Context: an optimization exercise on an open-source flow, tuned for small area and a short achievable clock period. The choices shown serve that exercise and are no tape-out recipe.
RTL that was checked went through simulation tests only; none was proved equivalent to the original.
The series may have gaps, and a smaller design here may also do less where the tests do not look.
Only the layout flow was run in runs 11 and 12; the RTL was not checked for function there.

File: flow/run.sh
#!/bin/bash
# synth_recipe.tcl (not shown) runs the flow's synth.tcl, then flattens the netlist and writes it again
# the make line also repeats each setting of config.mk as NAME=value (left out here)
make -C /OpenROAD-flow-scripts/flow DESIGN_CONFIG=/design/flow/config.mk WORK_HOME=/design/flow/orfs CLKGATE_MAP_FILE= SYNTH_SCRIPT=/design/flow/synth_recipe.tcl finish
File: flow/config.mk
export PLATFORM = sky130hd
export DESIGN_NAME = SPI_Wrapper
export DESIGN_NICKNAME = SPI_Wrapper
export VERILOG_FILES = /design/flow/design.v
export SDC_FILE = /design/flow/constraint.sdc
export NUM_CORES = 4
export LEC_CHECK = 0
export CAP_MARGIN = 20
export CORE_MARGIN = 2
export CORE_UTILIZATION = 45
export PLACE_DENSITY = 0.6
export SLEW_MARGIN = 20
File: flow/constraint.sdc
create_clock -name core_clock -period 6.0 [get_ports {clk}]
set_input_delay 1.2000 -clock core_clock [delete_from_list [all_inputs] [get_ports {clk}]]
set_output_delay 1.2000 -clock core_clock [all_outputs]
set_load 0.01 [all_outputs]
File: flow/design.v
module SPI_Slave(MOSI, MISO, SS_n, clk, rst_n, rx_data, rx_valid, tx_data, tx_valid);
	parameter IDLE = 3'b000;
	parameter CHK_CMD = 3'b001;
	parameter WRITE = 3'b010;
	parameter READ_ADD = 3'b011;
	parameter READ_DATA = 3'b100;
	parameter DONE = 3'b101;
	input MOSI, SS_n, clk, rst_n, tx_valid;
	input [7:0] tx_data;
	output reg rx_valid, MISO;
	output [9:0] rx_data;
	reg [2:0] CS, NS;
	reg read_add_received;
	reg [3:0] counter1;
	reg [2:0] counter2;
	reg tx_busy;
	reg [9:0] temp;
	assign rx_data = temp;
	always @(posedge clk or negedge rst_n) begin
		if (~rst_n)
			CS <= IDLE;
		else
			CS <= NS;
	end
	always @(*) begin
		NS = CS;
		case (CS)
			IDLE :
				if (~SS_n)
					NS = CHK_CMD;
			CHK_CMD :
				if (SS_n)
					NS = IDLE;
				else if (~MOSI)
					NS = WRITE;
				else if (~read_add_received)
					NS = READ_ADD;
				else
					NS = READ_DATA;
			WRITE, READ_ADD, READ_DATA :
				if (SS_n)
					NS = IDLE;
				else if (counter1 == 4'd9)
					NS = DONE;
			DONE :
				if (SS_n)
					NS = IDLE;
			default :
				NS = IDLE;
		endcase
	end
	always @(posedge clk or negedge rst_n) begin
		if (~rst_n) begin
			rx_valid <= 1'b0;
			temp <= 10'd0;
			counter1 <= 4'd0;
			read_add_received <= 1'b0;
		end
		else begin
			rx_valid <= 1'b0;
			if (CS == CHK_CMD)
				counter1 <= 4'd0;
			else if (((CS == WRITE) || (CS == READ_ADD) || (CS == READ_DATA)) && ~SS_n) begin
				temp <= {temp[8:0], MOSI};
				counter1 <= counter1 + 4'd1;
				if (counter1 == 4'd9) begin
					rx_valid <= 1'b1;
					if (CS == READ_ADD)
						read_add_received <= 1'b1;
					else if (CS == READ_DATA)
						read_add_received <= 1'b0;
				end
			end
		end
	end
	always @(posedge clk or negedge rst_n) begin
		if (~rst_n) begin
			MISO <= 1'b0;
			counter2 <= 3'd7;
			tx_busy <= 1'b0;
		end
		else if (tx_valid) begin
			MISO <= tx_data[7];
			counter2 <= 3'd6;
			tx_busy <= 1'b1;
		end
		else if (tx_busy) begin
			MISO <= tx_data[counter2];
			counter2 <= counter2 - 3'd1;
			if (counter2 == 3'd0)
				tx_busy <= 1'b0;
		end
		else
			MISO <= 1'b0;
	end
endmodule
module RAM(clk, rst_n, din, rx_valid, dout, tx_valid);
	parameter MEM_DEPTH = 256;
	parameter ADDR_SIZE = 8;
	input clk, rst_n, rx_valid;
	input [9:0] din;
	output reg tx_valid;
	output reg [7:0] dout;
	reg [ADDR_SIZE-1:0] wr_add, rd_add;
	reg [7:0] mem [MEM_DEPTH-1:0];
	always @(posedge clk or negedge rst_n) begin
		if (~rst_n) begin
			dout <= 8'd0;
			tx_valid <= 1'b0;
			wr_add <= {ADDR_SIZE{1'b0}};
			rd_add <= {ADDR_SIZE{1'b0}};
		end
		else begin
			tx_valid <= 1'b0;
			if (rx_valid) begin
				case (din[9:8])
					2'b00 : wr_add <= din[7:0];
					2'b10 : rd_add <= din[7:0];
					2'b11 : begin dout <= mem[rd_add]; tx_valid <= 1'b1; end
					default : ;
				endcase
			end
		end
	end
	always @(posedge clk) begin
		if (rx_valid && (din[9:8] == 2'b01))
			mem[wr_add] <= din[7:0];
	end
endmodule
module SPI_Wrapper(clk, rst_n, MOSI, MISO, SS_n);
	input clk, rst_n, MOSI, SS_n;
	output  MISO;
	wire [9:0] data_from_SPI_to_RAM;
	wire [7:0] data_from_RAM_to_SPI;
	wire data_from_SPI_to_RAM_valid, data_from_RAM_to_SPI_valid;
	SPI_Slave SPI (
		.MOSI(MOSI),
		.MISO(MISO),
		.SS_n(SS_n),
		.clk(clk),
		.rst_n(rst_n),
		.rx_data(data_from_SPI_to_RAM),
		.rx_valid(data_from_SPI_to_RAM_valid),
		.tx_data(data_from_RAM_to_SPI),
		.tx_valid(data_from_RAM_to_SPI_valid)
	);
	RAM RAM1 (
		.clk(clk),
		.rst_n(rst_n),
		.din(data_from_SPI_to_RAM),
		.rx_valid(data_from_SPI_to_RAM_valid),
		.dout(data_from_RAM_to_SPI),
		.tx_valid(data_from_RAM_to_SPI_valid)
	);
endmodule
Run 1, met2 routing:
The bar under the picture is 100 microns long.
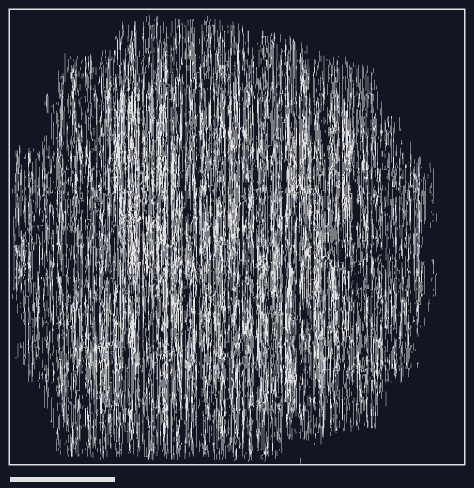
main direction: vertical
wire length on this layer: 104 mm
met2 usage: 37.0%
Total Wirelength: 219000 microns
DR vias: 42000

Run 1, sequential cells coloured by instance or generate block:
Other cells in grey.
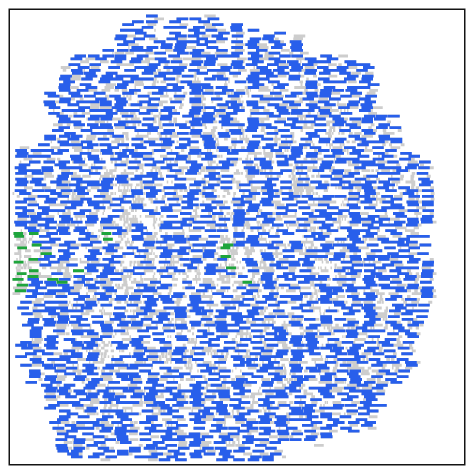
| colour | scope | flops |
|---|---|---|
| blue | RAM1 | 2073 |
| green | SPI | 24 |
post-layout util: 50.3%
DIE AREA: 0.186 sq mm
Post-Layout Cell Count: 6798

==> impl_metrics.py, run 1 <==
metrics = {
    "finish": {
        "inverters": 10,
        "area_growth_syn_to_layout_pct": 10.8,
        "clkbuf_count": 275,
        "multi_input_area_sq_mm": 0.0178,
        "numSequentialCells": 2097,
        "diodes": 0,
        "final_cell_mix": "edfxtp_1, mux2i_1, mux4_2",
        "fin_area_sq_mm": 0.0911,
        "num-nets-final": 4267,
        "ff_latch_area_sq_mm": 0.0628,
        "drive_gt1_share_pct": 17.5,
        "multi_input_gates": 1845,
        "layout.nonclk_buf_share_pct": 1.04,
        "fillers": 14500,
        "n_all_buffers": 99,
        "area_dominant_class": "flip-flops and latches",
        "clk_share_pct": 7.12,
        "sh_seq_area_pct": 68.9,
    },
    "route": {
        "routed.top_layer": "met5",
        "first_pass_iters": 6,
        "met1_length_microns": 89100,
        "drt_iter0_drc": 5840,
        "post_drt_wl_per_cell_microns": 32.3,
        "drc_errors": 0,
        "drtAntennaViolNets": 0,
        "wl_met3_microns": 18700,
        "vias_per_cell": 6.19,
        "dr_wl_met2_microns": 104000,
    },
    "logic_synthesis": {
        "async_reset_ff_share_pct": 2.34,
        "netlist_instances": 4210,
        "synth_warnings": 2,
        "synth_top_area_share_pct": 74.8,
        "synthesis.area_sq_mm": 0.0822,
        "avgSynthCellArea_sq_um": 19.5,
        "syn_nets": 4218,
        "synth_area_leader_cell": "edfxtp_1",
        "synth_edf_count": 2048,
        "seq_area_frac_synth_pct": 76.3,
        "synth-main-ff-cell": "edfxtp_1",
        "synth_cell_types": 67,
        "ys_ff_latch": 2097,
        "yosys-top-cells-area": "edfxtp_1, mux4_2, mux2i_1, dfrtp_1, nor2_1",
    },
    "sta": {
        "final-hold-violation-count": 0,
        "fmax_mhz": 225,
        "final_max_slew_viol_count": 0,
        "rsz0062_at_grt": "false",
        "setup_slack_ns": 1.56,
        "fin_crit_sh_pct": 74.0,
        "slew_headroom_pct": 16.0,
        "setup_viol": 0,
        "tightest_slew_ns": 1.26,
        "layout_min_cycle_time_ns": 4.44,
        "clock_skew_ns": 0.0421,
        "hold_ws_ns": 0.493,
        "finalSetupTns_ns": 0,
    },
    "placement": {
        "place_congestion": 0.844,
        "dp.cells": 6420,
        "portBuffers": 4,
        "place_ws_ns": 1.60,
        "placed_cell_area_sq_mm": 0.0845,
        "hpwl_microns": 133000,
    },
    "global_routing": {
        "groute.layer.met3.usage_pct": 4.29,
        "grt_use_total_pct": 23.6,
        "first_global_vias": 41400,
        "busiest_layer": "met2",
        "grt_pass1_wl_microns": 313000,
        "grt_max_degree": 247,
        "grt_util_met1_pct": 33.4,
        "grt.overflow.total": 0,
        "antenna_found_initial": 8,
    },
    "clocking": {
        "cts_sinks": 2097,
        "cts_tree": "done",
        "cts_buffers": 206,
        "postCtsSetupRepairBufs": 0,
        "h-tree-depth": 4,
        "cts_resized": 0,
        "cts-root-buf": "clkbuf_16",
        "clk_pin_slew_ns": 0.06,
        "clockBufferDepth": 3,
        "clock_latency_ns": 0.87,
        "ctsHoldBuffers": 0,
    },
    "worst_setup_path": {
        "critPathCapture": "RAM1.dout[4]$_DFFE_PN0P_",
        "rr_worst_depth": 8,
        "required_ns": 6.75,
        "setup.reg_to_reg.worst_slack_ns": 1.56,
        "startpoint": "RAM1.rd_add[0]$_DFFE_PN0P_",
        "worst-path-buf-inv": 2,
        "slowest_delay_ns": 0.94,
        "cp.depth": 8,
        "crit_fanout": 33,
        "critical_path_arrival_ns": 5.19,
        "r2r_end": "RAM1.dout[4]$_DFFE_PN0P_",
        "cp-start-kind": "register",
        "r2r-start": "RAM1.rd_add[0]$_DFFE_PN0P_",
        "crit_type": "register to register",
        "crit_chain": "buf_4 > nand3_1 > buf_4 > o22ai_1 > a211oi_1 > a211oi_1 > o2111ai_1 > o311ai_1",
        "end_kind": "register",
        "cp_top_family": "compound AO/OA/AOI/OAI gates",
        "slowest_stage": "dfrtp_4",
    },
    "job": {
        "maxCapViolations": 0,
    },
    "min_path": {
        "hold_class": "input port to asynchronous set/reset pin",
    },
    "floorplan": {
        "die_w_microns": 431,
        "fp-row-count": 156,
        "boundaryPins": 5,
        "nWellTaps": 2370,
        "fp.dieH_microns": 431,
        "core_sq_mm": 0.181,
        "initial_core_util_pct": 45.4,
    },
    "status": {
        "status": "timing/DRC/antenna clean",
    },
}
Run 1, selected gate families:
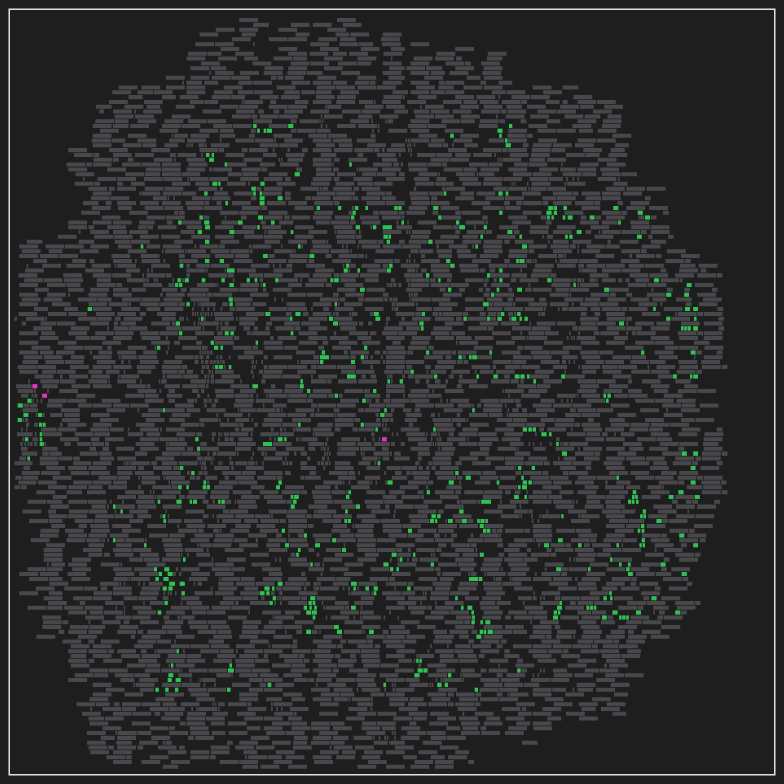
| colour | family | cells | most used |
|---|---|---|---|
| green | inverting AOI/OAI gates | 469 | o22ai_1 |
| magenta | XOR/XNOR gates | 3 | xor2_1 |
most common cell after layout, fill and taps aside: edfxtp_1
fraction of area in multi-input gates: 19.6%

## run 1: synthesized netlist by cell type, types with 19 or more instances
master / instances
buf_2: 41
nor2_1: 292
o221ai_1: 67
edfxtp_1: 2048
a2111oi_0: 20
buf_6: 38
mux2i_1: 383
mux4_2: 327
a211oi_1: 40
mux2_2: 34
dfrtp_1: 46
nand3_1: 36
o21ai_0: 59
o22ai_1: 124
a21oi_1: 87
clkbuf_1: 105
buf_4: 43
nor3_1: 20
nand2_1: 157
a221oi_1: 19
## run 1: registers in the layout (all words and copies together), names as in the netlist
register / flops
RAM1.mem: 2048
RAM1.wr_add: 8
SPI.counter2: 3
SPI.rx_valid: 1
SPI.CS: 3
SPI.MISO: 1
RAM1.tx_valid: 1
SPI.counter1: 4
SPI.temp: 10
RAM1.dout: 8
SPI.tx_busy: 1
RAM1.rd_add: 8
SPI.read_add_received: 1
## run 1: kinds of logic after synthesis
logic type	after synthesis	synth area share, %
DFF	2097	76.3
muxes	750	14.3
and+or+nand+nor	591	3.08
AOI/OAI and AO/OA	496	4.15
buffers and inverters	268	2.06
adders and majority gates	5	0.0731
xor gates and xnor gates	3	0.0320
--- run 2 (diff from run 1) ---
==> flow/design.v (replaced) <==
module SPI_Slave(MOSI, MISO, SS_n, clk, rst_n, rx_data, rx_valid, tx_data, tx_valid);
	input MOSI, SS_n, clk, rst_n, tx_valid;
	input [7:0] tx_data;
	output reg rx_valid, MISO;
	output [9:0] rx_data;
	reg [3:0] st;
	reg [9:0] temp;
	reg [2:0] counter2;
	reg tx_busy;
	assign rx_data = temp;
	always @(posedge clk)
		temp <= {temp[8:0], MOSI};
	always @(posedge clk or negedge rst_n) begin
		if (~rst_n) begin
			st <= 4'd0;
			rx_valid <= 1'b0;
		end
		else begin
			rx_valid <= ~SS_n && (st == 4'd11);
			if (SS_n)
				st <= 4'd0;
			else if (st != 4'd12)
				st <= st + 4'd1;
		end
	end
	always @(posedge clk or negedge rst_n) begin
		if (~rst_n) begin
			MISO <= 1'b0;
			counter2 <= 3'd7;
			tx_busy <= 1'b0;
		end
		else if (tx_valid) begin
			counter2 <= 3'd7;
			tx_busy <= 1'b1;
			MISO <= 1'b0;
		end
		else if (tx_busy) begin
			MISO <= tx_data[counter2];
			counter2 <= counter2 - 3'd1;
			if (counter2 == 3'd0)
				tx_busy <= 1'b0;
		end
		else
			MISO <= 1'b0;
	end
endmodule
module RAM(clk, rst_n, din, rx_valid, dout, tx_valid);
	parameter MEM_DEPTH = 256;
	parameter ADDR_SIZE = 8;
	input clk, rst_n, rx_valid;
	input [9:0] din;
	output tx_valid;
	output [7:0] dout;
	reg [2047:0] ring;           
	reg [2:0] ph;
	reg [7:0] wr_add;            
	reg wr_zero;                 
	reg [7:0] rd_add;
	reg pend;
	reg [7:0] pdata;
	reg [7:0] rb;
	wire do_wa = rx_valid && (din[9:8] == 2'b00);
	wire do_wr = rx_valid && (din[9:8] == 2'b01);
	wire do_ra = rx_valid && (din[9:8] == 2'b10);
	assign tx_valid = rx_valid && (din[9:8] == 2'b11);
	assign dout = rb;
	wire land = pend && (wr_add[2:0] == ph);
	wire [2:0] ph1 = ph + 3'd1;
	wire refresh = (rd_add[2:0] == ph1);
	integer g, s;
	always @(posedge clk) begin
		for (g = 0; g < 32; g = g + 1) begin
			for (s = 7; s > 0; s = s - 1)
				ring[(g*8+s)*8 +: 8] <= ring[(g*8+s-1)*8 +: 8];
			if (land && (wr_add[7:3] == g))
				ring[(g*8)*8 +: 8] <= pdata;
			else
				ring[(g*8)*8 +: 8] <= ring[(g*8+7)*8 +: 8];
		end
	end
	always @(posedge clk) begin
		ph <= ph - 3'd1;
		if (refresh)
			rb <= ring[(rd_add[7:3]*8)*8 +: 8];
		if (do_wr) begin
			pend <= 1'b1;
			pdata <= din[7:0];
		end
		else if (land)
			pend <= 1'b0;
		if (do_wa)
			wr_add <= din[7:0];
		else if (do_wr && wr_zero)
			wr_add <= 8'd0;
	end
	always @(posedge clk or negedge rst_n) begin
		if (~rst_n) begin
			wr_zero <= 1'b1;
			rd_add <= {ADDR_SIZE{1'b0}};
		end
		else begin
			if (do_wa || do_wr)
				wr_zero <= 1'b0;
			if (do_ra)
				rd_add <= din[7:0];
		end
	end
endmodule
module SPI_Wrapper(clk, rst_n, MOSI, MISO, SS_n);
	input clk, rst_n, MOSI, SS_n;
	output  MISO;
	wire [9:0] data_from_SPI_to_RAM;
	wire [7:0] data_from_RAM_to_SPI;
	wire data_from_SPI_to_RAM_valid, data_from_RAM_to_SPI_valid;
	SPI_Slave SPI (
		.MOSI(MOSI),
		.MISO(MISO),
		.SS_n(SS_n),
		.clk(clk),
		.rst_n(rst_n),
		.rx_data(data_from_SPI_to_RAM),
		.rx_valid(data_from_SPI_to_RAM_valid),
		.tx_data(data_from_RAM_to_SPI),
		.tx_valid(data_from_RAM_to_SPI_valid)
	);
	RAM RAM1 (
		.clk(clk),
		.rst_n(rst_n),
		.din(data_from_SPI_to_RAM),
		.rx_valid(data_from_SPI_to_RAM_valid),
		.dout(data_from_RAM_to_SPI),
		.tx_valid(data_from_RAM_to_SPI_valid)
	);
endmodule
Run 2, sequential cells coloured by instance or generate block:
Other cells in grey.
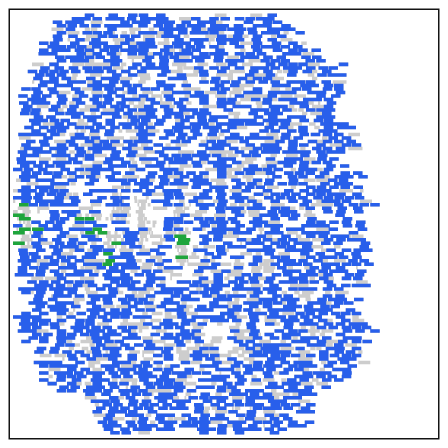
| colour | scope | flops | where |
|---|---|---|---|
| blue | RAM1 | 2085 | widely spread |
| green | SPI | 20 | left middle |
DIE AREA: 0.110 sq mm
Post-Layout Cell Count: 4318
post-layout util: 52.3%

Run 2, met2 routing:
The bar under the picture is 100 microns long.
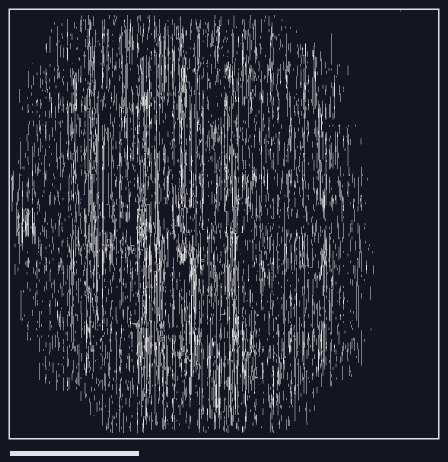
main direction: vertical
wire length on this layer: 33.0 mm
longest straight run: 135 microns
nets with wire on the layer: 2498
share of all routed wire: 42%
Total Wirelength: 79000 microns
met2 usage: 20.9%
DR vias: 18700

==> run 2 against run 1 <==
Compared with the run above:
- cell count shrank 36%
- hold slack lost 0.19 ns
- synthesized cell count shrank 37%
- clock skew shrank 0.011 ns
- sequential share of layout area grew 7.0 points
- non-clock buffer count shrank 86
==> impl_metrics.py, run 2 <==
metrics = {
    "finish": {
        "ff_latch_area_sq_mm": 0.0425,
        "inverters": 10,
        "fin_area_sq_mm": 0.0559,
        "largest_register_ffs": 2048,
        "area_growth_syn_to_layout_pct": 15.7,
        "layout.nonclk_buf_share_pct": 0.183,
        "fillers": 8465,
        "area_dominant_class": "flip-flops and latches",
        "clkbuf_count": 257,
        "final_cell_mix": "dfxtp_1, mux2_2, clkbuf_16",
        "numSequentialCells": 2105,
        "clk_share_pct": 10.6,
        "multi_input_area_sq_mm": 0.00562,
        "top_regs": "RAM1.ring x2048, SPI.temp x10",
        "sh_seq_area_pct": 75.9,
    },
    "global_routing": {
        "grt.overflow.total": 0,
        "grt_use_total_pct": 14.7,
        "grt_pass1_wl_microns": 121000,
        "antenna_found_initial": 4,
        "first_global_vias": 19500,
    },
    "sta": {
        "final_max_slew_viol_count": 0,
        "clock_skew_ns": 0.0315,
        "finalSetupTns_ns": 0,
        "fin_crit_sh_pct": 56.0,
        "final-hold-violation-count": 0,
        "rsz0062_at_grt": "false",
        "layout_min_cycle_time_ns": 3.36,
        "setup_viol": 0,
        "fmax_mhz": 298,
    },
    "placement": {
        "hpwl_microns": 46400,
        "placed_cell_area_sq_mm": 0.0500,
        "dp.cells": 3998,
    },
    "clocking": {
        "postCtsSetupRepairBufs": 0,
        "cts_buffers": 179,
        "clock_latency_ns": 0.75,
        "cts_resized": 0,
        "cts_sinks": 2105,
        "clockBufferDepth": 3,
        "cts-root-buf": "clkbuf_16",
    },
    "worst_setup_path": {
        "crit_fanout": 43,
        "startpoint": "RAM1.rd_add[4]$_DFFE_PN0P_",
        "r2r_end": "RAM1.rb[5]$_DFFE_PN_",
        "crit_type": "register to register",
        "setup.reg_to_reg.worst_slack_ns": 2.64,
        "rr_worst_depth": 4,
        "required_ns": 6.50,
        "cp-start-kind": "register",
        "critical_path_arrival_ns": 3.86,
    },
    "logic_synthesis": {
        "synth-main-ff-cell": "dfxtp_1",
        "netlist_instances": 2632,
        "synth_edf_count": 24,
        "async_reset_ff_share_pct": 0.903,
        "seq_area_frac_synth_pct": 87.8,
        "synthesis.area_sq_mm": 0.0484,
        "yosys-top-cells-area": "dfxtp_1, mux2_2, mux4_2, mux2_1, edfxtp_1",
        "synth_warnings": 2,
        "synth_cell_types": 38,
        "ys_ff_latch": 2105,
        "synth_area_leader_cell": "dfxtp_1",
        "synth_top_area_share_pct": 85.4,
        "synth_most_common_cell": "dfxtp_1",
        "syn_nets": 2642,
    },
    "route": {
        "vias_per_cell": 4.33,
        "first_pass_iters": 4,
        "drt_iter0_drc": 807,
        "drtAntennaViolNets": 0,
        "met1_length_microns": 40300,
        "wl_met3_microns": 3500,
        "routed.top_layer": "met4",
        "dr_wl_met2_microns": 33000,
        "post_drt_wl_per_cell_microns": 18.3,
    },
    "floorplan": {
        "fp-row-count": 120,
        "initial_core_util_pct": 45.2,
        "boundaryPins": 5,
    },
    "min_path": {
        "hold_class": "register to register",
    },
    "status": {
        "status": "timing/DRC/antenna clean",
    },
}
Run 2, selected gate families:
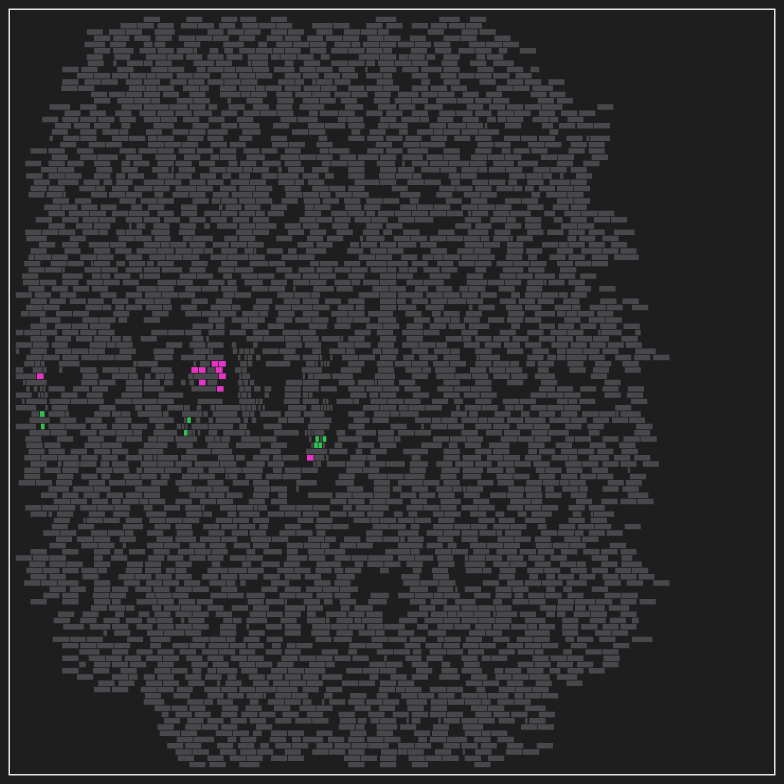
| colour | family | cells | most used |
|---|---|---|---|
| green | inverting AOI/OAI gates | 8 | a21oi_1 |
| magenta | XOR/XNOR gates | 10 | xnor2_1 |
most common cell after layout, fill and taps aside: dfxtp_1
fraction of area in multi-input gates: 10.0%

Run 2, power grid:
The bar under the picture is 100 microns long. Pins as bars on the die edge.
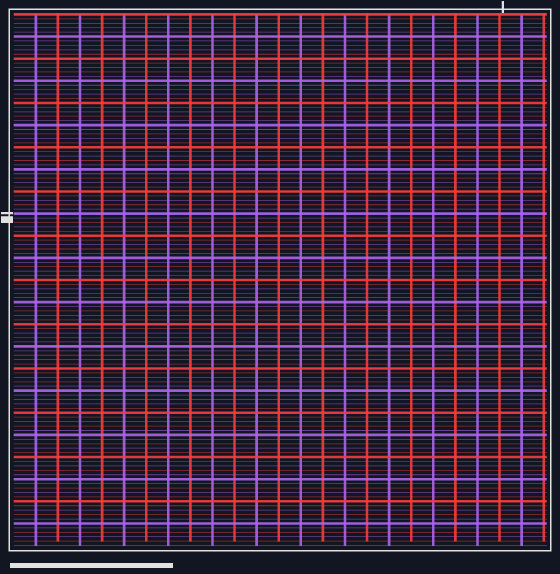
| colour | net |
|---|---|
| purple | VSS |
| red | VDD |
rows: 120
signal pins: 5
met5 straps: 24
met1 rails: 121
Die X: 332 microns
Std-Cell Core Area: 0.107 sq mm

==> run 2: cell families (layout without fill, tap and decap cells) <==
logic type	Yosys count	count (layout)	share of synthesized area, %
AO/OA/AOI/OAI	9	9	0.101
XOR/XNOR	10	10	0.181
adder cells (fa/ha/maj)	6	6	0.155
buffers and inverters	60	338	0.561
flip-flops	2105	2105	87.8
multiplexers	356	356	10.2
other	0	5	0
AND/OR/NAND/NOR	86	86	0.973
==> run 2: worst max-delay path, stage by stage (launching register included) <==
cell,delay (ns)
dfrtp_4,1.09
buf_4,0.56
mux4_2,0.59
mux4_2,0.51
mux2_2,0.28
==> run 2: metrics by stage <==
| step | setup WS, ns | hold WS [ns] |
|---|---|---|
| floorplan | 3.64 | 0.310 |
| global placement | 2.64 | 0.310 |
| detailed placement | 2.55 | 0.312 |
| CTS | 2.54 | 0.293 |
| global route | 2.45 | 0.311 |
| finish | 2.64 | 0.299 |
==> run 2: metal layers <==
layer | track usage (%) | vias up
li1 | - | 8963
met1 | 21.6 | 9254
met2 | 20.9 | 326
met3 | 3.44 | 139
met4 | 5.79 | 0
met5 | 0 | -
--- run 3 (diff from run 2) ---
--- a/flow/config.mk
+++ b/flow/config.mk
@@ -10,3 +10,4 @@
 export CORE_UTILIZATION = 45
 export PLACE_DENSITY = 0.6
+export SETUP_SLACK_MARGIN = 3.5
 export SLEW_MARGIN = 20
Run 3, sequential cells coloured by instance or generate block:
Other cells in grey.
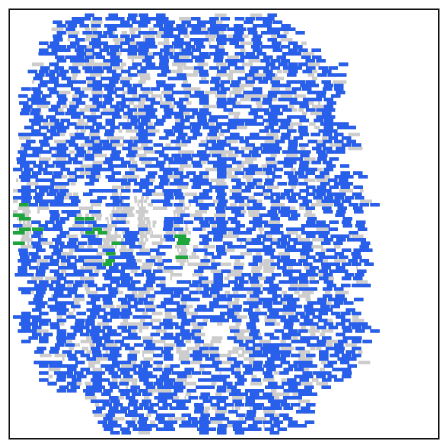
post-layout util: 52.5%
Post-Layout Cell Count: 4323

Run 3, selected gate families:
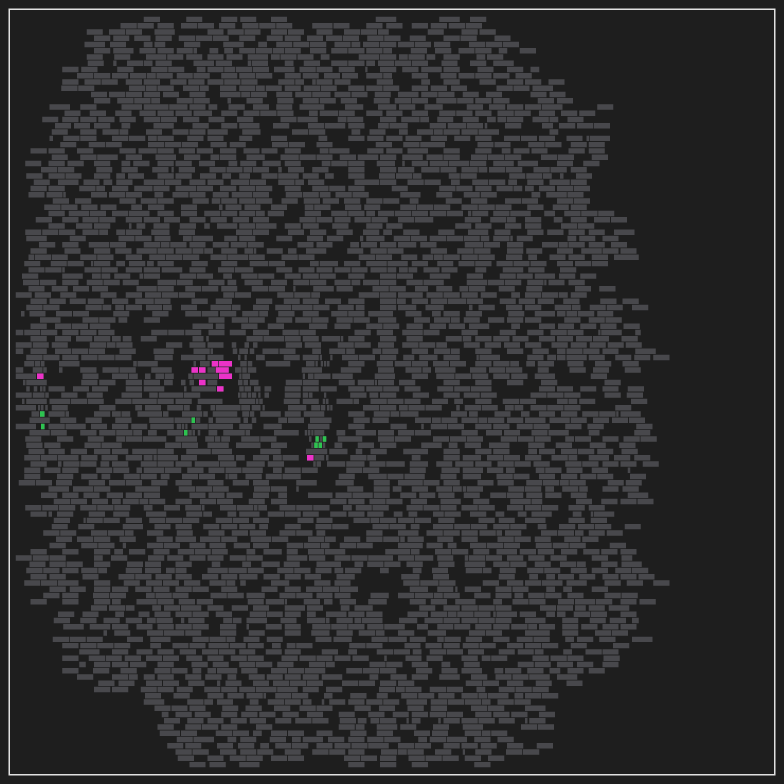
fraction of area in multi-input gates: 10.1%

==> run 3 against run 2 <==
Compared with the run above:
- die area unchanged
- register-to-register slack better by 0.89 ns
- routed wire length up 1.0%
- hold slack better by 0.0012 ns
- first-iteration DRC count down 4.8%
- critical path depth down 3
==> impl_metrics.py, run 3 <==
metrics = {
    "logic_synthesis": {
        "synth_top_area_share_pct": 85.4,
        "synthesis.area_sq_mm": 0.0484,
        "seq_area_frac_synth_pct": 87.8,
        "avgSynthCellArea_sq_um": 18.4,
        "synth_xor_area_share_pct": 0.181,
        "synth_area_leader_cell": "dfxtp_1",
        "synthAdderAreaFrac_pct": 0.155,
        "synth_simple_gate_area_share_pct": 0.973,
        "ys_ff_latch": 2105,
        "netlist_instances": 2632,
        "async_reset_ff_share_pct": 0.903,
        "netlist_top_cells_count": "dfxtp_1, mux2_2, mux2_1",
        "synth_warnings": 2,
        "synth-compound-area-share_pct": 0.101,
        "synthMuxAreaShare_pct": 10.2,
        "synth_cell_types": 38,
    },
    "global_routing": {
        "grt_use_total_pct": 14.9,
        "grt_max_degree": 33,
        "antenna_found_initial": 4,
        "first_global_vias": 19600,
    },
    "sta": {
        "fin_crit_sh_pct": 41.6,
        "setup_viol": 0,
        "clock_skew_ns": 0.0326,
        "layout_min_cycle_time_ns": 2.50,
        "fmax_mhz": 400,
        "finalSetupTns_ns": 0,
        "setup_slack_ns": 3.50,
        "final_max_slew_viol_count": 0,
        "slew_headroom_pct": 30.0,
        "final-hold-violation-count": 0,
    },
    "worst_setup_path": {
        "setup.reg_to_reg.worst_slack_ns": 3.53,
        "crit_chain": "buf_2",
        "cp-start-kind": "register",
        "cp.depth": 1,
        "slowest_stage": "dfrtp_1",
        "end_kind": "output port",
        "r2r-start": "RAM1.rd_add[4]$_DFFE_PN0P_",
        "critical_path_arrival_ns": 1.30,
        "cp_top_family": "flip-flops",
        "crit_type": "register to output port",
        "rr_worst_depth": 4,
        "crit_fanout": 1,
        "worst-path-buf-inv": 1,
        "slowest_delay_ns": 0.40,
        "required_ns": 4.80,
        "startpoint": "SPI.MISO$_DFF_PN0_",
    },
    "clocking": {
        "cts_buffers": 179,
        "cts_tree": "done",
        "h-tree-depth": 4,
        "cts-root-buf": "clkbuf_16",
        "ctsHoldBuffers": 0,
        "clk_pin_slew_ns": 0.06,
        "clock_latency_ns": 0.75,
        "cts_sinks": 2105,
    },
    "placement": {
        "portBuffers": 4,
        "place_ws_ns": 2.55,
        "hpwl_microns": 46400,
    },
    "finish": {
        "largest_register_ffs": 2048,
        "clk_share_pct": 10.6,
        "top_regs": "RAM1.ring x2048, SPI.temp x10",
        "inverters": 10,
        "area_growth_syn_to_layout_pct": 16.1,
        "final_cell_mix": "dfxtp_1, mux2_2, clkbuf_16",
        "ff_latch_area_sq_mm": 0.0425,
        "n_all_buffers": 19,
        "multi_input_gates": 467,
        "multi_input_area_sq_mm": 0.00568,
        "diodes": 4,
        "fillers": 8447,
    },
    "floorplan": {
        "boundaryPins": 5,
        "design.die.area_sq_mm": 0.110,
        "die_w_microns": 332,
        "nWellTaps": 1403,
        "fp-row-count": 120,
        "initial_core_util_pct": 45.2,
        "core_sq_mm": 0.107,
        "fp.dieH_microns": 332,
    },
    "route": {
        "drt_iter0_drc": 768,
        "drc_errors": 0,
        "post_drt_wl_per_cell_microns": 18.5,
        "first_pass_iters": 5,
    },
    "min_path": {
        "hold_class": "register to register",
    },
    "status": {
        "status": "timing/DRC/antenna clean",
    },
    "job": {
        "maxCapViolations": 0,
    },
}
Run 3, met2 routing:
The bar under the picture is 100 microns long.
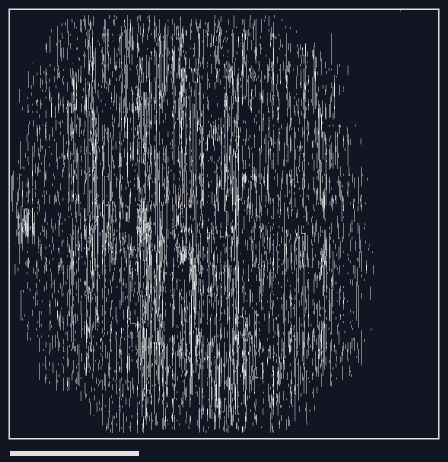
nets with wire on the layer: 2505
longest straight run: 127 microns
Total Wirelength: 79800 microns
met2 usage: 21.1%
DR vias: 18700

## run 3: metrics by stage
| stage | utilization (%) | cells | hold WS [ns] | instance area, sq um |
|---|---|---|---|---|
| floorplan | - | 2632 | 0.310 | 48400 |
| global placement | 46.8 | 3998 | 0.310 | 50000 |
| detailed placement | 46.8 | 3998 | 0.312 | 50000 |
| CTS | 52.4 | 4318 | 0.293 | 56100 |
| global route | 52.5 | 4319 | 0.311 | 56100 |
| finish | 52.5 | 4323 | 0.301 | 56100 |
## run 3: layer usage
layer,global-route usage [%],part of all wire (%),routed length (microns)
met3,3.69,5.1,4050
met4,5.92,2.8,2220
met5,0,0,0
met1,21.8,51,40400
met2,21.1,42,33200
## run 3: timing repair
action / 4_1_cts / 5_1_grt
gates resized for setup: 10 / 9
setup buffers: 5 / 0
setup endpoints to repair: 41 / 136
--- run 4 (diff from run 3) ---
--- a/flow/config.mk
+++ b/flow/config.mk
@@ -8,6 +8,8 @@
 export CAP_MARGIN = 20
 export CORE_MARGIN = 2
-export CORE_UTILIZATION = 45
-export PLACE_DENSITY = 0.6
-export SETUP_SLACK_MARGIN = 3.5
+export CORE_UTILIZATION = 65
+export CTS_BUF_LIST = sky130_fd_sc_hd__clkbuf_8
+export CTS_CLUSTER_SIZE = 24
+export PLACE_DENSITY = 0.75
+export SETUP_SLACK_MARGIN = 3.8
 export SLEW_MARGIN = 20
Run 4, met2 routing:
The bar under the picture is 100 microns long.
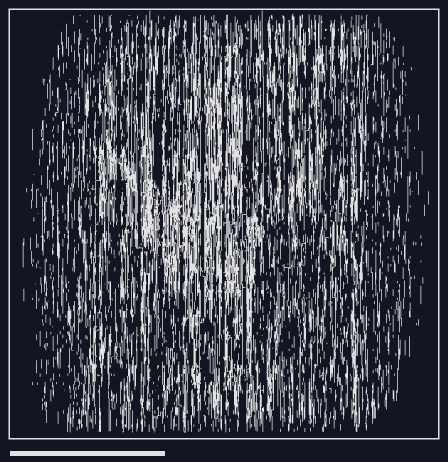
wire length on this layer: 38.2 mm
main direction: vertical
longest straight run: 89.1 microns
DR vias: 20000
met2 usage: 32.6%
Total Wirelength: 85300 microns

Run 4, sequential cells coloured by instance or generate block:
Other cells in grey.
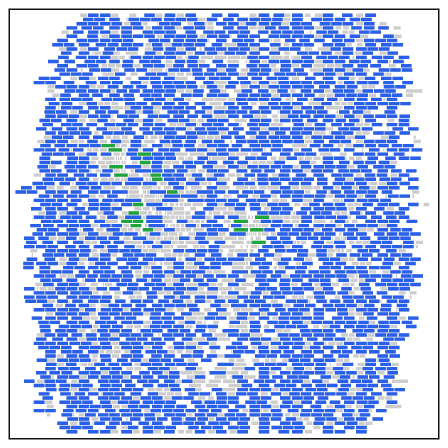
DIE AREA: 0.0766 sq mm
Post-Layout Cell Count: 4111
post-layout util: 75.7%

==> run 4 against run 3 <==
Compared with the run above:
- global-route usage up 7.5 points
- synthesized cell count unchanged
- first-iteration DRC count up 59%
==> impl_metrics.py, run 4 <==
metrics = {
    "status": {
        "status": "timing/DRC/antenna clean",
    },
    "floorplan": {
        "nWellTaps": 969,
        "fp-row-count": 100,
        "boundaryPins": 5,
    },
    "finish": {
        "clk_share_pct": 10.5,
        "multi_input_gates": 467,
        "drive_gt1_share_pct": 24.8,
        "final_cell_mix": "dfxtp_1, clkbuf_8, mux2_2",
        "largest_register_ffs": 2048,
        "inverters": 10,
        "layout.nonclk_buf_share_pct": 1.19,
        "top_regs": "RAM1.ring x2048, SPI.temp x10",
        "ff_latch_area_sq_mm": 0.0425,
        "sh_seq_area_pct": 75.7,
        "area_dominant_class": "flip-flops and latches",
        "numSequentialCells": 2105,
        "n_all_buffers": 45,
        "final_common_cell": "dfxtp_1",
        "clkbuf_count": 371,
        "fillers": 3728,
        "regMostFlops": "RAM1.ring",
        "fin_area_sq_mm": 0.0561,
        "num-nets-final": 2941,
        "diodes": 5,
        "area_growth_syn_to_layout_pct": 16.0,
    },
    "route": {
        "post_drt_wl_per_cell_microns": 20.7,
        "vias_per_cell": 4.87,
        "routed.top_layer": "met5",
        "wl_met3_microns": 4810,
        "drt_iter0_drc": 1223,
    },
    "worst_setup_path": {
        "r2r-start": "RAM1.rd_add[4]$_DFFE_PN0P_",
        "crit_chain": "buf_6",
        "cp.depth": 1,
        "critical_path_arrival_ns": 1.49,
        "slowest_delay_ns": 0.45,
        "rr_worst_depth": 6,
        "required_ns": 4.80,
        "cp-start-kind": "register",
        "startpoint": "SPI.MISO$_DFF_PN0_",
        "worst-path-buf-inv": 1,
        "critPathCapture": "MISO",
        "r2r_end": "RAM1.rb[3]$_DFFE_PN_",
        "slowest_stage": "dfrtp_2",
        "setup.reg_to_reg.worst_slack_ns": 3.49,
        "crit_fanout": 1,
    },
    "job": {
        "maxCapViolations": 0,
    },
    "global_routing": {
        "busiest_layer": "met2",
        "grt_use_total_pct": 22.4,
        "first_global_vias": 21600,
        "groute.layer.met3.usage_pct": 6.39,
        "antenna_found_initial": 7,
    },
    "clocking": {
        "cts_buffers": 302,
        "cts-root-buf": "clkbuf_8",
        "clk_pin_slew_ns": 0.07,
        "ctsHoldBuffers": 0,
        "cts_tree": "done",
        "postCtsSetupRepairBufs": 20,
        "h-tree-depth": 5,
        "cts_sinks": 2105,
        "cts_resized": 50,
        "clock_latency_ns": 0.93,
    },
    "placement": {
        "hpwl_microns": 46200,
        "portBuffers": 4,
    },
    "sta": {
        "fin_crit_sh_pct": 44.8,
        "finalSetupTns_ns": 0,
        "setup_viol": 0,
        "setup_slack_ns": 3.31,
        "fmax_mhz": 372,
        "clock_skew_ns": 0.0701,
        "hold_ws_ns": 0.278,
        "final_max_slew_viol_count": 0,
    },
    "logic_synthesis": {
        "synth-compound-area-share_pct": 0.101,
        "synth_area_leader_cell": "dfxtp_1",
        "synth_most_common_cell": "dfxtp_1",
        "synth_warnings": 2,
        "synth_top_area_share_pct": 85.4,
        "avgSynthCellArea_sq_um": 18.4,
        "netlist_top_cells_count": "dfxtp_1, mux2_2, mux2_1",
        "synth_cell_types": 38,
        "synthAdderAreaFrac_pct": 0.155,
        "synth_xor_area_share_pct": 0.181,
        "synthMuxAreaShare_pct": 10.2,
        "syn_nets": 2642,
        "netlist_instances": 2632,
        "synth_top_family_by_area": "multiplexers",
        "synth_simple_gate_area_share_pct": 0.973,
    },
    "min_path": {
        "hold_class": "input port to asynchronous set/reset pin",
    },
}
Run 4, power grid:
The bar under the picture is 100 microns long. Pins as bars on the die edge.
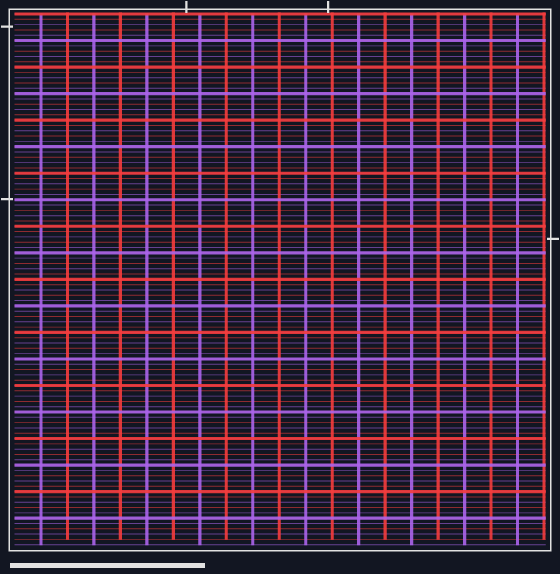
| colour | net |
|---|---|
| purple | VSS |
| red | VDD |
met5 straps: 20
signal pins: 5
rows: 100
met1 rails: 101
Die X: 277 microns
Std-Cell Core Area: 0.0741 sq mm
chip height: 277 microns

Run 4, selected gate families:
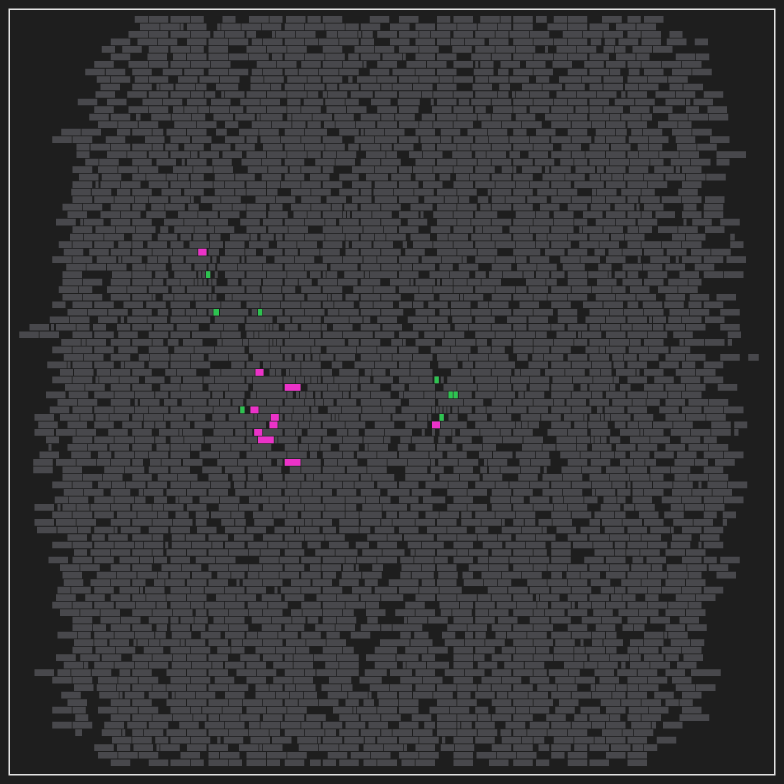
| colour | family | cells | most used |
|---|---|---|---|
| green | inverting AOI/OAI gates | 8 | a21oi_1 |
| magenta | XOR/XNOR gates | 10 | xnor2_1 |
fraction of area in multi-input gates: 10.4%

==> run 4: cell count changes in the layout (fill, tap and decap cells not counted), sizes merged <==
| cell | change |
|---|---|
| clkinv | -6 |
| clkinvlp | +4 |
| clkbuf | +115 |
| bufinv | -3 |
| buf | +26 |
| clkdlybuf4s50 | -1 |
| diode | +1 |
| inv | +86 |
==> run 4: metrics by stage <==
stage	util [%]
floorplan	-
global placement	66.8
detailed placement	66.8
CTS	75.5
global route	75.7
finish	75.7
==> run 4: how the worst min path moves through the flow <==
stage	slack [ns]	depth (start not counted)	startpoint	endpoint
after CTS	0.27	0	RAM1.ring[1957]$_DFF_P_	RAM1.ring[1965]$_DFF_P_
after detailed placement	0.31	0	RAM1.ring[1168]$_DFF_P_	RAM1.ring[1176]$_DFF_P_
after global routing	0.27	1	rst_n	RAM1.rd_add[6]$_DFFE_PN0P_
after floorplan	0.31	0	RAM1.ring[992]$_DFF_P_	RAM1.ring[1000]$_DFF_P_
after global placement	0.31	0	RAM1.ring[670]$_DFF_P_	RAM1.ring[678]$_DFF_P_
final	0.28	1	rst_n	RAM1.rd_add[6]$_DFFE_PN0P_
--- run 5 (diff from run 4) ---
--- a/flow/config.mk
+++ b/flow/config.mk
@@ -10,5 +10,6 @@
 export CORE_UTILIZATION = 65
 export CTS_BUF_LIST = sky130_fd_sc_hd__clkbuf_8
-export CTS_CLUSTER_SIZE = 24
+export CTS_CLUSTER_DIAMETER = 80
+export CTS_CLUSTER_SIZE = 20
 export PLACE_DENSITY = 0.75
 export SETUP_SLACK_MARGIN = 3.8
Run 5, sequential cells coloured by instance or generate block:
Other cells in grey.
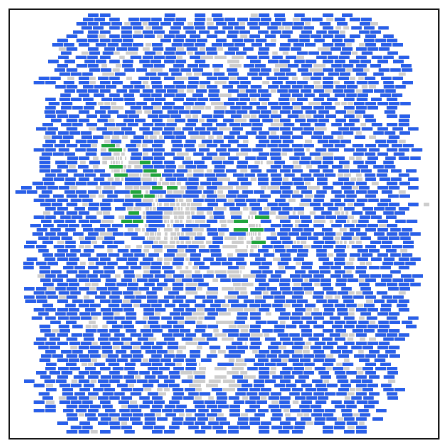
| colour | scope | flops |
|---|---|---|
| green | SPI | 20 |
| blue | RAM1 | 2085 |
Post-Layout Cell Count: 3742
post-layout util: 70.2%

Run 5, selected gate families:
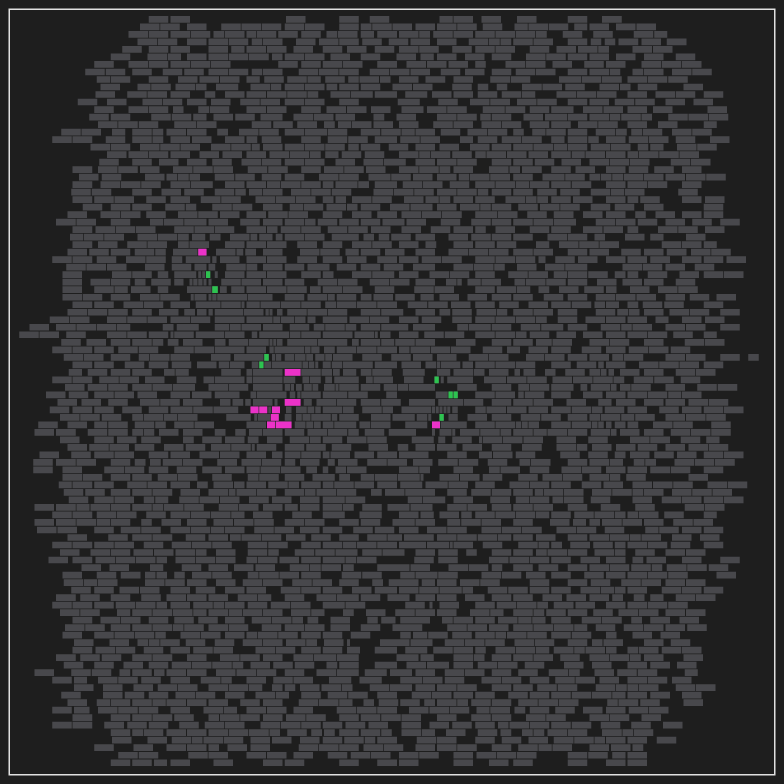
| colour | family | cells | most used |
|---|---|---|---|
| green | inverting AOI/OAI gates | 8 | a21oi_1 |
| magenta | XOR/XNOR gates | 10 | xnor2_1 |
fraction of area in multi-input gates: 11.2%

==> run 5 against run 4 <==
Compared with the run above:
- sequential share of layout area grew 6.0 points
- maximum frequency is 5.4% higher
- largest cell class unchanged
- critical path type unchanged
- setup slack improved by 0.14 ns
- routed wire length is 14% lower
- global-route usage fell by 3.0 points
==> impl_metrics.py, run 5 <==
metrics = {
    "min_path": {
        "min_delay_path_depth": 0,
        "hold_class": "register to register",
        "min_to": "RAM1.ring[1907]$_DFF_P_",
        "worstHoldStart": "RAM1.ring[1899]$_DFF_P_",
    },
    "clocking": {
        "clock_latency_ns": 0.76,
        "cts_buffers": 115,
        "h-tree-depth": 3,
        "ctsHoldBuffers": 0,
        "cts-root-buf": "clkbuf_8",
        "clockBufferDepth": 3,
        "clk_pin_slew_ns": 0.12,
        "cts_sinks": 2105,
        "cts_tree": "done",
    },
    "finish": {
        "sh_seq_area_pct": 81.7,
        "top_regs": "RAM1.ring x2048, SPI.temp x10",
        "regMostFlops": "RAM1.ring",
        "area_growth_syn_to_layout_pct": 7.48,
        "multi_input_area_sq_mm": 0.00583,
        "ff_latch_area_sq_mm": 0.0425,
        "fin_area_sq_mm": 0.0520,
        "inverters": 10,
        "numSequentialCells": 2105,
        "diodes": 6,
        "multi_input_gates": 467,
        "final_common_cell": "dfxtp_1",
        "final_cell_mix": "dfxtp_1, mux2_2, clkbuf_8",
        "layout.nonclk_buf_share_pct": 1.32,
        "clkbuf_count": 117,
        "num-nets-final": 2758,
        "n_all_buffers": 49,
        "drive_gt1_share_pct": 17.6,
        "area_dominant_class": "flip-flops and latches",
        "clk_share_pct": 3.30,
        "fillers": 4436,
        "largest_register_ffs": 2048,
    },
    "sta": {
        "finalSetupTns_ns": 0,
        "layout_min_cycle_time_ns": 2.55,
        "clock_skew_ns": 0.0295,
        "setup_viol": 0,
        "slew_headroom_pct": 43.4,
        "final-hold-violation-count": 0,
        "fmax_mhz": 392,
        "fin_crit_sh_pct": 42.5,
        "final_max_slew_viol_count": 0,
        "rsz0062_at_grt": "true",
        "hold_ws_ns": 0.312,
        "tightest_slew_ns": 0.850,
    },
    "placement": {
        "placed_cell_area_sq_mm": 0.0495,
        "portBuffers": 4,
        "hpwl_microns": 46200,
        "place_congestion": 0.811,
    },
    "floorplan": {
        "design.die.area_sq_mm": 0.0766,
        "initial_core_util_pct": 65.3,
        "die_w_microns": 277,
        "fp.dieH_microns": 277,
        "fp-row-count": 100,
        "boundaryPins": 5,
        "core_sq_mm": 0.0741,
        "nWellTaps": 969,
    },
    "worst_setup_path": {
        "critPathCapture": "MISO",
        "setup.reg_to_reg.worst_slack_ns": 3.48,
        "r2r_end": "RAM1.rb[4]$_DFFE_PN_",
        "startpoint": "SPI.MISO$_DFF_PN0_",
        "worst-path-buf-inv": 1,
        "cp.depth": 1,
        "rr_worst_depth": 6,
        "cp-start-kind": "register",
        "cp_top_family": "flip-flops",
        "end_kind": "output port",
        "crit_fanout": 1,
        "slowest_delay_ns": 0.47,
        "r2r-start": "RAM1.rd_add[4]$_DFFE_PN0P_",
        "critical_path_arrival_ns": 1.35,
        "crit_type": "register to output port",
        "crit_chain": "buf_6",
        "required_ns": 4.80,
        "slowest_stage": "dfrtp_2",
    },
    "logic_synthesis": {
        "synthesis.area_sq_mm": 0.0484,
        "seq_area_frac_synth_pct": 87.8,
        "netlist_top_cells_count": "dfxtp_1, mux2_2, mux2_1",
        "yosys-top-cells-area": "dfxtp_1, mux2_2, mux4_2, mux2_1, edfxtp_1",
        "synth_most_common_cell": "dfxtp_1",
        "netlist_instances": 2632,
        "syn_nets": 2642,
        "ys_ff_latch": 2105,
        "synth-main-ff-cell": "dfxtp_1",
        "synth_cell_types": 38,
        "synth_warnings": 2,
        "synth_area_leader_cell": "dfxtp_1",
        "async_reset_ff_share_pct": 0.903,
        "synth_top_area_share_pct": 85.4,
        "synth_edf_count": 24,
        "avgSynthCellArea_sq_um": 18.4,
    },
    "route": {
        "drc_errors": 0,
        "first_pass_iters": 4,
        "post_drt_wl_per_cell_microns": 19.7,
        "vias_per_cell": 4.87,
        "drt_iter0_drc": 1215,
        "drtAntennaViolNets": 0,
    },
    "global_routing": {
        "first_global_vias": 18600,
        "grt.overflow.total": 0,
        "grt_use_total_pct": 19.4,
        "antenna_found_initial": 6,
        "grt_max_degree": 33,
        "grt_pass1_wl_microns": 111000,
    },
    "job": {
        "maxCapViolations": 0,
    },
    "status": {
        "status": "timing/DRC/antenna clean",
    },
}
Run 5, met2 routing:
The bar under the picture is 100 microns long.
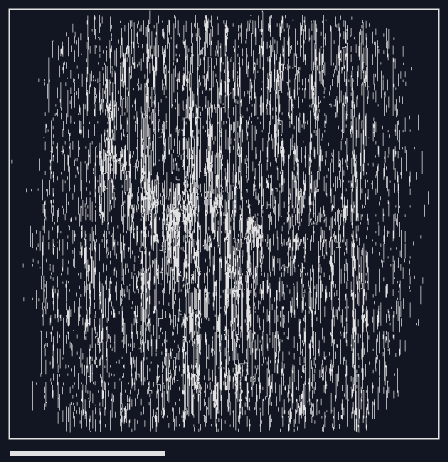
met2 usage: 26.8%
Total Wirelength: 73700 microns
DR vias: 18200

run 5: per-layer routing:
metal	routed length, microns	vias to the layer above	global-route usage (%)	part of all wire [%]
met2	30300	326	26.8	41
met3	3560	114	3.68	4.8
li1	-	8744	-	-
met1	37900	9051	30.8	51
met5	0	-	0	0
met4	1880	0	6.45	2.5
run 5: per-stage QoR:
stage                     std cells  setup slack, ns  utilization [%]
final                          3742             3.45             70.2
after global placement         3565             2.80             66.8
after detailed placement       3565             2.66             66.8
after floorplan                2632             3.83                -
after global routing           3737             3.37             70.2
after CTS                      3724             3.34             69.9
run 5: cells by family after synthesis:
kind of cell    after synthesis  share of synthesized area [%]
buf+inv                      60                          0.561
compound gates                9                          0.101
xor+xnor                     10                          0.181
flops                      2105                           87.8
mux                         356                           10.2
fa+ha+maj                     6                          0.155
simple gates                 86                          0.973
run 5: repair_timing:
item                                   CTS  global route
resized for setup                       50            22
gates cloned                             4             0
pin swaps                               11             6
buffers inserted                        19            12
setup endpoints to repair              203           240
endpoints found under the hold margin    0             0
--- run 6 (diff from run 5) ---
--- a/flow/config.mk
+++ b/flow/config.mk
@@ -9,7 +9,5 @@
 export CORE_MARGIN = 2
 export CORE_UTILIZATION = 65
-export CTS_BUF_LIST = sky130_fd_sc_hd__clkbuf_8
-export CTS_CLUSTER_DIAMETER = 80
-export CTS_CLUSTER_SIZE = 20
+export CTS_BUF_LIST = sky130_fd_sc_hd__clkbuf_4 sky130_fd_sc_hd__clkbuf_8
 export PLACE_DENSITY = 0.75
 export SETUP_SLACK_MARGIN = 3.8
Run 6, selected gate families:
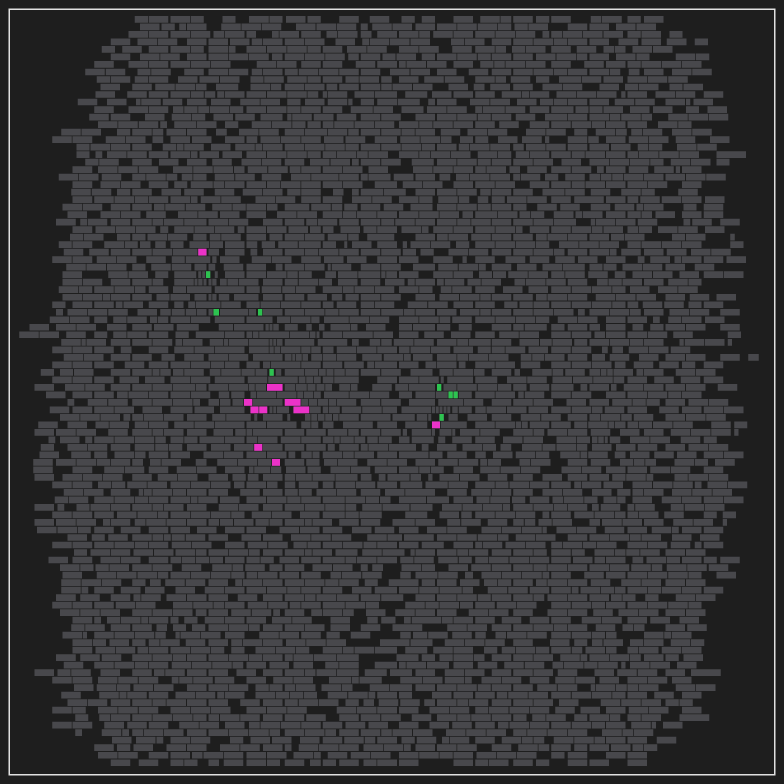
Post-Layout Cell Count: 4123
fraction of area in multi-input gates: 10.3%

Run 6, sequential cells coloured by instance or generate block:
Other cells in grey.
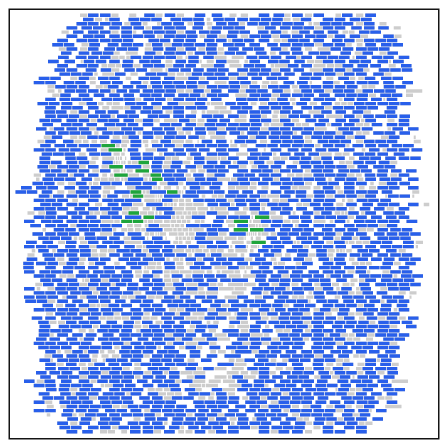
post-layout util: 76.3%

==> run 6 against run 5 <==
Compared with the run above:
- still clean
- cell count rose by 10%
- global-route usage rose by 3.6 points
- critical path depth did not move
- via count rose by 11%
- setup slack got worse by 0.14 ns
- first-iteration DRC count rose by 0.41%
- register-to-register slack improved by 0.04 ns
- count of clock-buffer cells in the layout rose by 345
- critical path type unchanged
- largest cell class unchanged
- highest routed layer unchanged
==> impl_metrics.py, run 6 <==
metrics = {
    "sta": {
        "fin_crit_sh_pct": 44.8,
        "fmax_mhz": 372,
        "finalSetupTns_ns": 0,
        "hold_ws_ns": 0.291,
        "final-hold-violation-count": 0,
        "setup_viol": 0,
        "layout_min_cycle_time_ns": 2.69,
        "clock_skew_ns": 0.0506,
        "setup_slack_ns": 3.31,
        "tightest_slew_ns": 0.916,
        "rsz0062_at_grt": "true",
        "slew_headroom_pct": 39.0,
        "final_max_slew_viol_count": 0,
    },
    "floorplan": {
        "fp.dieH_microns": 277,
        "design.die.area_sq_mm": 0.0766,
        "fp-row-count": 100,
        "nWellTaps": 969,
        "initial_core_util_pct": 65.3,
        "boundaryPins": 5,
        "die_w_microns": 277,
        "core_sq_mm": 0.0741,
    },
    "finish": {
        "inverters": 10,
        "numSequentialCells": 2105,
        "multi_input_area_sq_mm": 0.00581,
        "n_all_buffers": 54,
        "final_cell_mix": "dfxtp_1, clkbuf_8, mux2_2",
        "clkbuf_count": 462,
        "num-nets-final": 2950,
        "area_growth_syn_to_layout_pct": 16.9,
        "regMostFlops": "RAM1.ring",
        "final_common_cell": "dfxtp_1",
        "top_regs": "RAM1.ring x2048, SPI.temp x10",
        "layout.nonclk_buf_share_pct": 1.29,
        "drive_gt1_share_pct": 27.9,
        "clk_share_pct": 11.0,
        "area_dominant_class": "flip-flops and latches",
        "largest_register_ffs": 2048,
        "diodes": 7,
        "ff_latch_area_sq_mm": 0.0425,
        "sh_seq_area_pct": 75.2,
        "fillers": 3698,
        "fin_area_sq_mm": 0.0565,
        "multi_input_gates": 467,
    },
    "placement": {
        "placed_cell_area_sq_mm": 0.0495,
        "place_ws_ns": 2.66,
        "place_congestion": 0.811,
        "portBuffers": 4,
        "dp.cells": 3565,
        "hpwl_microns": 46200,
    },
    "logic_synthesis": {
        "synth_simple_gate_area_share_pct": 0.973,
        "synth-compound-area-share_pct": 0.101,
        "netlist_top_cells_count": "dfxtp_1, mux2_2, mux2_1",
        "synth_edf_count": 24,
        "synth-main-ff-cell": "dfxtp_1",
        "synth_warnings": 2,
        "async_reset_ff_share_pct": 0.903,
        "synth_cell_types": 38,
        "synthesis.area_sq_mm": 0.0484,
        "synth_most_common_cell": "dfxtp_1",
        "synth_top_family_by_area": "multiplexers",
        "ys_ff_latch": 2105,
        "synth_top_area_share_pct": 85.4,
        "synthMuxAreaShare_pct": 10.2,
        "synth_xor_area_share_pct": 0.181,
        "yosys-top-cells-area": "dfxtp_1, mux2_2, mux4_2, mux2_1, edfxtp_1",
        "synth_area_leader_cell": "dfxtp_1",
        "seq_area_frac_synth_pct": 87.8,
        "netlist_instances": 2632,
        "avgSynthCellArea_sq_um": 18.4,
        "synthAdderAreaFrac_pct": 0.155,
        "syn_nets": 2642,
    },
    "clocking": {
        "clk_pin_slew_ns": 0.07,
        "cts_buffers": 302,
        "clockBufferDepth": 4,
        "clock_latency_ns": 0.92,
        "h-tree-depth": 5,
        "cts_tree": "done",
        "cts-root-buf": "clkbuf_8",
        "cts_sinks": 2105,
    },
    "status": {
        "status": "timing/DRC/antenna clean",
    },
    "route": {
        "drt_iter0_drc": 1220,
        "post_drt_wl_per_cell_microns": 20.9,
        "vias_per_cell": 4.89,
        "drc_errors": 0,
        "first_pass_iters": 6,
        "vias": 20200,
        "drtAntennaViolNets": 0,
    },
    "worst_setup_path": {
        "critical_path_arrival_ns": 1.49,
        "slowest_delay_ns": 0.45,
        "worst-path-buf-inv": 1,
        "end_kind": "output port",
        "crit_type": "register to output port",
        "slowest_stage": "dfrtp_2",
        "required_ns": 4.80,
        "crit_fanout": 1,
        "cp-start-kind": "register",
        "crit_chain": "buf_6",
        "cp_top_family": "flip-flops",
    },
    "global_routing": {
        "antenna_found_initial": 4,
        "grt_pass1_wl_microns": 130000,
        "first_global_vias": 21900,
        "grt_use_total_pct": 23.0,
        "grt.overflow.total": 0,
        "grt_max_degree": 33,
    },
    "min_path": {
        "hold_class": "register to register",
    },
    "job": {
        "maxCapViolations": 0,
    },
}
Run 6, met2 routing:
The bar under the picture is 100 microns long.
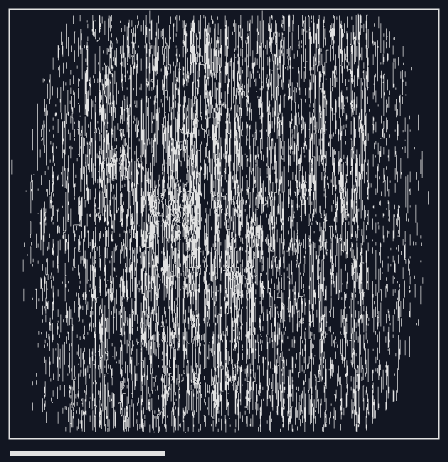
longest straight run: 109 microns
share of all routed wire: 45%
main direction: vertical
wire length on this layer: 38.5 mm
met2 usage: 33.8%
Total Wirelength: 86200 microns

[run 6: routing by layer]
metal / routed length [microns] / global-route usage, % / share of wire (%)
met1: 39700 / 32.3 / 46
met2: 38500 / 33.8 / 45
met3: 5420 / 6.37 / 6.3
met4: 2650 / 9.84 / 3.1
met5: 0 / 0 / 0
[run 6: timing repair]
item	CTS	global route
gates resized for setup	51	24
setup buffers	24	11
endpoints found under the setup margin	201	233
hold buffers	0	0
pin swaps	13	3
gates cloned	4	1
[run 6: path summary, 6_finish.rpt]
path / startpoint / to / slack [ns] / cells past startpoint
worst max-delay path: SPI.MISO$_DFF_PN0_ / MISO / 3.31 / 1
worst min-delay path: RAM1.ring[112]$_DFF_P_ / RAM1.ring[120]$_DFF_P_ / 0.29 / 0
worst max register to register: RAM1.rd_add[4]$_DFFE_PN0P_ / RAM1.rb[4]$_DFFE_PN_ / 3.52 / 5
worst min register to register: RAM1.ring[112]$_DFF_P_ / RAM1.ring[120]$_DFF_P_ / 0.29 / 0
max in group asynchronous: rst_n / RAM1.rd_add[4]$_DFFE_PN0P_ / 5.24 / 1
min in group asynchronous: rst_n / RAM1.rd_add[6]$_DFFE_PN0P_ / 0.30 / 1
--- run 7 (diff from run 6) ---
--- a/flow/config.mk
+++ b/flow/config.mk
@@ -9,6 +9,5 @@
 export CORE_MARGIN = 2
 export CORE_UTILIZATION = 65
-export CTS_BUF_LIST = sky130_fd_sc_hd__clkbuf_4 sky130_fd_sc_hd__clkbuf_8
 export PLACE_DENSITY = 0.75
-export SETUP_SLACK_MARGIN = 3.8
+export SETUP_SLACK_MARGIN = 3.0
 export SLEW_MARGIN = 20
Run 7, met2 routing:
The bar under the picture is 100 microns long.
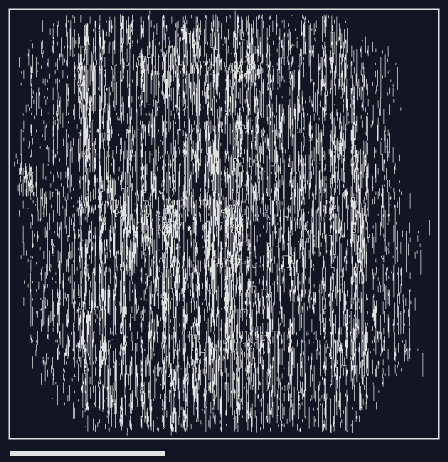
longest straight run: 109 microns
wire length on this layer: 38.0 mm
nets with wire on the layer: 2581
Total Wirelength: 83600 microns
met2 usage: 34.2%
DR vias: 19300

Run 7, sequential cells coloured by instance or generate block:
Other cells in grey.
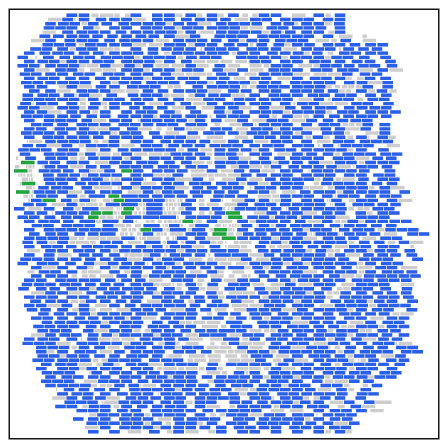
| colour | scope | flops |
|---|---|---|
| green | SPI | 20 |
| blue | RAM1 | 2085 |
Post-Layout Cell Count: 3890
post-layout util: 75.0%

==> run 7 against run 6 <==
Compared with the run above:
- synthesized cell count did not move
- setup slack got worse by 0.25 ns
- register-to-register slack worse by 0.37 ns
- still clean on timing, DRC and antenna
- hold slack improved by 0.026 ns
- critical path depth is the same
- area after synthesis unchanged
- die area is the same
- sequential share of layout area grew 1.3 points
- utilization decreased by 1.3 points
- first-iteration DRC count up 11%
- global-route usage shrank 0.51 points
==> impl_metrics.py, run 7 <==
metrics = {
    "sta": {
        "fin_crit_sh_pct": 49.0,
        "setup_viol": 0,
        "finalSetupTns_ns": 0,
        "final_max_slew_viol_count": 0,
        "fmax_mhz": 340,
        "tightest_slew_ns": 1.10,
        "layout_min_cycle_time_ns": 2.94,
        "clock_skew_ns": 0.0177,
        "rsz0062_at_grt": "false",
        "slew_headroom_pct": 26.3,
        "final-hold-violation-count": 0,
    },
    "worst_setup_path": {
        "crit_fanout": 1,
        "crit_type": "register to output port",
        "startpoint": "SPI.MISO$_DFF_PN0_",
        "required_ns": 4.80,
        "rr_worst_depth": 4,
        "cp_top_family": "buffers and inverters",
        "slowest_delay_ns": 0.57,
        "worst-path-buf-inv": 1,
        "slowest_stage": "clkdlybuf4s50_1",
        "critical_path_arrival_ns": 1.74,
        "end_kind": "output port",
        "cp.depth": 1,
        "setup.reg_to_reg.worst_slack_ns": 3.15,
        "crit_chain": "clkdlybuf4s50_1",
        "r2r-start": "RAM1.rd_add[4]$_DFFE_PN0P_",
        "critPathCapture": "MISO",
        "cp-start-kind": "register",
        "r2r_end": "RAM1.rb[4]$_DFFE_PN_",
    },
    "global_routing": {
        "antenna_found_initial": 4,
        "groute.layer.met3.usage_pct": 4.60,
        "grt_max_degree": 66,
        "first_global_vias": 20600,
        "grt_pass1_wl_microns": 128000,
        "grt_use_total_pct": 22.4,
        "busiest_layer": "met2",
        "grt.overflow.total": 0,
        "grt_util_met1_pct": 32.5,
    },
    "logic_synthesis": {
        "synthesis.area_sq_mm": 0.0484,
        "synthAdderAreaFrac_pct": 0.155,
        "synth_most_common_cell": "dfxtp_1",
        "syn_nets": 2642,
        "ys_ff_latch": 2105,
        "async_reset_ff_share_pct": 0.903,
        "netlist_instances": 2632,
        "netlist_top_cells_count": "dfxtp_1, mux2_2, mux2_1",
        "synth_cell_types": 38,
        "synth_top_family_by_area": "multiplexers",
        "avgSynthCellArea_sq_um": 18.4,
        "synth_top_area_share_pct": 85.4,
        "synth-main-ff-cell": "dfxtp_1",
        "synth_area_leader_cell": "dfxtp_1",
        "synth_warnings": 2,
        "synthMuxAreaShare_pct": 10.2,
        "synth_simple_gate_area_share_pct": 0.973,
        "seq_area_frac_synth_pct": 87.8,
        "synth-compound-area-share_pct": 0.101,
        "synth_xor_area_share_pct": 0.181,
        "yosys-top-cells-area": "dfxtp_1, mux2_2, mux4_2, mux2_1, edfxtp_1",
        "synth_edf_count": 24,
    },
    "finish": {
        "largest_register_ffs": 2048,
        "num-nets-final": 2785,
        "final_cell_mix": "dfxtp_1, mux2_2, clkbuf_16",
        "area_growth_syn_to_layout_pct": 14.9,
        "fillers": 3877,
        "top_regs": "RAM1.ring x2048, SPI.temp x10",
        "regMostFlops": "RAM1.ring",
        "drive_gt1_share_pct": 20.1,
        "final_common_cell": "dfxtp_1",
    },
    "clocking": {
        "clockBufferDepth": 3,
        "cts-root-buf": "clkbuf_16",
        "cts_sinks": 2105,
        "clk_pin_slew_ns": 0.07,
        "clock_latency_ns": 0.75,
        "h-tree-depth": 4,
        "cts_tree": "done",
        "ctsHoldBuffers": 0,
        "cts_buffers": 175,
    },
    "route": {
        "vias_per_cell": 4.96,
        "routed.top_layer": "met4",
        "met1_length_microns": 39400,
        "wl_met3_microns": 4180,
        "first_pass_iters": 5,
        "drtAntennaViolNets": 0,
        "post_drt_wl_per_cell_microns": 21.5,
        "drt_iter0_drc": 1350,
        "drc_errors": 0,
        "dr_wl_met2_microns": 38000,
    },
    "floorplan": {
        "design.die.area_sq_mm": 0.0766,
        "fp.dieH_microns": 277,
        "core_sq_mm": 0.0741,
        "boundaryPins": 5,
        "fp-row-count": 100,
        "die_w_microns": 277,
        "initial_core_util_pct": 65.3,
    },
    "placement": {
        "portBuffers": 4,
        "place_congestion": 0.833,
        "hpwl_microns": 45800,
    },
    "min_path": {
        "min_delay_path_depth": 0,
        "hold_class": "register to register",
        "worstHoldStart": "RAM1.ring[866]$_DFF_P_",
        "min_to": "RAM1.ring[874]$_DFF_P_",
    },
    "job": {
        "maxCapViolations": 0,
    },
    "status": {
        "status": "timing/DRC/antenna clean",
    },
}
Run 7, power grid:
The bar under the picture is 100 microns long. Pins as bars on the die edge.
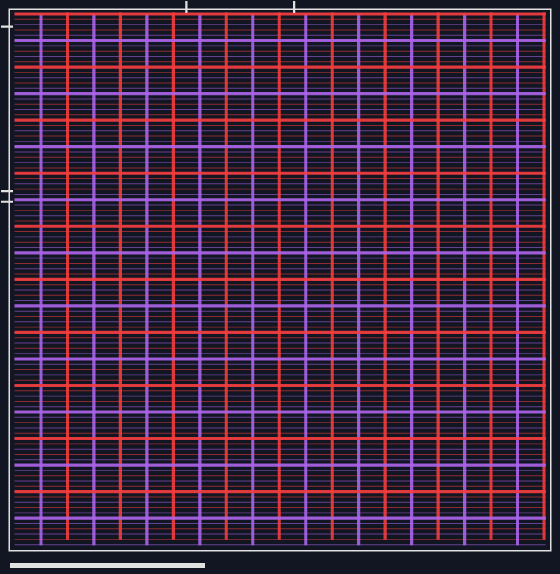

Run 7, selected gate families:
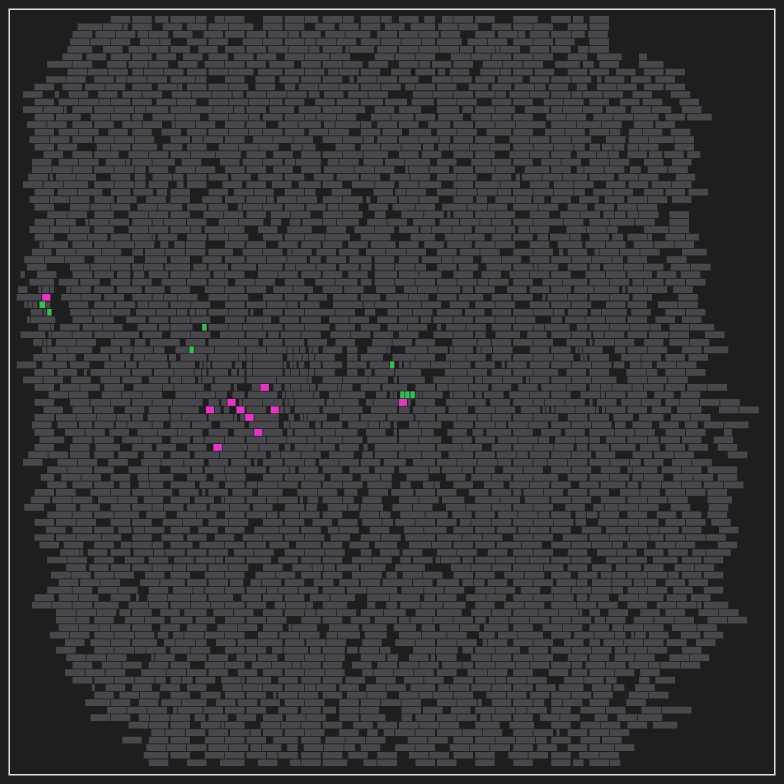
fraction of area in multi-input gates: 10.1%

run 7: cell type report:
cell class                 instances  area (sq um)  share of cell area [%]
clock inverter                    56           702                    1.26
inverter                          10          37.5                  0.0676
multi-input combinational        467          5610                    10.1
tap                              969          1210                    2.18
sequential                      2105         42500                    76.5
antenna                            1          2.50                 0.00450
clock buffer                     266          5370                    9.66
timing repair buffer              16           141                   0.254
run 7: through the flow:
stage	cells	hold slack, ns	cell area [sq um]	setup slack (ns)	utilization [%]
after detailed placement	3566	0.312	49500	2.73	66.8
final	3890	0.317	55600	3.06	75.0
after floorplan	2632	0.310	48400	3.64	-
after global routing	3889	0.313	55600	3.02	75.0
after CTS	3889	0.305	55600	3.01	75.0
after global placement	3566	0.310	49500	2.82	66.8
run 7: timing repair:
action                                  CTS  global route
endpoints found under the setup margin    9             0
setup buffers                             1             0
gates resized for setup                   2             0
run 7: kinds of logic after synthesis:
| family | Yosys count |
|---|---|
| AOI/OAI and AO/OA | 9 |
| xor gates and xnor gates | 10 |
| adders and majority gates | 6 |
| buffers and inverters | 60 |
| DFF | 2105 |
| muxes | 356 |
| and+or+nand+nor | 86 |
--- run 8 (diff from run 7) ---
--- a/flow/config.mk
+++ b/flow/config.mk
@@ -9,5 +9,8 @@
 export CORE_MARGIN = 2
 export CORE_UTILIZATION = 65
+export CTS_BUF_LIST = sky130_fd_sc_hd__clkbuf_16
+export CTS_CLUSTER_DIAMETER = 100
+export CTS_CLUSTER_SIZE = 30
 export PLACE_DENSITY = 0.75
-export SETUP_SLACK_MARGIN = 3.0
+export SETUP_SLACK_MARGIN = 4.0
 export SLEW_MARGIN = 20
Run 8, met2 routing:
The bar under the picture is 100 microns long.
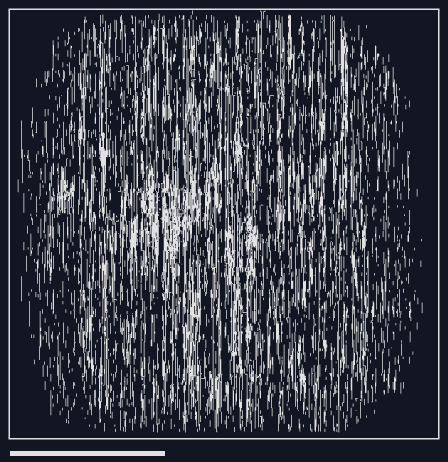
share of all routed wire: 44%
longest straight run: 105 microns
wire length on this layer: 33.9 mm
nets with wire on the layer: 2505
main direction: vertical
met2 usage: 29.5%
DR vias: 18400
Total Wirelength: 77800 microns

Run 8, sequential cells coloured by instance or generate block:
Other cells in grey.
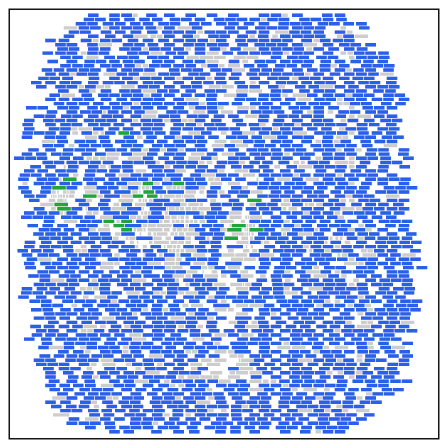
| colour | scope | flops |
|---|---|---|
| blue | RAM1 | 2085 |
| green | SPI | 20 |
post-layout util: 71.0%
Post-Layout Cell Count: 3711

==> run 8 against run 7 <==
Compared with the run above:
- synthesized cell count unchanged
- die area unchanged
- setup slack better by 0.47 ns
- utilization down 4.0 points
- critical path depth up 4
- via count down 4.8%
- highest routed layer is now met5
==> impl_metrics.py, run 8 <==
metrics = {
    "logic_synthesis": {
        "syn_nets": 2642,
        "synth_most_common_cell": "dfxtp_1",
        "synth-main-ff-cell": "dfxtp_1",
        "async_reset_ff_share_pct": 0.903,
        "synth_warnings": 2,
        "synth_edf_count": 24,
    },
    "finish": {
        "largest_register_ffs": 2048,
        "clk_share_pct": 4.21,
        "clkbuf_count": 85,
        "n_all_buffers": 59,
        "area_dominant_class": "flip-flops and latches",
        "drive_gt1_share_pct": 17.0,
        "multi_input_area_sq_mm": 0.00590,
        "top_regs": "RAM1.ring x2048, SPI.temp x10",
        "layout.nonclk_buf_share_pct": 1.39,
        "area_growth_syn_to_layout_pct": 8.73,
        "diodes": 3,
        "num-nets-final": 2733,
        "multi_input_gates": 467,
        "numSequentialCells": 2105,
        "inverters": 10,
    },
    "worst_setup_path": {
        "r2r_end": "RAM1.rb[7]$_DFFE_PN_",
        "end_kind": "register",
        "cp-start-kind": "register",
        "setup.reg_to_reg.worst_slack_ns": 3.54,
        "startpoint": "RAM1.rd_add[4]$_DFFE_PN0P_",
        "critPathCapture": "RAM1.rb[7]$_DFFE_PN_",
        "crit_type": "register to register",
        "worst-path-buf-inv": 2,
    },
    "sta": {
        "finalSetupTns_ns": 0,
        "setup_slack_ns": 3.54,
        "clock_skew_ns": 0.0372,
        "slew_headroom_pct": 35.4,
        "final-hold-violation-count": 0,
        "rsz0062_at_grt": "true",
        "final_max_slew_viol_count": 0,
    },
    "floorplan": {
        "initial_core_util_pct": 65.3,
        "boundaryPins": 5,
        "core_sq_mm": 0.0741,
        "fp-row-count": 100,
        "fp.dieH_microns": 277,
        "nWellTaps": 969,
    },
    "global_routing": {
        "grt_max_degree": 33,
        "grt_use_total_pct": 20.3,
        "grt_pass1_wl_microns": 116000,
    },
    "placement": {
        "hpwl_microns": 46600,
    },
    "job": {
        "maxCapViolations": 0,
    },
    "min_path": {
        "min_delay_path_depth": 0,
        "worstHoldStart": "RAM1.ring[1622]$_DFF_P_",
        "min_to": "RAM1.ring[1630]$_DFF_P_",
        "hold_class": "register to register",
    },
    "route": {
        "drtAntennaViolNets": 0,
        "drc_errors": 0,
    },
    "clocking": {
        "ctsHoldBuffers": 0,
        "clk_pin_slew_ns": 0.12,
        "clock_latency_ns": 0.68,
        "h-tree-depth": 3,
    },
    "status": {
        "status": "timing/DRC/antenna clean",
    },
}
Run 8, power grid:
The bar under the picture is 100 microns long. Pins as bars on the die edge.
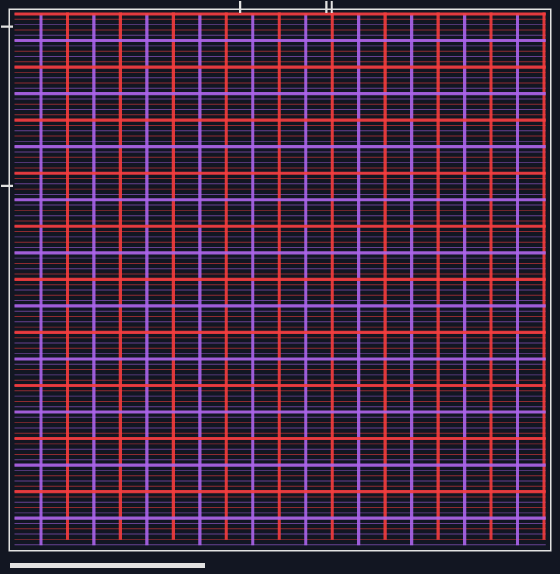
| colour | net |
|---|---|
| purple | VSS |
| red | VDD |
met4 straps: 20
signal pins: 5
rows: 100
met5 straps: 20

Run 8, selected gate families:
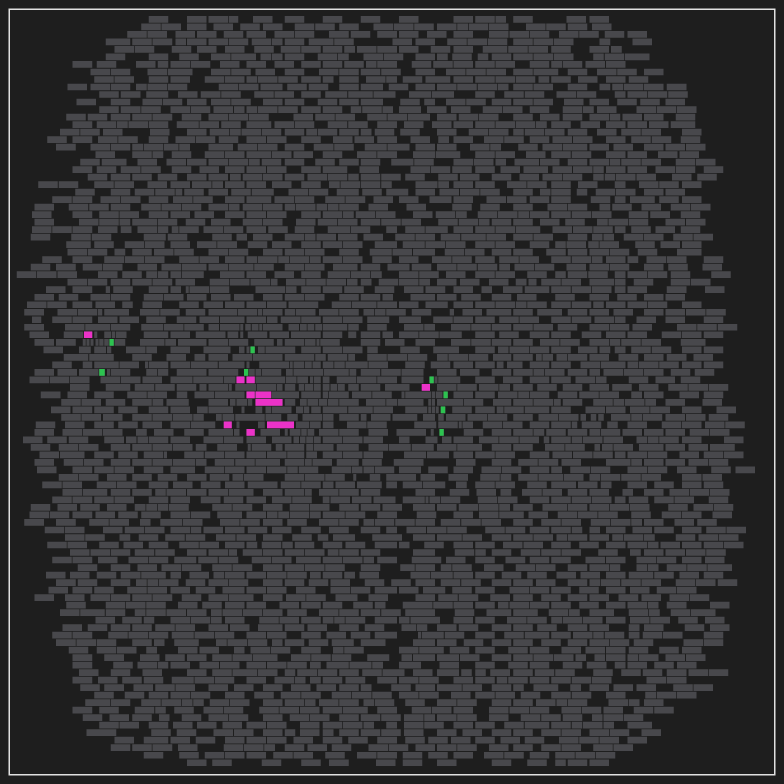
| colour | family | cells | most used |
|---|---|---|---|
| green | inverting AOI/OAI gates | 8 | a21oi_1 |
| magenta | XOR/XNOR gates | 10 | xnor2_1 |
fraction of area in multi-input gates: 11.2%

==> run 8: cell families (layout without fill, tap and decap cells) <==
logic type	after synthesis	after routing	share of synthesized area [%]
flip-flops	2105	2105	87.8
multiplexers	356	356	10.2
AND/OR/NAND/NOR	86	86	0.973
buffers and inverters	60	167	0.561
XOR/XNOR	10	10	0.181
AO/OA/AOI/OAI	9	9	0.101
adder cells (fa/ha/maj)	6	6	0.155
other	0	3	0
==> run 8: through the flow <==
stage / hold WS [ns] / instances / instance area [sq um]
final: 0.302 / 3711 / 52600
after floorplan: 0.310 / 2632 / 48400
after global placement: 0.310 / 3566 / 49500
after global routing: 0.302 / 3708 / 52600
after CTS: 0.305 / 3695 / 52400
after detailed placement: 0.312 / 3566 / 49500
==> run 8: layer usage <==
layer / global-route usage [%] / vias to the layer above / routed length, microns
met5: 0 / - / 13
met4: 7.01 / 2 / 2160
met3: 3.36 / 112 / 3610
met2: 29.5 / 364 / 33900
met1: 31.2 / 9161 / 38200
li1: - / 8733 / -
==> run 8: repair_timing <==
| action | in CTS | in global routing |
|---|---|---|
| pin swaps | 16 | 10 |
| cloned | 1 | 0 |
| gates resized for setup | 59 | 22 |
| setup buffers | 30 | 13 |
| setup endpoints to repair | 265 | 218 |
--- run 9 (diff from run 8) ---
--- a/flow/config.mk
+++ b/flow/config.mk
@@ -13,4 +13,4 @@
 export CTS_CLUSTER_SIZE = 30
 export PLACE_DENSITY = 0.75
-export SETUP_SLACK_MARGIN = 4.0
+export SETUP_SLACK_MARGIN = 3.65
 export SLEW_MARGIN = 20
Run 9, selected gate families:
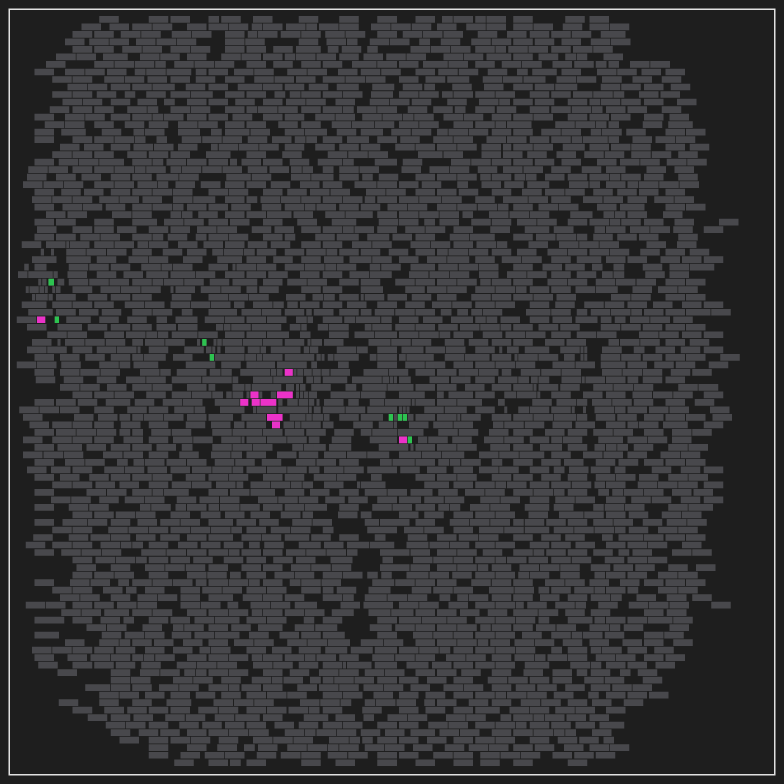
| colour | family | cells | most used |
|---|---|---|---|
| magenta | XOR/XNOR gates | 10 | xnor2_1 |
| green | inverting AOI/OAI gates | 8 | a21oi_1 |
Post-Layout Cell Count: 3687
fraction of area in multi-input gates: 11.0%

Run 9, sequential cells coloured by instance or generate block:
Other cells in grey.
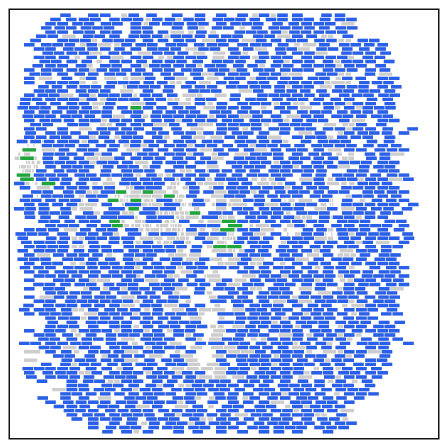
| colour | scope | flops |
|---|---|---|
| green | SPI | 20 |
| blue | RAM1 | 2085 |
post-layout util: 70.4%

==> run 9 against run 8 <==
Compared with the run above:
- register-to-register slack barely moved
- critical endpoint is now MISO
- maximum frequency rose by 0.19%
- sequential cell count unchanged
- area after synthesis unchanged
- first-iteration DRC count up 7.4%
==> impl_metrics.py, run 9 <==
metrics = {
    "status": {
        "status": "timing/DRC/antenna clean",
    },
    "worst_setup_path": {
        "crit_fanout": 1,
        "cp-start-kind": "register",
        "critical_path_arrival_ns": 1.26,
        "end_kind": "output port",
        "cp_top_family": "flip-flops",
        "required_ns": 4.80,
        "r2r-start": "RAM1.rd_add[4]$_DFFE_PN0P_",
        "crit_chain": "buf_6",
        "slowest_stage": "dfrtp_2",
    },
    "finish": {
        "multi_input_area_sq_mm": 0.00572,
        "fillers": 4477,
        "multi_input_gates": 467,
        "clkbuf_count": 85,
        "largest_register_ffs": 2048,
        "area_growth_syn_to_layout_pct": 7.77,
        "inverters": 10,
        "sh_seq_area_pct": 81.5,
        "clk_share_pct": 4.25,
        "numSequentialCells": 2105,
        "final_cell_mix": "dfxtp_1, mux2_2, mux2_1, clkbuf_16, mux4_2",
        "area_dominant_class": "flip-flops and latches",
    },
    "clocking": {
        "h-tree-depth": 3,
        "postCtsSetupRepairBufs": 11,
        "ctsHoldBuffers": 0,
        "cts_resized": 26,
        "clk_pin_slew_ns": 0.11,
    },
    "sta": {
        "finalSetupTns_ns": 0,
        "final-hold-violation-count": 0,
        "fmax_mhz": 407,
        "tightest_slew_ns": 0.881,
        "fin_crit_sh_pct": 41.0,
        "setup_viol": 0,
        "rsz0062_at_grt": "true",
    },
    "floorplan": {
        "initial_core_util_pct": 65.3,
        "core_sq_mm": 0.0741,
        "boundaryPins": 5,
        "fp-row-count": 100,
        "design.die.area_sq_mm": 0.0766,
    },
    "placement": {
        "place_congestion": 0.796,
        "hpwl_microns": 45100,
    },
    "job": {
        "maxCapViolations": 0,
    },
    "global_routing": {
        "grt_max_degree": 33,
        "antenna_found_initial": 5,
        "grt_util_met1_pct": 30.4,
        "grt.overflow.total": 0,
    },
    "logic_synthesis": {
        "async_reset_ff_share_pct": 0.903,
        "synth_area_leader_cell": "dfxtp_1",
        "syn_nets": 2642,
        "synth_edf_count": 24,
        "synth_top_family_by_area": "multiplexers",
        "seq_area_frac_synth_pct": 87.8,
        "synth-main-ff-cell": "dfxtp_1",
        "synth_top_area_share_pct": 85.4,
        "synth-compound-area-share_pct": 0.101,
        "synthesis.area_sq_mm": 0.0484,
    },
    "route": {
        "drtAntennaViolNets": 0,
        "drc_errors": 0,
        "drt_iter0_drc": 1236,
        "wl_met3_microns": 3160,
        "first_pass_iters": 5,
    },
}
Run 9, power grid:
The bar under the picture is 100 microns long. Pins as bars on the die edge.
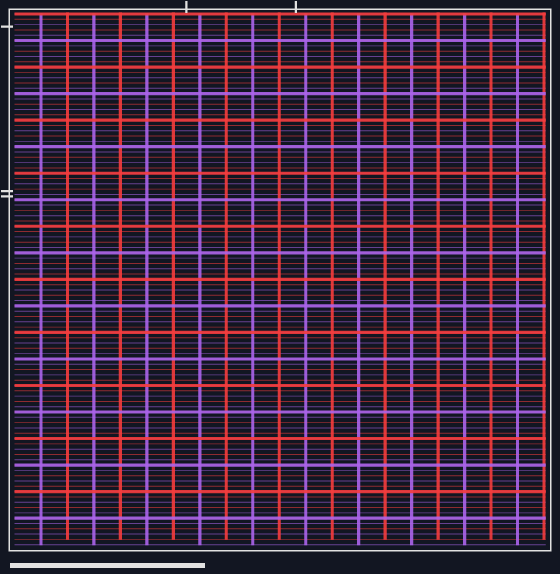

Run 9, met2 routing:
The bar under the picture is 100 microns long.
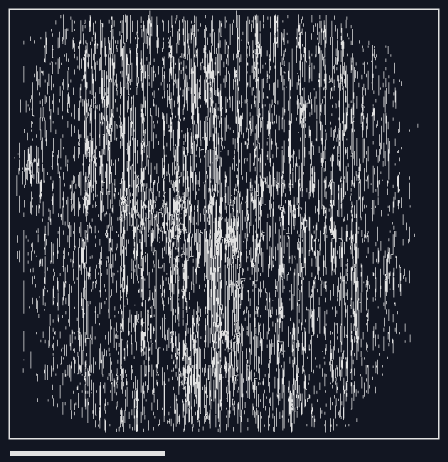
share of all routed wire: 42%
main direction: vertical
longest straight run: 99.4 microns
Total Wirelength: 73500 microns
DR vias: 18000
met2 usage: 28.1%

## run 9: through the flow
step	setup slack [ns]	util, %	std cells	hold slack [ns]	cell area, sq um
2_1_floorplan	3.72	-	2632	0.310	48400
3_3_place_gp	2.74	66.8	3566	0.309	49500
4_1_cts	3.49	70.2	3678	0.305	52000
5_1_grt	3.51	70.4	3682	0.303	52100
3_5_place_dp	2.66	66.8	3566	0.312	49500
6_report	3.54	70.4	3687	0.306	52100
## run 9: path summary, 6_finish.rpt
check                                             endpoint  slack, ns  depth (start not counted)
worst max register to register        RAM1.rb[3]$_DFFE_PN_       3.55                          6
worst min-delay path               RAM1.ring[1758]$_DFF_P_       0.31                          0
worst min register to register     RAM1.ring[1758]$_DFF_P_       0.31                          0
min in group asynchronous            SPI.st[0]$_DFFE_PN0P_       0.50                          1
max in group asynchronous       RAM1.rd_add[5]$_DFFE_PN0P_       5.10                          1
worst max-delay path                                  MISO       3.54                          1
--- run 10 (diff from run 9) ---
--- a/flow/config.mk
+++ b/flow/config.mk
@@ -13,4 +13,4 @@
 export CTS_CLUSTER_SIZE = 30
 export PLACE_DENSITY = 0.75
-export SETUP_SLACK_MARGIN = 3.65
+export SETUP_SLACK_MARGIN = 3.8
 export SLEW_MARGIN = 20
Run 10, met2 routing:
The bar under the picture is 100 microns long.
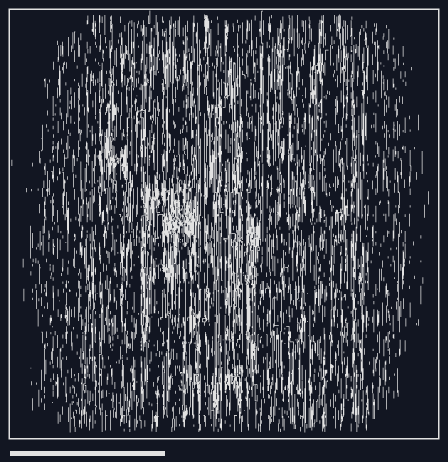
Total Wirelength: 75400 microns
DR vias: 18200
met2 usage: 28.1%

Run 10, sequential cells coloured by instance or generate block:
Other cells in grey.
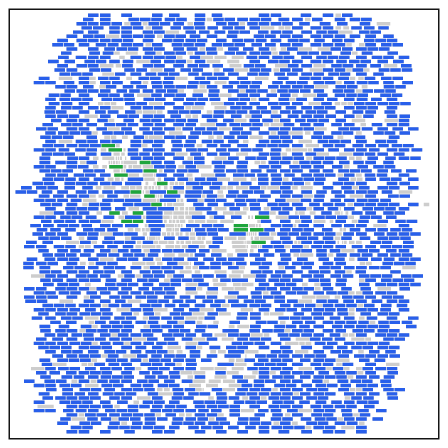
| colour | scope | flops |
|---|---|---|
| green | SPI | 20 |
| blue | RAM1 | 2085 |
Post-Layout Cell Count: 3698
post-layout util: 70.7%

==> run 10 against run 9 <==
Compared with the run above:
- still clean
- setup slack improved by 0.00063 ns
- routed wire length rose by 2.6%
- critical path type unchanged
- largest cell class unchanged
==> impl_metrics.py, run 10 <==
metrics = {
    "global_routing": {
        "grt_max_degree": 33,
        "antenna_found_initial": 5,
        "grt_use_total_pct": 19.7,
        "grt.overflow.total": 0,
        "grt_pass1_wl_microns": 112000,
        "first_global_vias": 18400,
    },
    "finish": {
        "regMostFlops": "RAM1.ring",
        "final_common_cell": "dfxtp_1",
        "num-nets-final": 2719,
        "final_cell_mix": "dfxtp_1, mux2_2, mux2_1",
        "fin_area_sq_mm": 0.0524,
        "largest_register_ffs": 2048,
        "drive_gt1_share_pct": 16.1,
        "area_growth_syn_to_layout_pct": 8.31,
    },
    "worst_setup_path": {
        "setup.reg_to_reg.worst_slack_ns": 3.57,
        "crit_type": "register to output port",
        "critPathCapture": "MISO",
        "startpoint": "SPI.MISO$_DFF_PN0_",
        "cp_top_family": "flip-flops",
        "slowest_stage": "dfrtp_2",
        "cp-start-kind": "register",
        "crit_fanout": 1,
        "slowest_delay_ns": 0.47,
        "required_ns": 4.80,
    },
    "route": {
        "vias_per_cell": 4.92,
        "first_pass_iters": 5,
        "drtAntennaViolNets": 0,
    },
    "clocking": {
        "cts_tree": "done",
        "cts-root-buf": "clkbuf_16",
        "clockBufferDepth": 3,
        "clk_pin_slew_ns": 0.11,
        "h-tree-depth": 3,
    },
    "min_path": {
        "worstHoldStart": "RAM1.ring[1899]$_DFF_P_",
        "min_delay_path_depth": 0,
        "hold_class": "register to register",
    },
    "status": {
        "status": "timing/DRC/antenna clean",
    },
    "logic_synthesis": {
        "synth_warnings": 2,
        "avgSynthCellArea_sq_um": 18.4,
        "synth_top_area_share_pct": 85.4,
        "synth_most_common_cell": "dfxtp_1",
        "syn_nets": 2642,
        "async_reset_ff_share_pct": 0.903,
        "synth_area_leader_cell": "dfxtp_1",
        "synthesis.area_sq_mm": 0.0484,
        "ys_ff_latch": 2105,
        "netlist_instances": 2632,
    },
    "floorplan": {
        "design.die.area_sq_mm": 0.0766,
        "core_sq_mm": 0.0741,
    },
    "sta": {
        "fin_crit_sh_pct": 41.0,
        "clock_skew_ns": 0.0271,
        "fmax_mhz": 407,
        "layout_min_cycle_time_ns": 2.46,
        "finalSetupTns_ns": 0,
    },
    "job": {
        "maxCapViolations": 0,
    },
    "placement": {
        "place_ws_ns": 2.66,
        "placed_cell_area_sq_mm": 0.0495,
        "portBuffers": 4,
    },
}
Run 10, selected gate families:
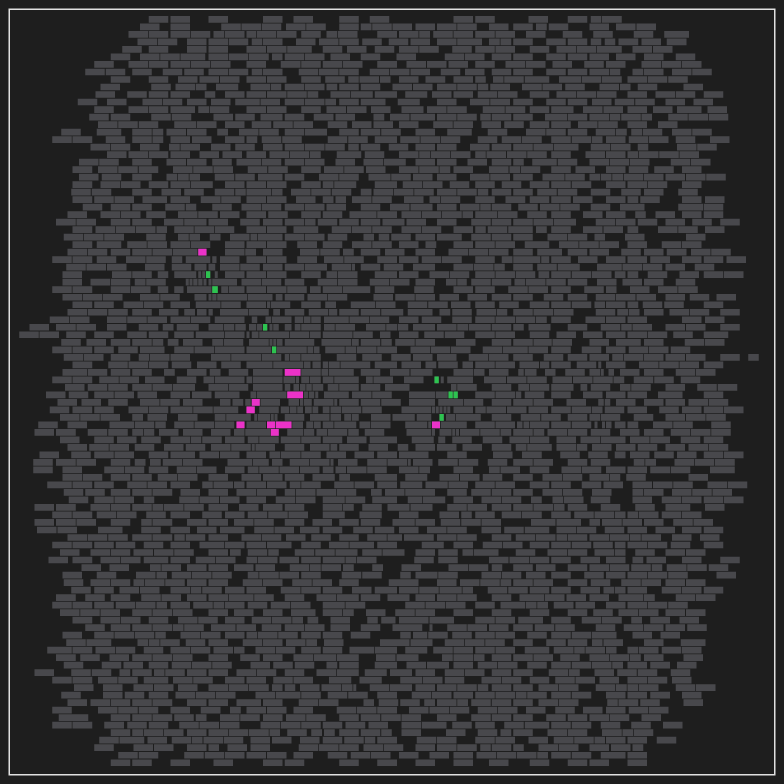
| colour | family | cells | most used |
|---|---|---|---|
| green | inverting AOI/OAI gates | 8 | a21oi_1 |
| magenta | XOR/XNOR gates | 10 | xnor2_1 |
fraction of area in multi-input gates: 11.1%

==> run 10: metal layers <==
layer | global-route usage [%] | wire (microns) | up-vias | share of wire [%]
li1 | - | - | 8682 | -
met1 | 31.0 | 37800 | 9032 | 50
met2 | 28.1 | 32100 | 376 | 43
met3 | 3.56 | 3780 | 117 | 5.0
met4 | 5.31 | 1640 | 0 | 2.2
met5 | 0 | 0 | - | 0
==> run 10: area by class of cell <==
cell class                 count  area [sq um]
sequential                  2105         42500
fill                        4372         21700
multi-input combinational    467          5800
clock buffer                  84          2100
tap                          969          1210
timing repair buffer          45           633
clock inverter                12          88.8
inverter                      10          37.5
antenna                        6          15.0
==> run 10: kinds of logic after synthesis <==
family                   synth area share, %
flip-flops                              87.8
buffers and inverters                  0.561
AND/OR/NAND/NOR                        0.973
XOR/XNOR                               0.181
AO/OA/AOI/OAI                          0.101
multiplexers                            10.2
adder cells (fa/ha/maj)                0.155
--- run 11 (diff from run 10) ---
--- a/flow/design.v
+++ b/flow/design.v
@@ -65,5 +65,7 @@
 	assign tx_valid = rx_valid && (din[9:8] == 2'b11);
 	assign dout = rb;
-	wire land = pend && (wr_add[2:0] == ph);
+	reg land_ph;
+	wire land = pend && land_ph;
+	wire [7:0] wr_add_nx = do_wa ? din[7:0] : ((do_wr && wr_zero) ? 8'd0 : wr_add);
 	wire [2:0] ph1 = ph + 3'd1;
 	wire refresh = (rd_add[2:0] == ph1);
@@ -81,4 +83,5 @@
 	always @(posedge clk) begin
 		ph <= ph - 3'd1;
+		land_ph <= (wr_add_nx[2:0] == ph - 3'd1);
 		if (refresh)
 			rb <= ring[(rd_add[7:3]*8)*8 +: 8];
@@ -89,8 +92,5 @@
 		else if (land)
 			pend <= 1'b0;
-		if (do_wa)
-			wr_add <= din[7:0];
-		else if (do_wr && wr_zero)
-			wr_add <= 8'd0;
+		wr_add <= wr_add_nx;
 	end
 	always @(posedge clk or negedge rst_n) begin
--- a/flow/config.mk
+++ b/flow/config.mk
@@ -13,4 +13,4 @@
 export CTS_CLUSTER_SIZE = 30
 export PLACE_DENSITY = 0.75
-export SETUP_SLACK_MARGIN = 3.8
+export SETUP_SLACK_MARGIN = 3.65
 export SLEW_MARGIN = 20
Run 11, sequential cells coloured by instance or generate block:
Other cells in grey.
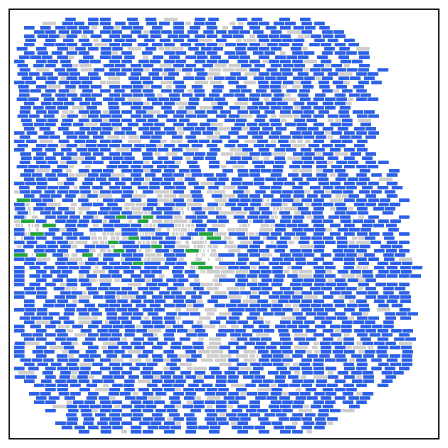
| colour | scope | flops |
|---|---|---|
| green | SPI | 20 |
| blue | RAM1 | 2086 |
DIE AREA: 0.0766 sq mm
post-layout util: 71.1%

Run 11, met2 routing:
The bar under the picture is 100 microns long.
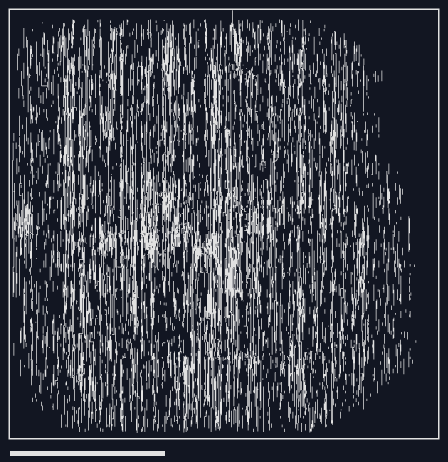
Total Wirelength: 77400 microns
met2 usage: 30.6%
DR vias: 18400

==> run 11 against run 10 <==
Compared with the run above:
- setup slack lost 0.0084 ns
- first-iteration DRC count down 5.5%
- clock skew fell by 0.0020 ns
- critical endpoint unchanged
==> impl_metrics.py, run 11 <==
metrics = {
    "global_routing": {
        "grt.overflow.total": 0,
        "first_global_vias": 18800,
        "grt_pass1_wl_microns": 116000,
        "antenna_found_initial": 2,
        "grt_max_degree": 33,
        "grt_use_total_pct": 20.3,
    },
    "finish": {
        "final_cell_mix": "dfxtp_1, mux2_2, clkbuf_16",
        "fin_area_sq_mm": 0.0521,
        "top_regs": "RAM1.ring x2048, SPI.temp x10",
        "final_common_cell": "dfxtp_1",
        "drive_gt1_share_pct": 18.1,
        "area_growth_syn_to_layout_pct": 7.81,
        "regMostFlops": "RAM1.ring",
    },
    "min_path": {
        "worstHoldStart": "RAM1.ring[1514]$_DFF_P_",
        "min_to": "RAM1.ring[1522]$_DFF_P_",
        "min_delay_path_depth": 0,
        "hold_class": "register to register",
    },
    "clocking": {
        "clockBufferDepth": 3,
        "cts_tree": "done",
        "ctsHoldBuffers": 0,
        "cts_sinks": 2106,
        "h-tree-depth": 3,
        "cts_buffers": 80,
        "clk_pin_slew_ns": 0.11,
        "cts-root-buf": "clkbuf_16",
        "clock_latency_ns": 0.66,
    },
    "route": {
        "post_drt_wl_per_cell_microns": 21.0,
        "vias_per_cell": 4.99,
        "drt_iter0_drc": 1246,
        "first_pass_iters": 5,
        "drtAntennaViolNets": 0,
        "drc_errors": 0,
    },
    "logic_synthesis": {
        "ys_ff_latch": 2106,
        "synth_most_common_cell": "dfxtp_1",
        "async_reset_ff_share_pct": 0.902,
        "synthMuxAreaShare_pct": 10.2,
        "synth_edf_count": 21,
        "seq_area_frac_synth_pct": 87.9,
        "netlist_instances": 2636,
        "synth_cell_types": 34,
        "synth_top_family_by_area": "multiplexers",
        "synth_simple_gate_area_share_pct": 0.885,
        "syn_nets": 2646,
        "synth_xor_area_share_pct": 0.181,
        "synth_area_leader_cell": "dfxtp_1",
        "synth_top_area_share_pct": 85.6,
        "synthesis.area_sq_mm": 0.0483,
        "synth_warnings": 2,
        "avgSynthCellArea_sq_um": 18.3,
        "netlist_top_cells_count": "dfxtp_1, mux2_2, mux4_2",
        "synth-main-ff-cell": "dfxtp_1",
        "synthAdderAreaFrac_pct": 0.155,
        "yosys-top-cells-area": "dfxtp_1, mux2_2, mux4_2, edfxtp_1, dfrtp_1",
        "synth-compound-area-share_pct": 0.142,
    },
    "worst_setup_path": {
        "startpoint": "SPI.MISO$_DFF_PN0_",
        "crit_chain": "buf_6",
        "cp.depth": 1,
        "end_kind": "output port",
        "rr_worst_depth": 4,
        "r2r-start": "RAM1.rd_add[4]$_DFFE_PN0P_",
        "cp_top_family": "flip-flops",
        "worst-path-buf-inv": 1,
        "crit_fanout": 1,
        "required_ns": 4.80,
        "setup.reg_to_reg.worst_slack_ns": 3.57,
        "critical_path_arrival_ns": 1.27,
        "slowest_stage": "dfrtp_2",
        "crit_type": "register to output port",
        "critPathCapture": "MISO",
        "r2r_end": "RAM1.rb[3]$_DFFE_PN_",
        "slowest_delay_ns": 0.47,
        "cp-start-kind": "register",
    },
    "status": {
        "status": "timing/DRC/antenna clean",
    },
    "floorplan": {
        "fp-row-count": 99,
        "boundaryPins": 5,
        "initial_core_util_pct": 65.9,
    },
    "placement": {
        "dp.cells": 3564,
        "place_congestion": 0.819,
        "placed_cell_area_sq_mm": 0.0495,
        "place_ws_ns": 2.65,
        "hpwl_microns": 46700,
        "portBuffers": 4,
    },
    "sta": {
        "final_max_slew_viol_count": 0,
        "finalSetupTns_ns": 0,
        "fmax_mhz": 405,
        "final-hold-violation-count": 0,
        "tightest_slew_ns": 0.901,
        "setup_viol": 0,
        "clock_skew_ns": 0.0250,
        "setup_slack_ns": 3.53,
        "layout_min_cycle_time_ns": 2.47,
        "slew_headroom_pct": 39.9,
        "hold_ws_ns": 0.322,
        "fin_crit_sh_pct": 41.1,
        "rsz0062_at_grt": "true",
    },
    "job": {
        "maxCapViolations": 0,
    },
}
Run 11, selected gate families:
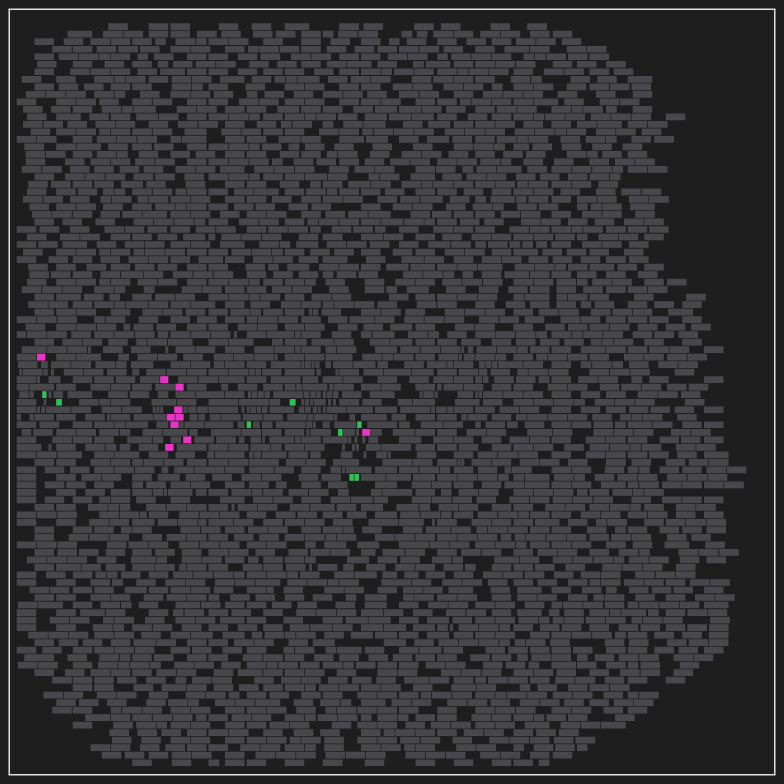
| colour | family | cells | most used |
|---|---|---|---|
| green | inverting AOI/OAI gates | 8 | o21ai_0 |
| magenta | XOR/XNOR gates | 10 | xnor2_1 |
fraction of area in multi-input gates: 10.9%
Post-Layout Cell Count: 3684

Run 11, power grid:
The bar under the picture is 100 microns long. Pins as bars on the die edge.
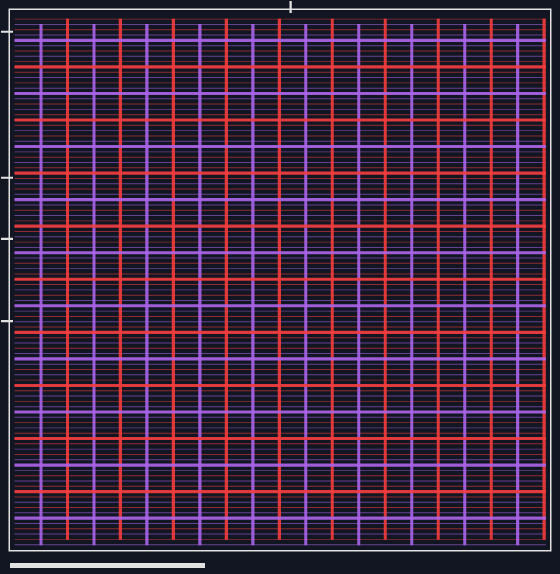
| colour | net |
|---|---|
| purple | VSS |
| red | VDD |
met5 straps: 19
met1 rails: 100
Die X: 277 microns
Std-Cell Core Area: 0.0733 sq mm
chip height: 277 microns

-- run 11: timing repair --
item,in CTS,in global routing
setup endpoints to repair,113,113
buffers inserted,10,3
resized for setup,28,15
pin swaps,0,1
cloned,2,3
-- run 11: per-layer routing --
layer | part of all wire (%) | track usage, % | vias to the layer above
met5 | 0 | 0 | -
met2 | 44 | 30.6 | 377
met3 | 5.0 | 3.23 | 93
met4 | 2.1 | 5.45 | 0
met1 | 49 | 31.1 | 9223
li1 | - | - | 8686
-- run 11: area by class of cell --
class | count | area (sq um)
repair buffers | 36 | 492
inverters | 11 | 41.3
well taps | 959 | 1200
clock buffers | 84 | 2100
fillers | 4323 | 21200
multi-input cells | 470 | 5680
diodes | 1 | 2.50
clock inverters | 17 | 108
flip-flops and latches | 2106 | 42500
-- run 11: cell families (layout without fill, tap and decap cells) --
kind of cell	count (synthesis)	after routing
XOR/XNOR	10	10
AND/OR/NAND/NOR	87	87
buffers and inverters	60	148
flip-flops	2106	2106
AO/OA/AOI/OAI	11	11
adder cells (fa/ha/maj)	6	6
multiplexers	356	356
other	0	1
--- run 12 (diff from run 11) ---
--- a/flow/design.v
+++ b/flow/design.v
@@ -65,10 +65,18 @@
 	assign tx_valid = rx_valid && (din[9:8] == 2'b11);
 	assign dout = rb;
-	reg land_ph;
-	wire land = pend && land_ph;
+	reg land;
 	wire [7:0] wr_add_nx = do_wa ? din[7:0] : ((do_wr && wr_zero) ? 8'd0 : wr_add);
+	wire pend_nx = do_wr || (pend && !land);
 	wire [2:0] ph1 = ph + 3'd1;
 	wire refresh = (rd_add[2:0] == ph1);
 	integer g, s;
+	reg [7:0] ra_hi;
+	reg [3:0] ra_lo;
+	reg [7:0] tap;
+	always @(*) begin
+		tap = 8'd0;
+		for (g = 0; g < 32; g = g + 1)
+			tap = tap | (ring[(g*8)*8 +: 8] & {8{ra_hi[g/4] & ra_lo[g%4]}});
+	end
 	always @(posedge clk) begin
 		for (g = 0; g < 32; g = g + 1) begin
@@ -83,13 +91,10 @@
 	always @(posedge clk) begin
 		ph <= ph - 3'd1;
-		land_ph <= (wr_add_nx[2:0] == ph - 3'd1);
+		land <= pend_nx && (wr_add_nx[2:0] == ph - 3'd1);
 		if (refresh)
-			rb <= ring[(rd_add[7:3]*8)*8 +: 8];
-		if (do_wr) begin
-			pend <= 1'b1;
+			rb <= tap;
+		pend <= pend_nx;
+		if (do_wr)
 			pdata <= din[7:0];
-		end
-		else if (land)
-			pend <= 1'b0;
 		wr_add <= wr_add_nx;
 	end
@@ -98,10 +103,15 @@
 			wr_zero <= 1'b1;
 			rd_add <= {ADDR_SIZE{1'b0}};
+			ra_hi <= 8'd1;
+			ra_lo <= 4'd1;
 		end
 		else begin
 			if (do_wa || do_wr)
 				wr_zero <= 1'b0;
-			if (do_ra)
+			if (do_ra) begin
 				rd_add <= din[7:0];
+				ra_hi <= 8'd1 << din[7:5];
+				ra_lo <= 4'd1 << din[4:3];
+			end
 		end
 	end
--- a/flow/config.mk
+++ b/flow/config.mk
@@ -13,4 +13,4 @@
 export CTS_CLUSTER_SIZE = 30
 export PLACE_DENSITY = 0.75
-export SETUP_SLACK_MARGIN = 3.65
+export SETUP_SLACK_MARGIN = 3.7
 export SLEW_MARGIN = 20
Run 12, power grid:
The bar under the picture is 100 microns long. Pins as bars on the die edge.
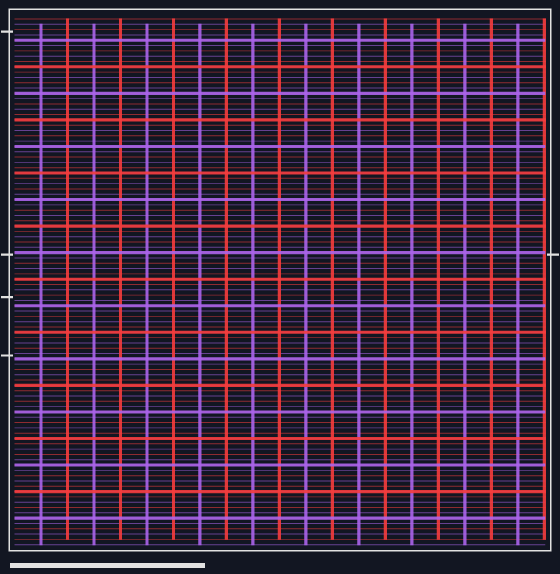
chip height: 277 microns
Std-Cell Core Area: 0.0732 sq mm

Run 12, selected gate families:
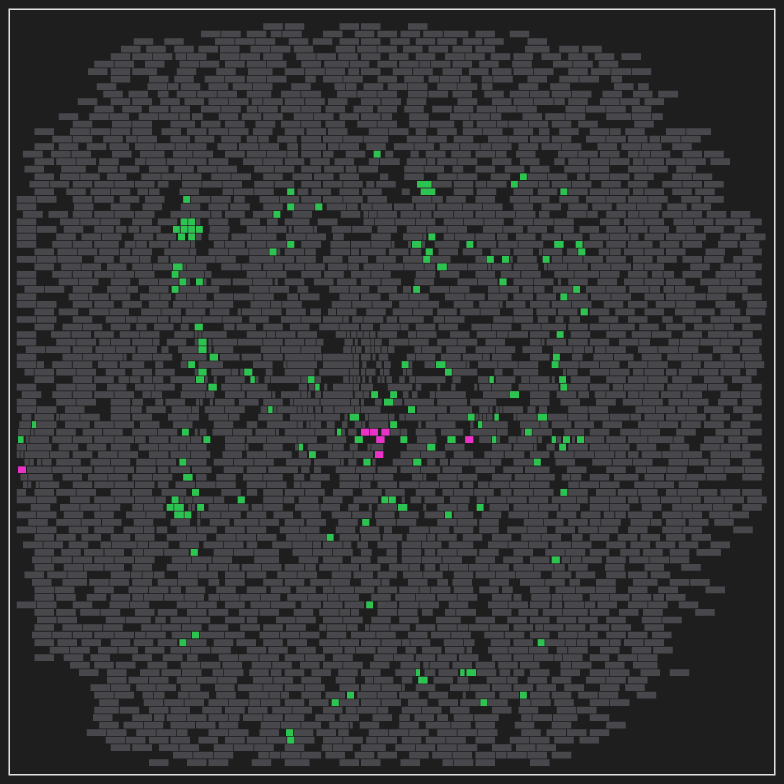
| colour | family | cells | most used |
|---|---|---|---|
| magenta | XOR/XNOR gates | 7 | xnor2_1 |
| green | inverting AOI/OAI gates | 130 | a22oi_1 |
fraction of area in multi-input gates: 10.5%
Post-Layout Cell Count: 3828

==> run 12 against run 11 <==
Compared with the run above:
- critical path depth unchanged
- sequential cell count up 7
- register-to-register slack is essentially flat
- utilization down 0.39 points
- count of clock-buffer cells in the layout did not move
- sequential share of layout area grew 0.91 points
- setup slack improved by 0.0019 ns
==> impl_metrics.py, run 12 <==
metrics = {
    "worst_setup_path": {
        "cp-start-kind": "register",
        "slowest_stage": "dfrtp_1",
        "crit_type": "register to output port",
        "slowest_delay_ns": 0.45,
        "cp_top_family": "flip-flops",
        "crit_fanout": 1,
        "required_ns": 4.80,
        "worst-path-buf-inv": 1,
        "end_kind": "output port",
        "crit_chain": "buf_6",
        "critical_path_arrival_ns": 1.27,
        "setup.reg_to_reg.worst_slack_ns": 3.57,
    },
    "clocking": {
        "cts_sinks": 2113,
        "clock_latency_ns": 0.67,
        "ctsHoldBuffers": 0,
        "cts_buffers": 80,
        "h-tree-depth": 3,
        "cts_tree": "done",
        "clockBufferDepth": 3,
        "cts-root-buf": "clkbuf_16",
        "clk_pin_slew_ns": 0.11,
    },
    "logic_synthesis": {
        "synth_top_area_share_pct": 85.6,
        "netlist_instances": 2815,
        "synth_most_common_cell": "dfxtp_1",
        "synth_edf_count": 21,
        "yosys-top-cells-area": "dfxtp_1, mux2_2, a22oi_1, edfxtp_1, dfrtp_1",
        "synth_area_leader_cell": "dfxtp_1",
        "seq_area_frac_synth_pct": 88.3,
        "avgSynthCellArea_sq_um": 17.2,
        "syn_nets": 2825,
        "netlist_top_cells_count": "dfxtp_1, mux2_2, a22oi_1",
        "async_reset_ff_share_pct": 1.23,
        "synth_cell_types": 42,
        "synthesis.area_sq_mm": 0.0483,
        "synth_warnings": 2,
        "synth-main-ff-cell": "dfxtp_1",
        "ys_ff_latch": 2113,
    },
    "finish": {
        "inverters": 14,
        "final_common_cell": "dfxtp_1",
        "multi_input_area_sq_mm": 0.00541,
        "top_regs": "RAM1.ring x2048, SPI.temp x10",
        "regMostFlops": "RAM1.ring",
        "numSequentialCells": 2113,
        "final_cell_mix": "dfxtp_1, mux2_2, a22oi_1, clkbuf_16, nand2_1",
        "fin_area_sq_mm": 0.0517,
        "area_growth_syn_to_layout_pct": 7.10,
        "layout.nonclk_buf_share_pct": 0.464,
        "fillers": 4421,
        "multi_input_gates": 615,
        "drive_gt1_share_pct": 13.6,
        "ff_latch_area_sq_mm": 0.0426,
        "num-nets-final": 2864,
        "area_dominant_class": "flip-flops and latches",
        "sh_seq_area_pct": 82.4,
        "clk_share_pct": 4.22,
        "clkbuf_count": 84,
        "diodes": 0,
        "largest_register_ffs": 2048,
        "n_all_buffers": 30,
    },
    "global_routing": {
        "antenna_found_initial": 2,
        "grt_max_degree": 39,
        "busiest_layer": "met2",
        "first_global_vias": 20000,
        "grt_pass1_wl_microns": 126000,
        "grt_util_met1_pct": 31.4,
        "grt_use_total_pct": 22.1,
        "groute.layer.met3.usage_pct": 4.10,
        "grt.overflow.total": 0,
    },
    "sta": {
        "hold_ws_ns": 0.316,
        "final-hold-violation-count": 0,
        "final_max_slew_viol_count": 0,
        "finalSetupTns_ns": 0,
        "tightest_slew_ns": 1.01,
        "fmax_mhz": 406,
        "setup_slack_ns": 3.53,
        "rsz0062_at_grt": "true",
        "fin_crit_sh_pct": 41.1,
        "clock_skew_ns": 0.0434,
        "setup_viol": 0,
        "layout_min_cycle_time_ns": 2.47,
        "slew_headroom_pct": 32.2,
    },
    "placement": {
        "place_ws_ns": 3.65,
        "hpwl_microns": 51800,
        "placed_cell_area_sq_mm": 0.0495,
        "place_congestion": 0.881,
        "dp.cells": 3731,
        "portBuffers": 4,
    },
    "status": {
        "status": "timing/DRC/antenna clean",
    },
    "route": {
        "dr_wl_met2_microns": 37700,
        "post_drt_wl_per_cell_microns": 22.0,
        "first_pass_iters": 8,
        "routed.top_layer": "met4",
        "wl_met3_microns": 4710,
        "drtAntennaViolNets": 0,
        "drt_iter0_drc": 1584,
        "drc_errors": 0,
        "met1_length_microns": 38900,
        "vias_per_cell": 5.15,
    },
    "floorplan": {
        "nWellTaps": 959,
        "fp-row-count": 99,
        "initial_core_util_pct": 66.0,
        "boundaryPins": 5,
        "die_w_microns": 277,
    },
    "job": {
        "maxCapViolations": 0,
    },
    "min_path": {
        "hold_class": "register to register",
    },
}
Run 12, sequential cells coloured by instance or generate block:
Other cells in grey.
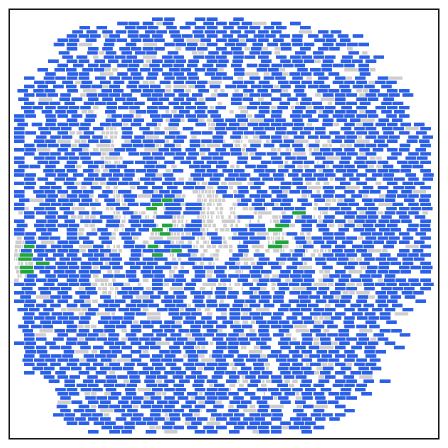
| colour | scope | flops |
|---|---|---|
| green | SPI | 20 |
| blue | RAM1 | 2093 |
DIE AREA: 0.0765 sq mm
post-layout util: 70.7%

Run 12, met2 routing:
The bar under the picture is 100 microns long.
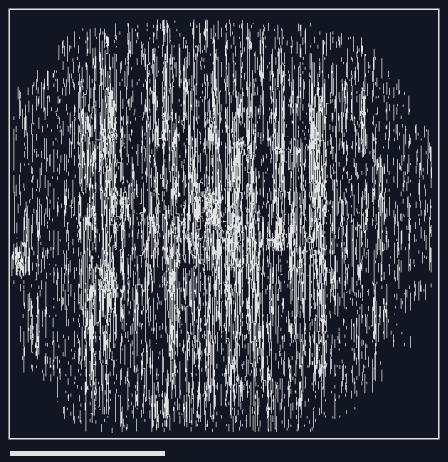
wire length on this layer: 37.7 mm
share of all routed wire: 45%
longest straight run: 85.7 microns
main direction: vertical
DR vias: 19700
Total Wirelength: 84200 microns
met2 usage: 34.6%

-- run 12: timing repair --
| action | CTS | global route |
|---|---|---|
| buffers inserted | 0 | 0 |
| gates resized for setup | 10 | 17 |
| setup endpoints to repair | 26 | 123 |
| pin swaps | 0 | 0 |
-- run 12: final timing paths --
kind,end,start,depth (start not counted)
setup / recovery,MISO,SPI.MISO$_DFF_PN0_,1
max in group asynchronous,SPI.counter2[0]$_DFFE_PN1P_,rst_n,2
hold / removal,RAM1.ring[811]$_DFF_P_,RAM1.ring[803]$_DFF_P_,0
min in group asynchronous,SPI.st[0]$_DFFE_PN0P_,rst_n,2
hold reg to reg,RAM1.ring[811]$_DFF_P_,RAM1.ring[803]$_DFF_P_,0
setup reg to reg,RAM1.ring[69]$_DFF_P_,RAM1.wr_add[7]$_DFFE_PP_,4
-- run 12: cell families (layout without fill, tap and decap cells) --
group / after synthesis / count (layout) / share of synthesized area (%)
XOR/XNOR: 7 / 7 / 0.127
AO/OA/AOI/OAI: 186 / 186 / 3.08
AND/OR/NAND/NOR: 153 / 153 / 1.50
flip-flops: 2113 / 2113 / 88.3
multiplexers: 263 / 263 / 6.17
adder cells (fa/ha/maj): 6 / 6 / 0.155
buffers and inverters: 87 / 141 / 0.676

re-timing with driven ports:
The flow's constraints put no driver on any port. The routed layouts listed below were extracted and timed again, unchanged, in two steps. Step 1 (the two cells are an assumption about what drives the block):
set clk [get_ports {clk}]
set_driving_cell -lib_cell sky130_fd_sc_hd__clkbuf_16 $clk
set_driving_cell -lib_cell sky130_fd_sc_hd__buf_2 [delete_from_list [all_inputs] $clk]
Step 2 adds t to the input delays and takes it off the output delays; t is the mean of the earliest and latest rising clock arrival at the registers after step 1. Input paths then give back, and output paths get back, about the clock's delay inside the block. a / b / c = no drivers / after step 1 / after step 2; a / b = the first two.
run | t, ns | setup WS [ns] | clock arrival spread, ns | worst register clock-pin slew, ns
run 1 | 0.943 | 1.559 / 1.559 / 1.559 | 0.047 / 0.047 | 0.07 / 0.07
run 2 | 0.810 | 2.643 / 2.643 / 2.643 | 0.041 / 0.041 | 0.07 / 0.07
run 3 | 0.810 | 3.503 / 3.433 / 3.530 | 0.039 / 0.040 | 0.07 / 0.07
run 4 | 0.962 | 3.313 / 3.244 / 3.487 | 0.072 / 0.072 | 0.09 / 0.09
run 5 | 0.803 | 3.451 / 3.387 / 3.482 | 0.038 / 0.038 | 0.12 / 0.12
run 6 | 0.948 | 3.312 / 3.252 / 3.523 | 0.060 / 0.060 | 0.08 / 0.08
run 7 | 0.815 | 3.061 / 2.991 / 3.147 | 0.024 / 0.024 | 0.07 / 0.07
run 8 | 0.720 | 3.536 / 3.486 / 3.536 | 0.047 / 0.047 | 0.12 / 0.12
run 9 | 0.717 | 3.540 / 3.474 / 3.550 | 0.050 / 0.050 | 0.12 / 0.12
run 10 | 0.705 | 3.541 / 3.475 / 3.404 | 0.039 / 0.040 | 0.11 / 0.11
run 11 | 0.709 | 3.532 / 3.465 / 3.568 | 0.032 / 0.032 | 0.11 / 0.11
run 12 | 0.716 | 3.534 / 3.471 / 3.574 | 0.045 / 0.046 | 0.11 / 0.11
After both steps every run listed still meets setup and hold. The setup slack of run 10, which loses most, moves by -0.066 ns with the drivers and by -0.137 ns with both steps. Setup slack includes reset recovery checks.
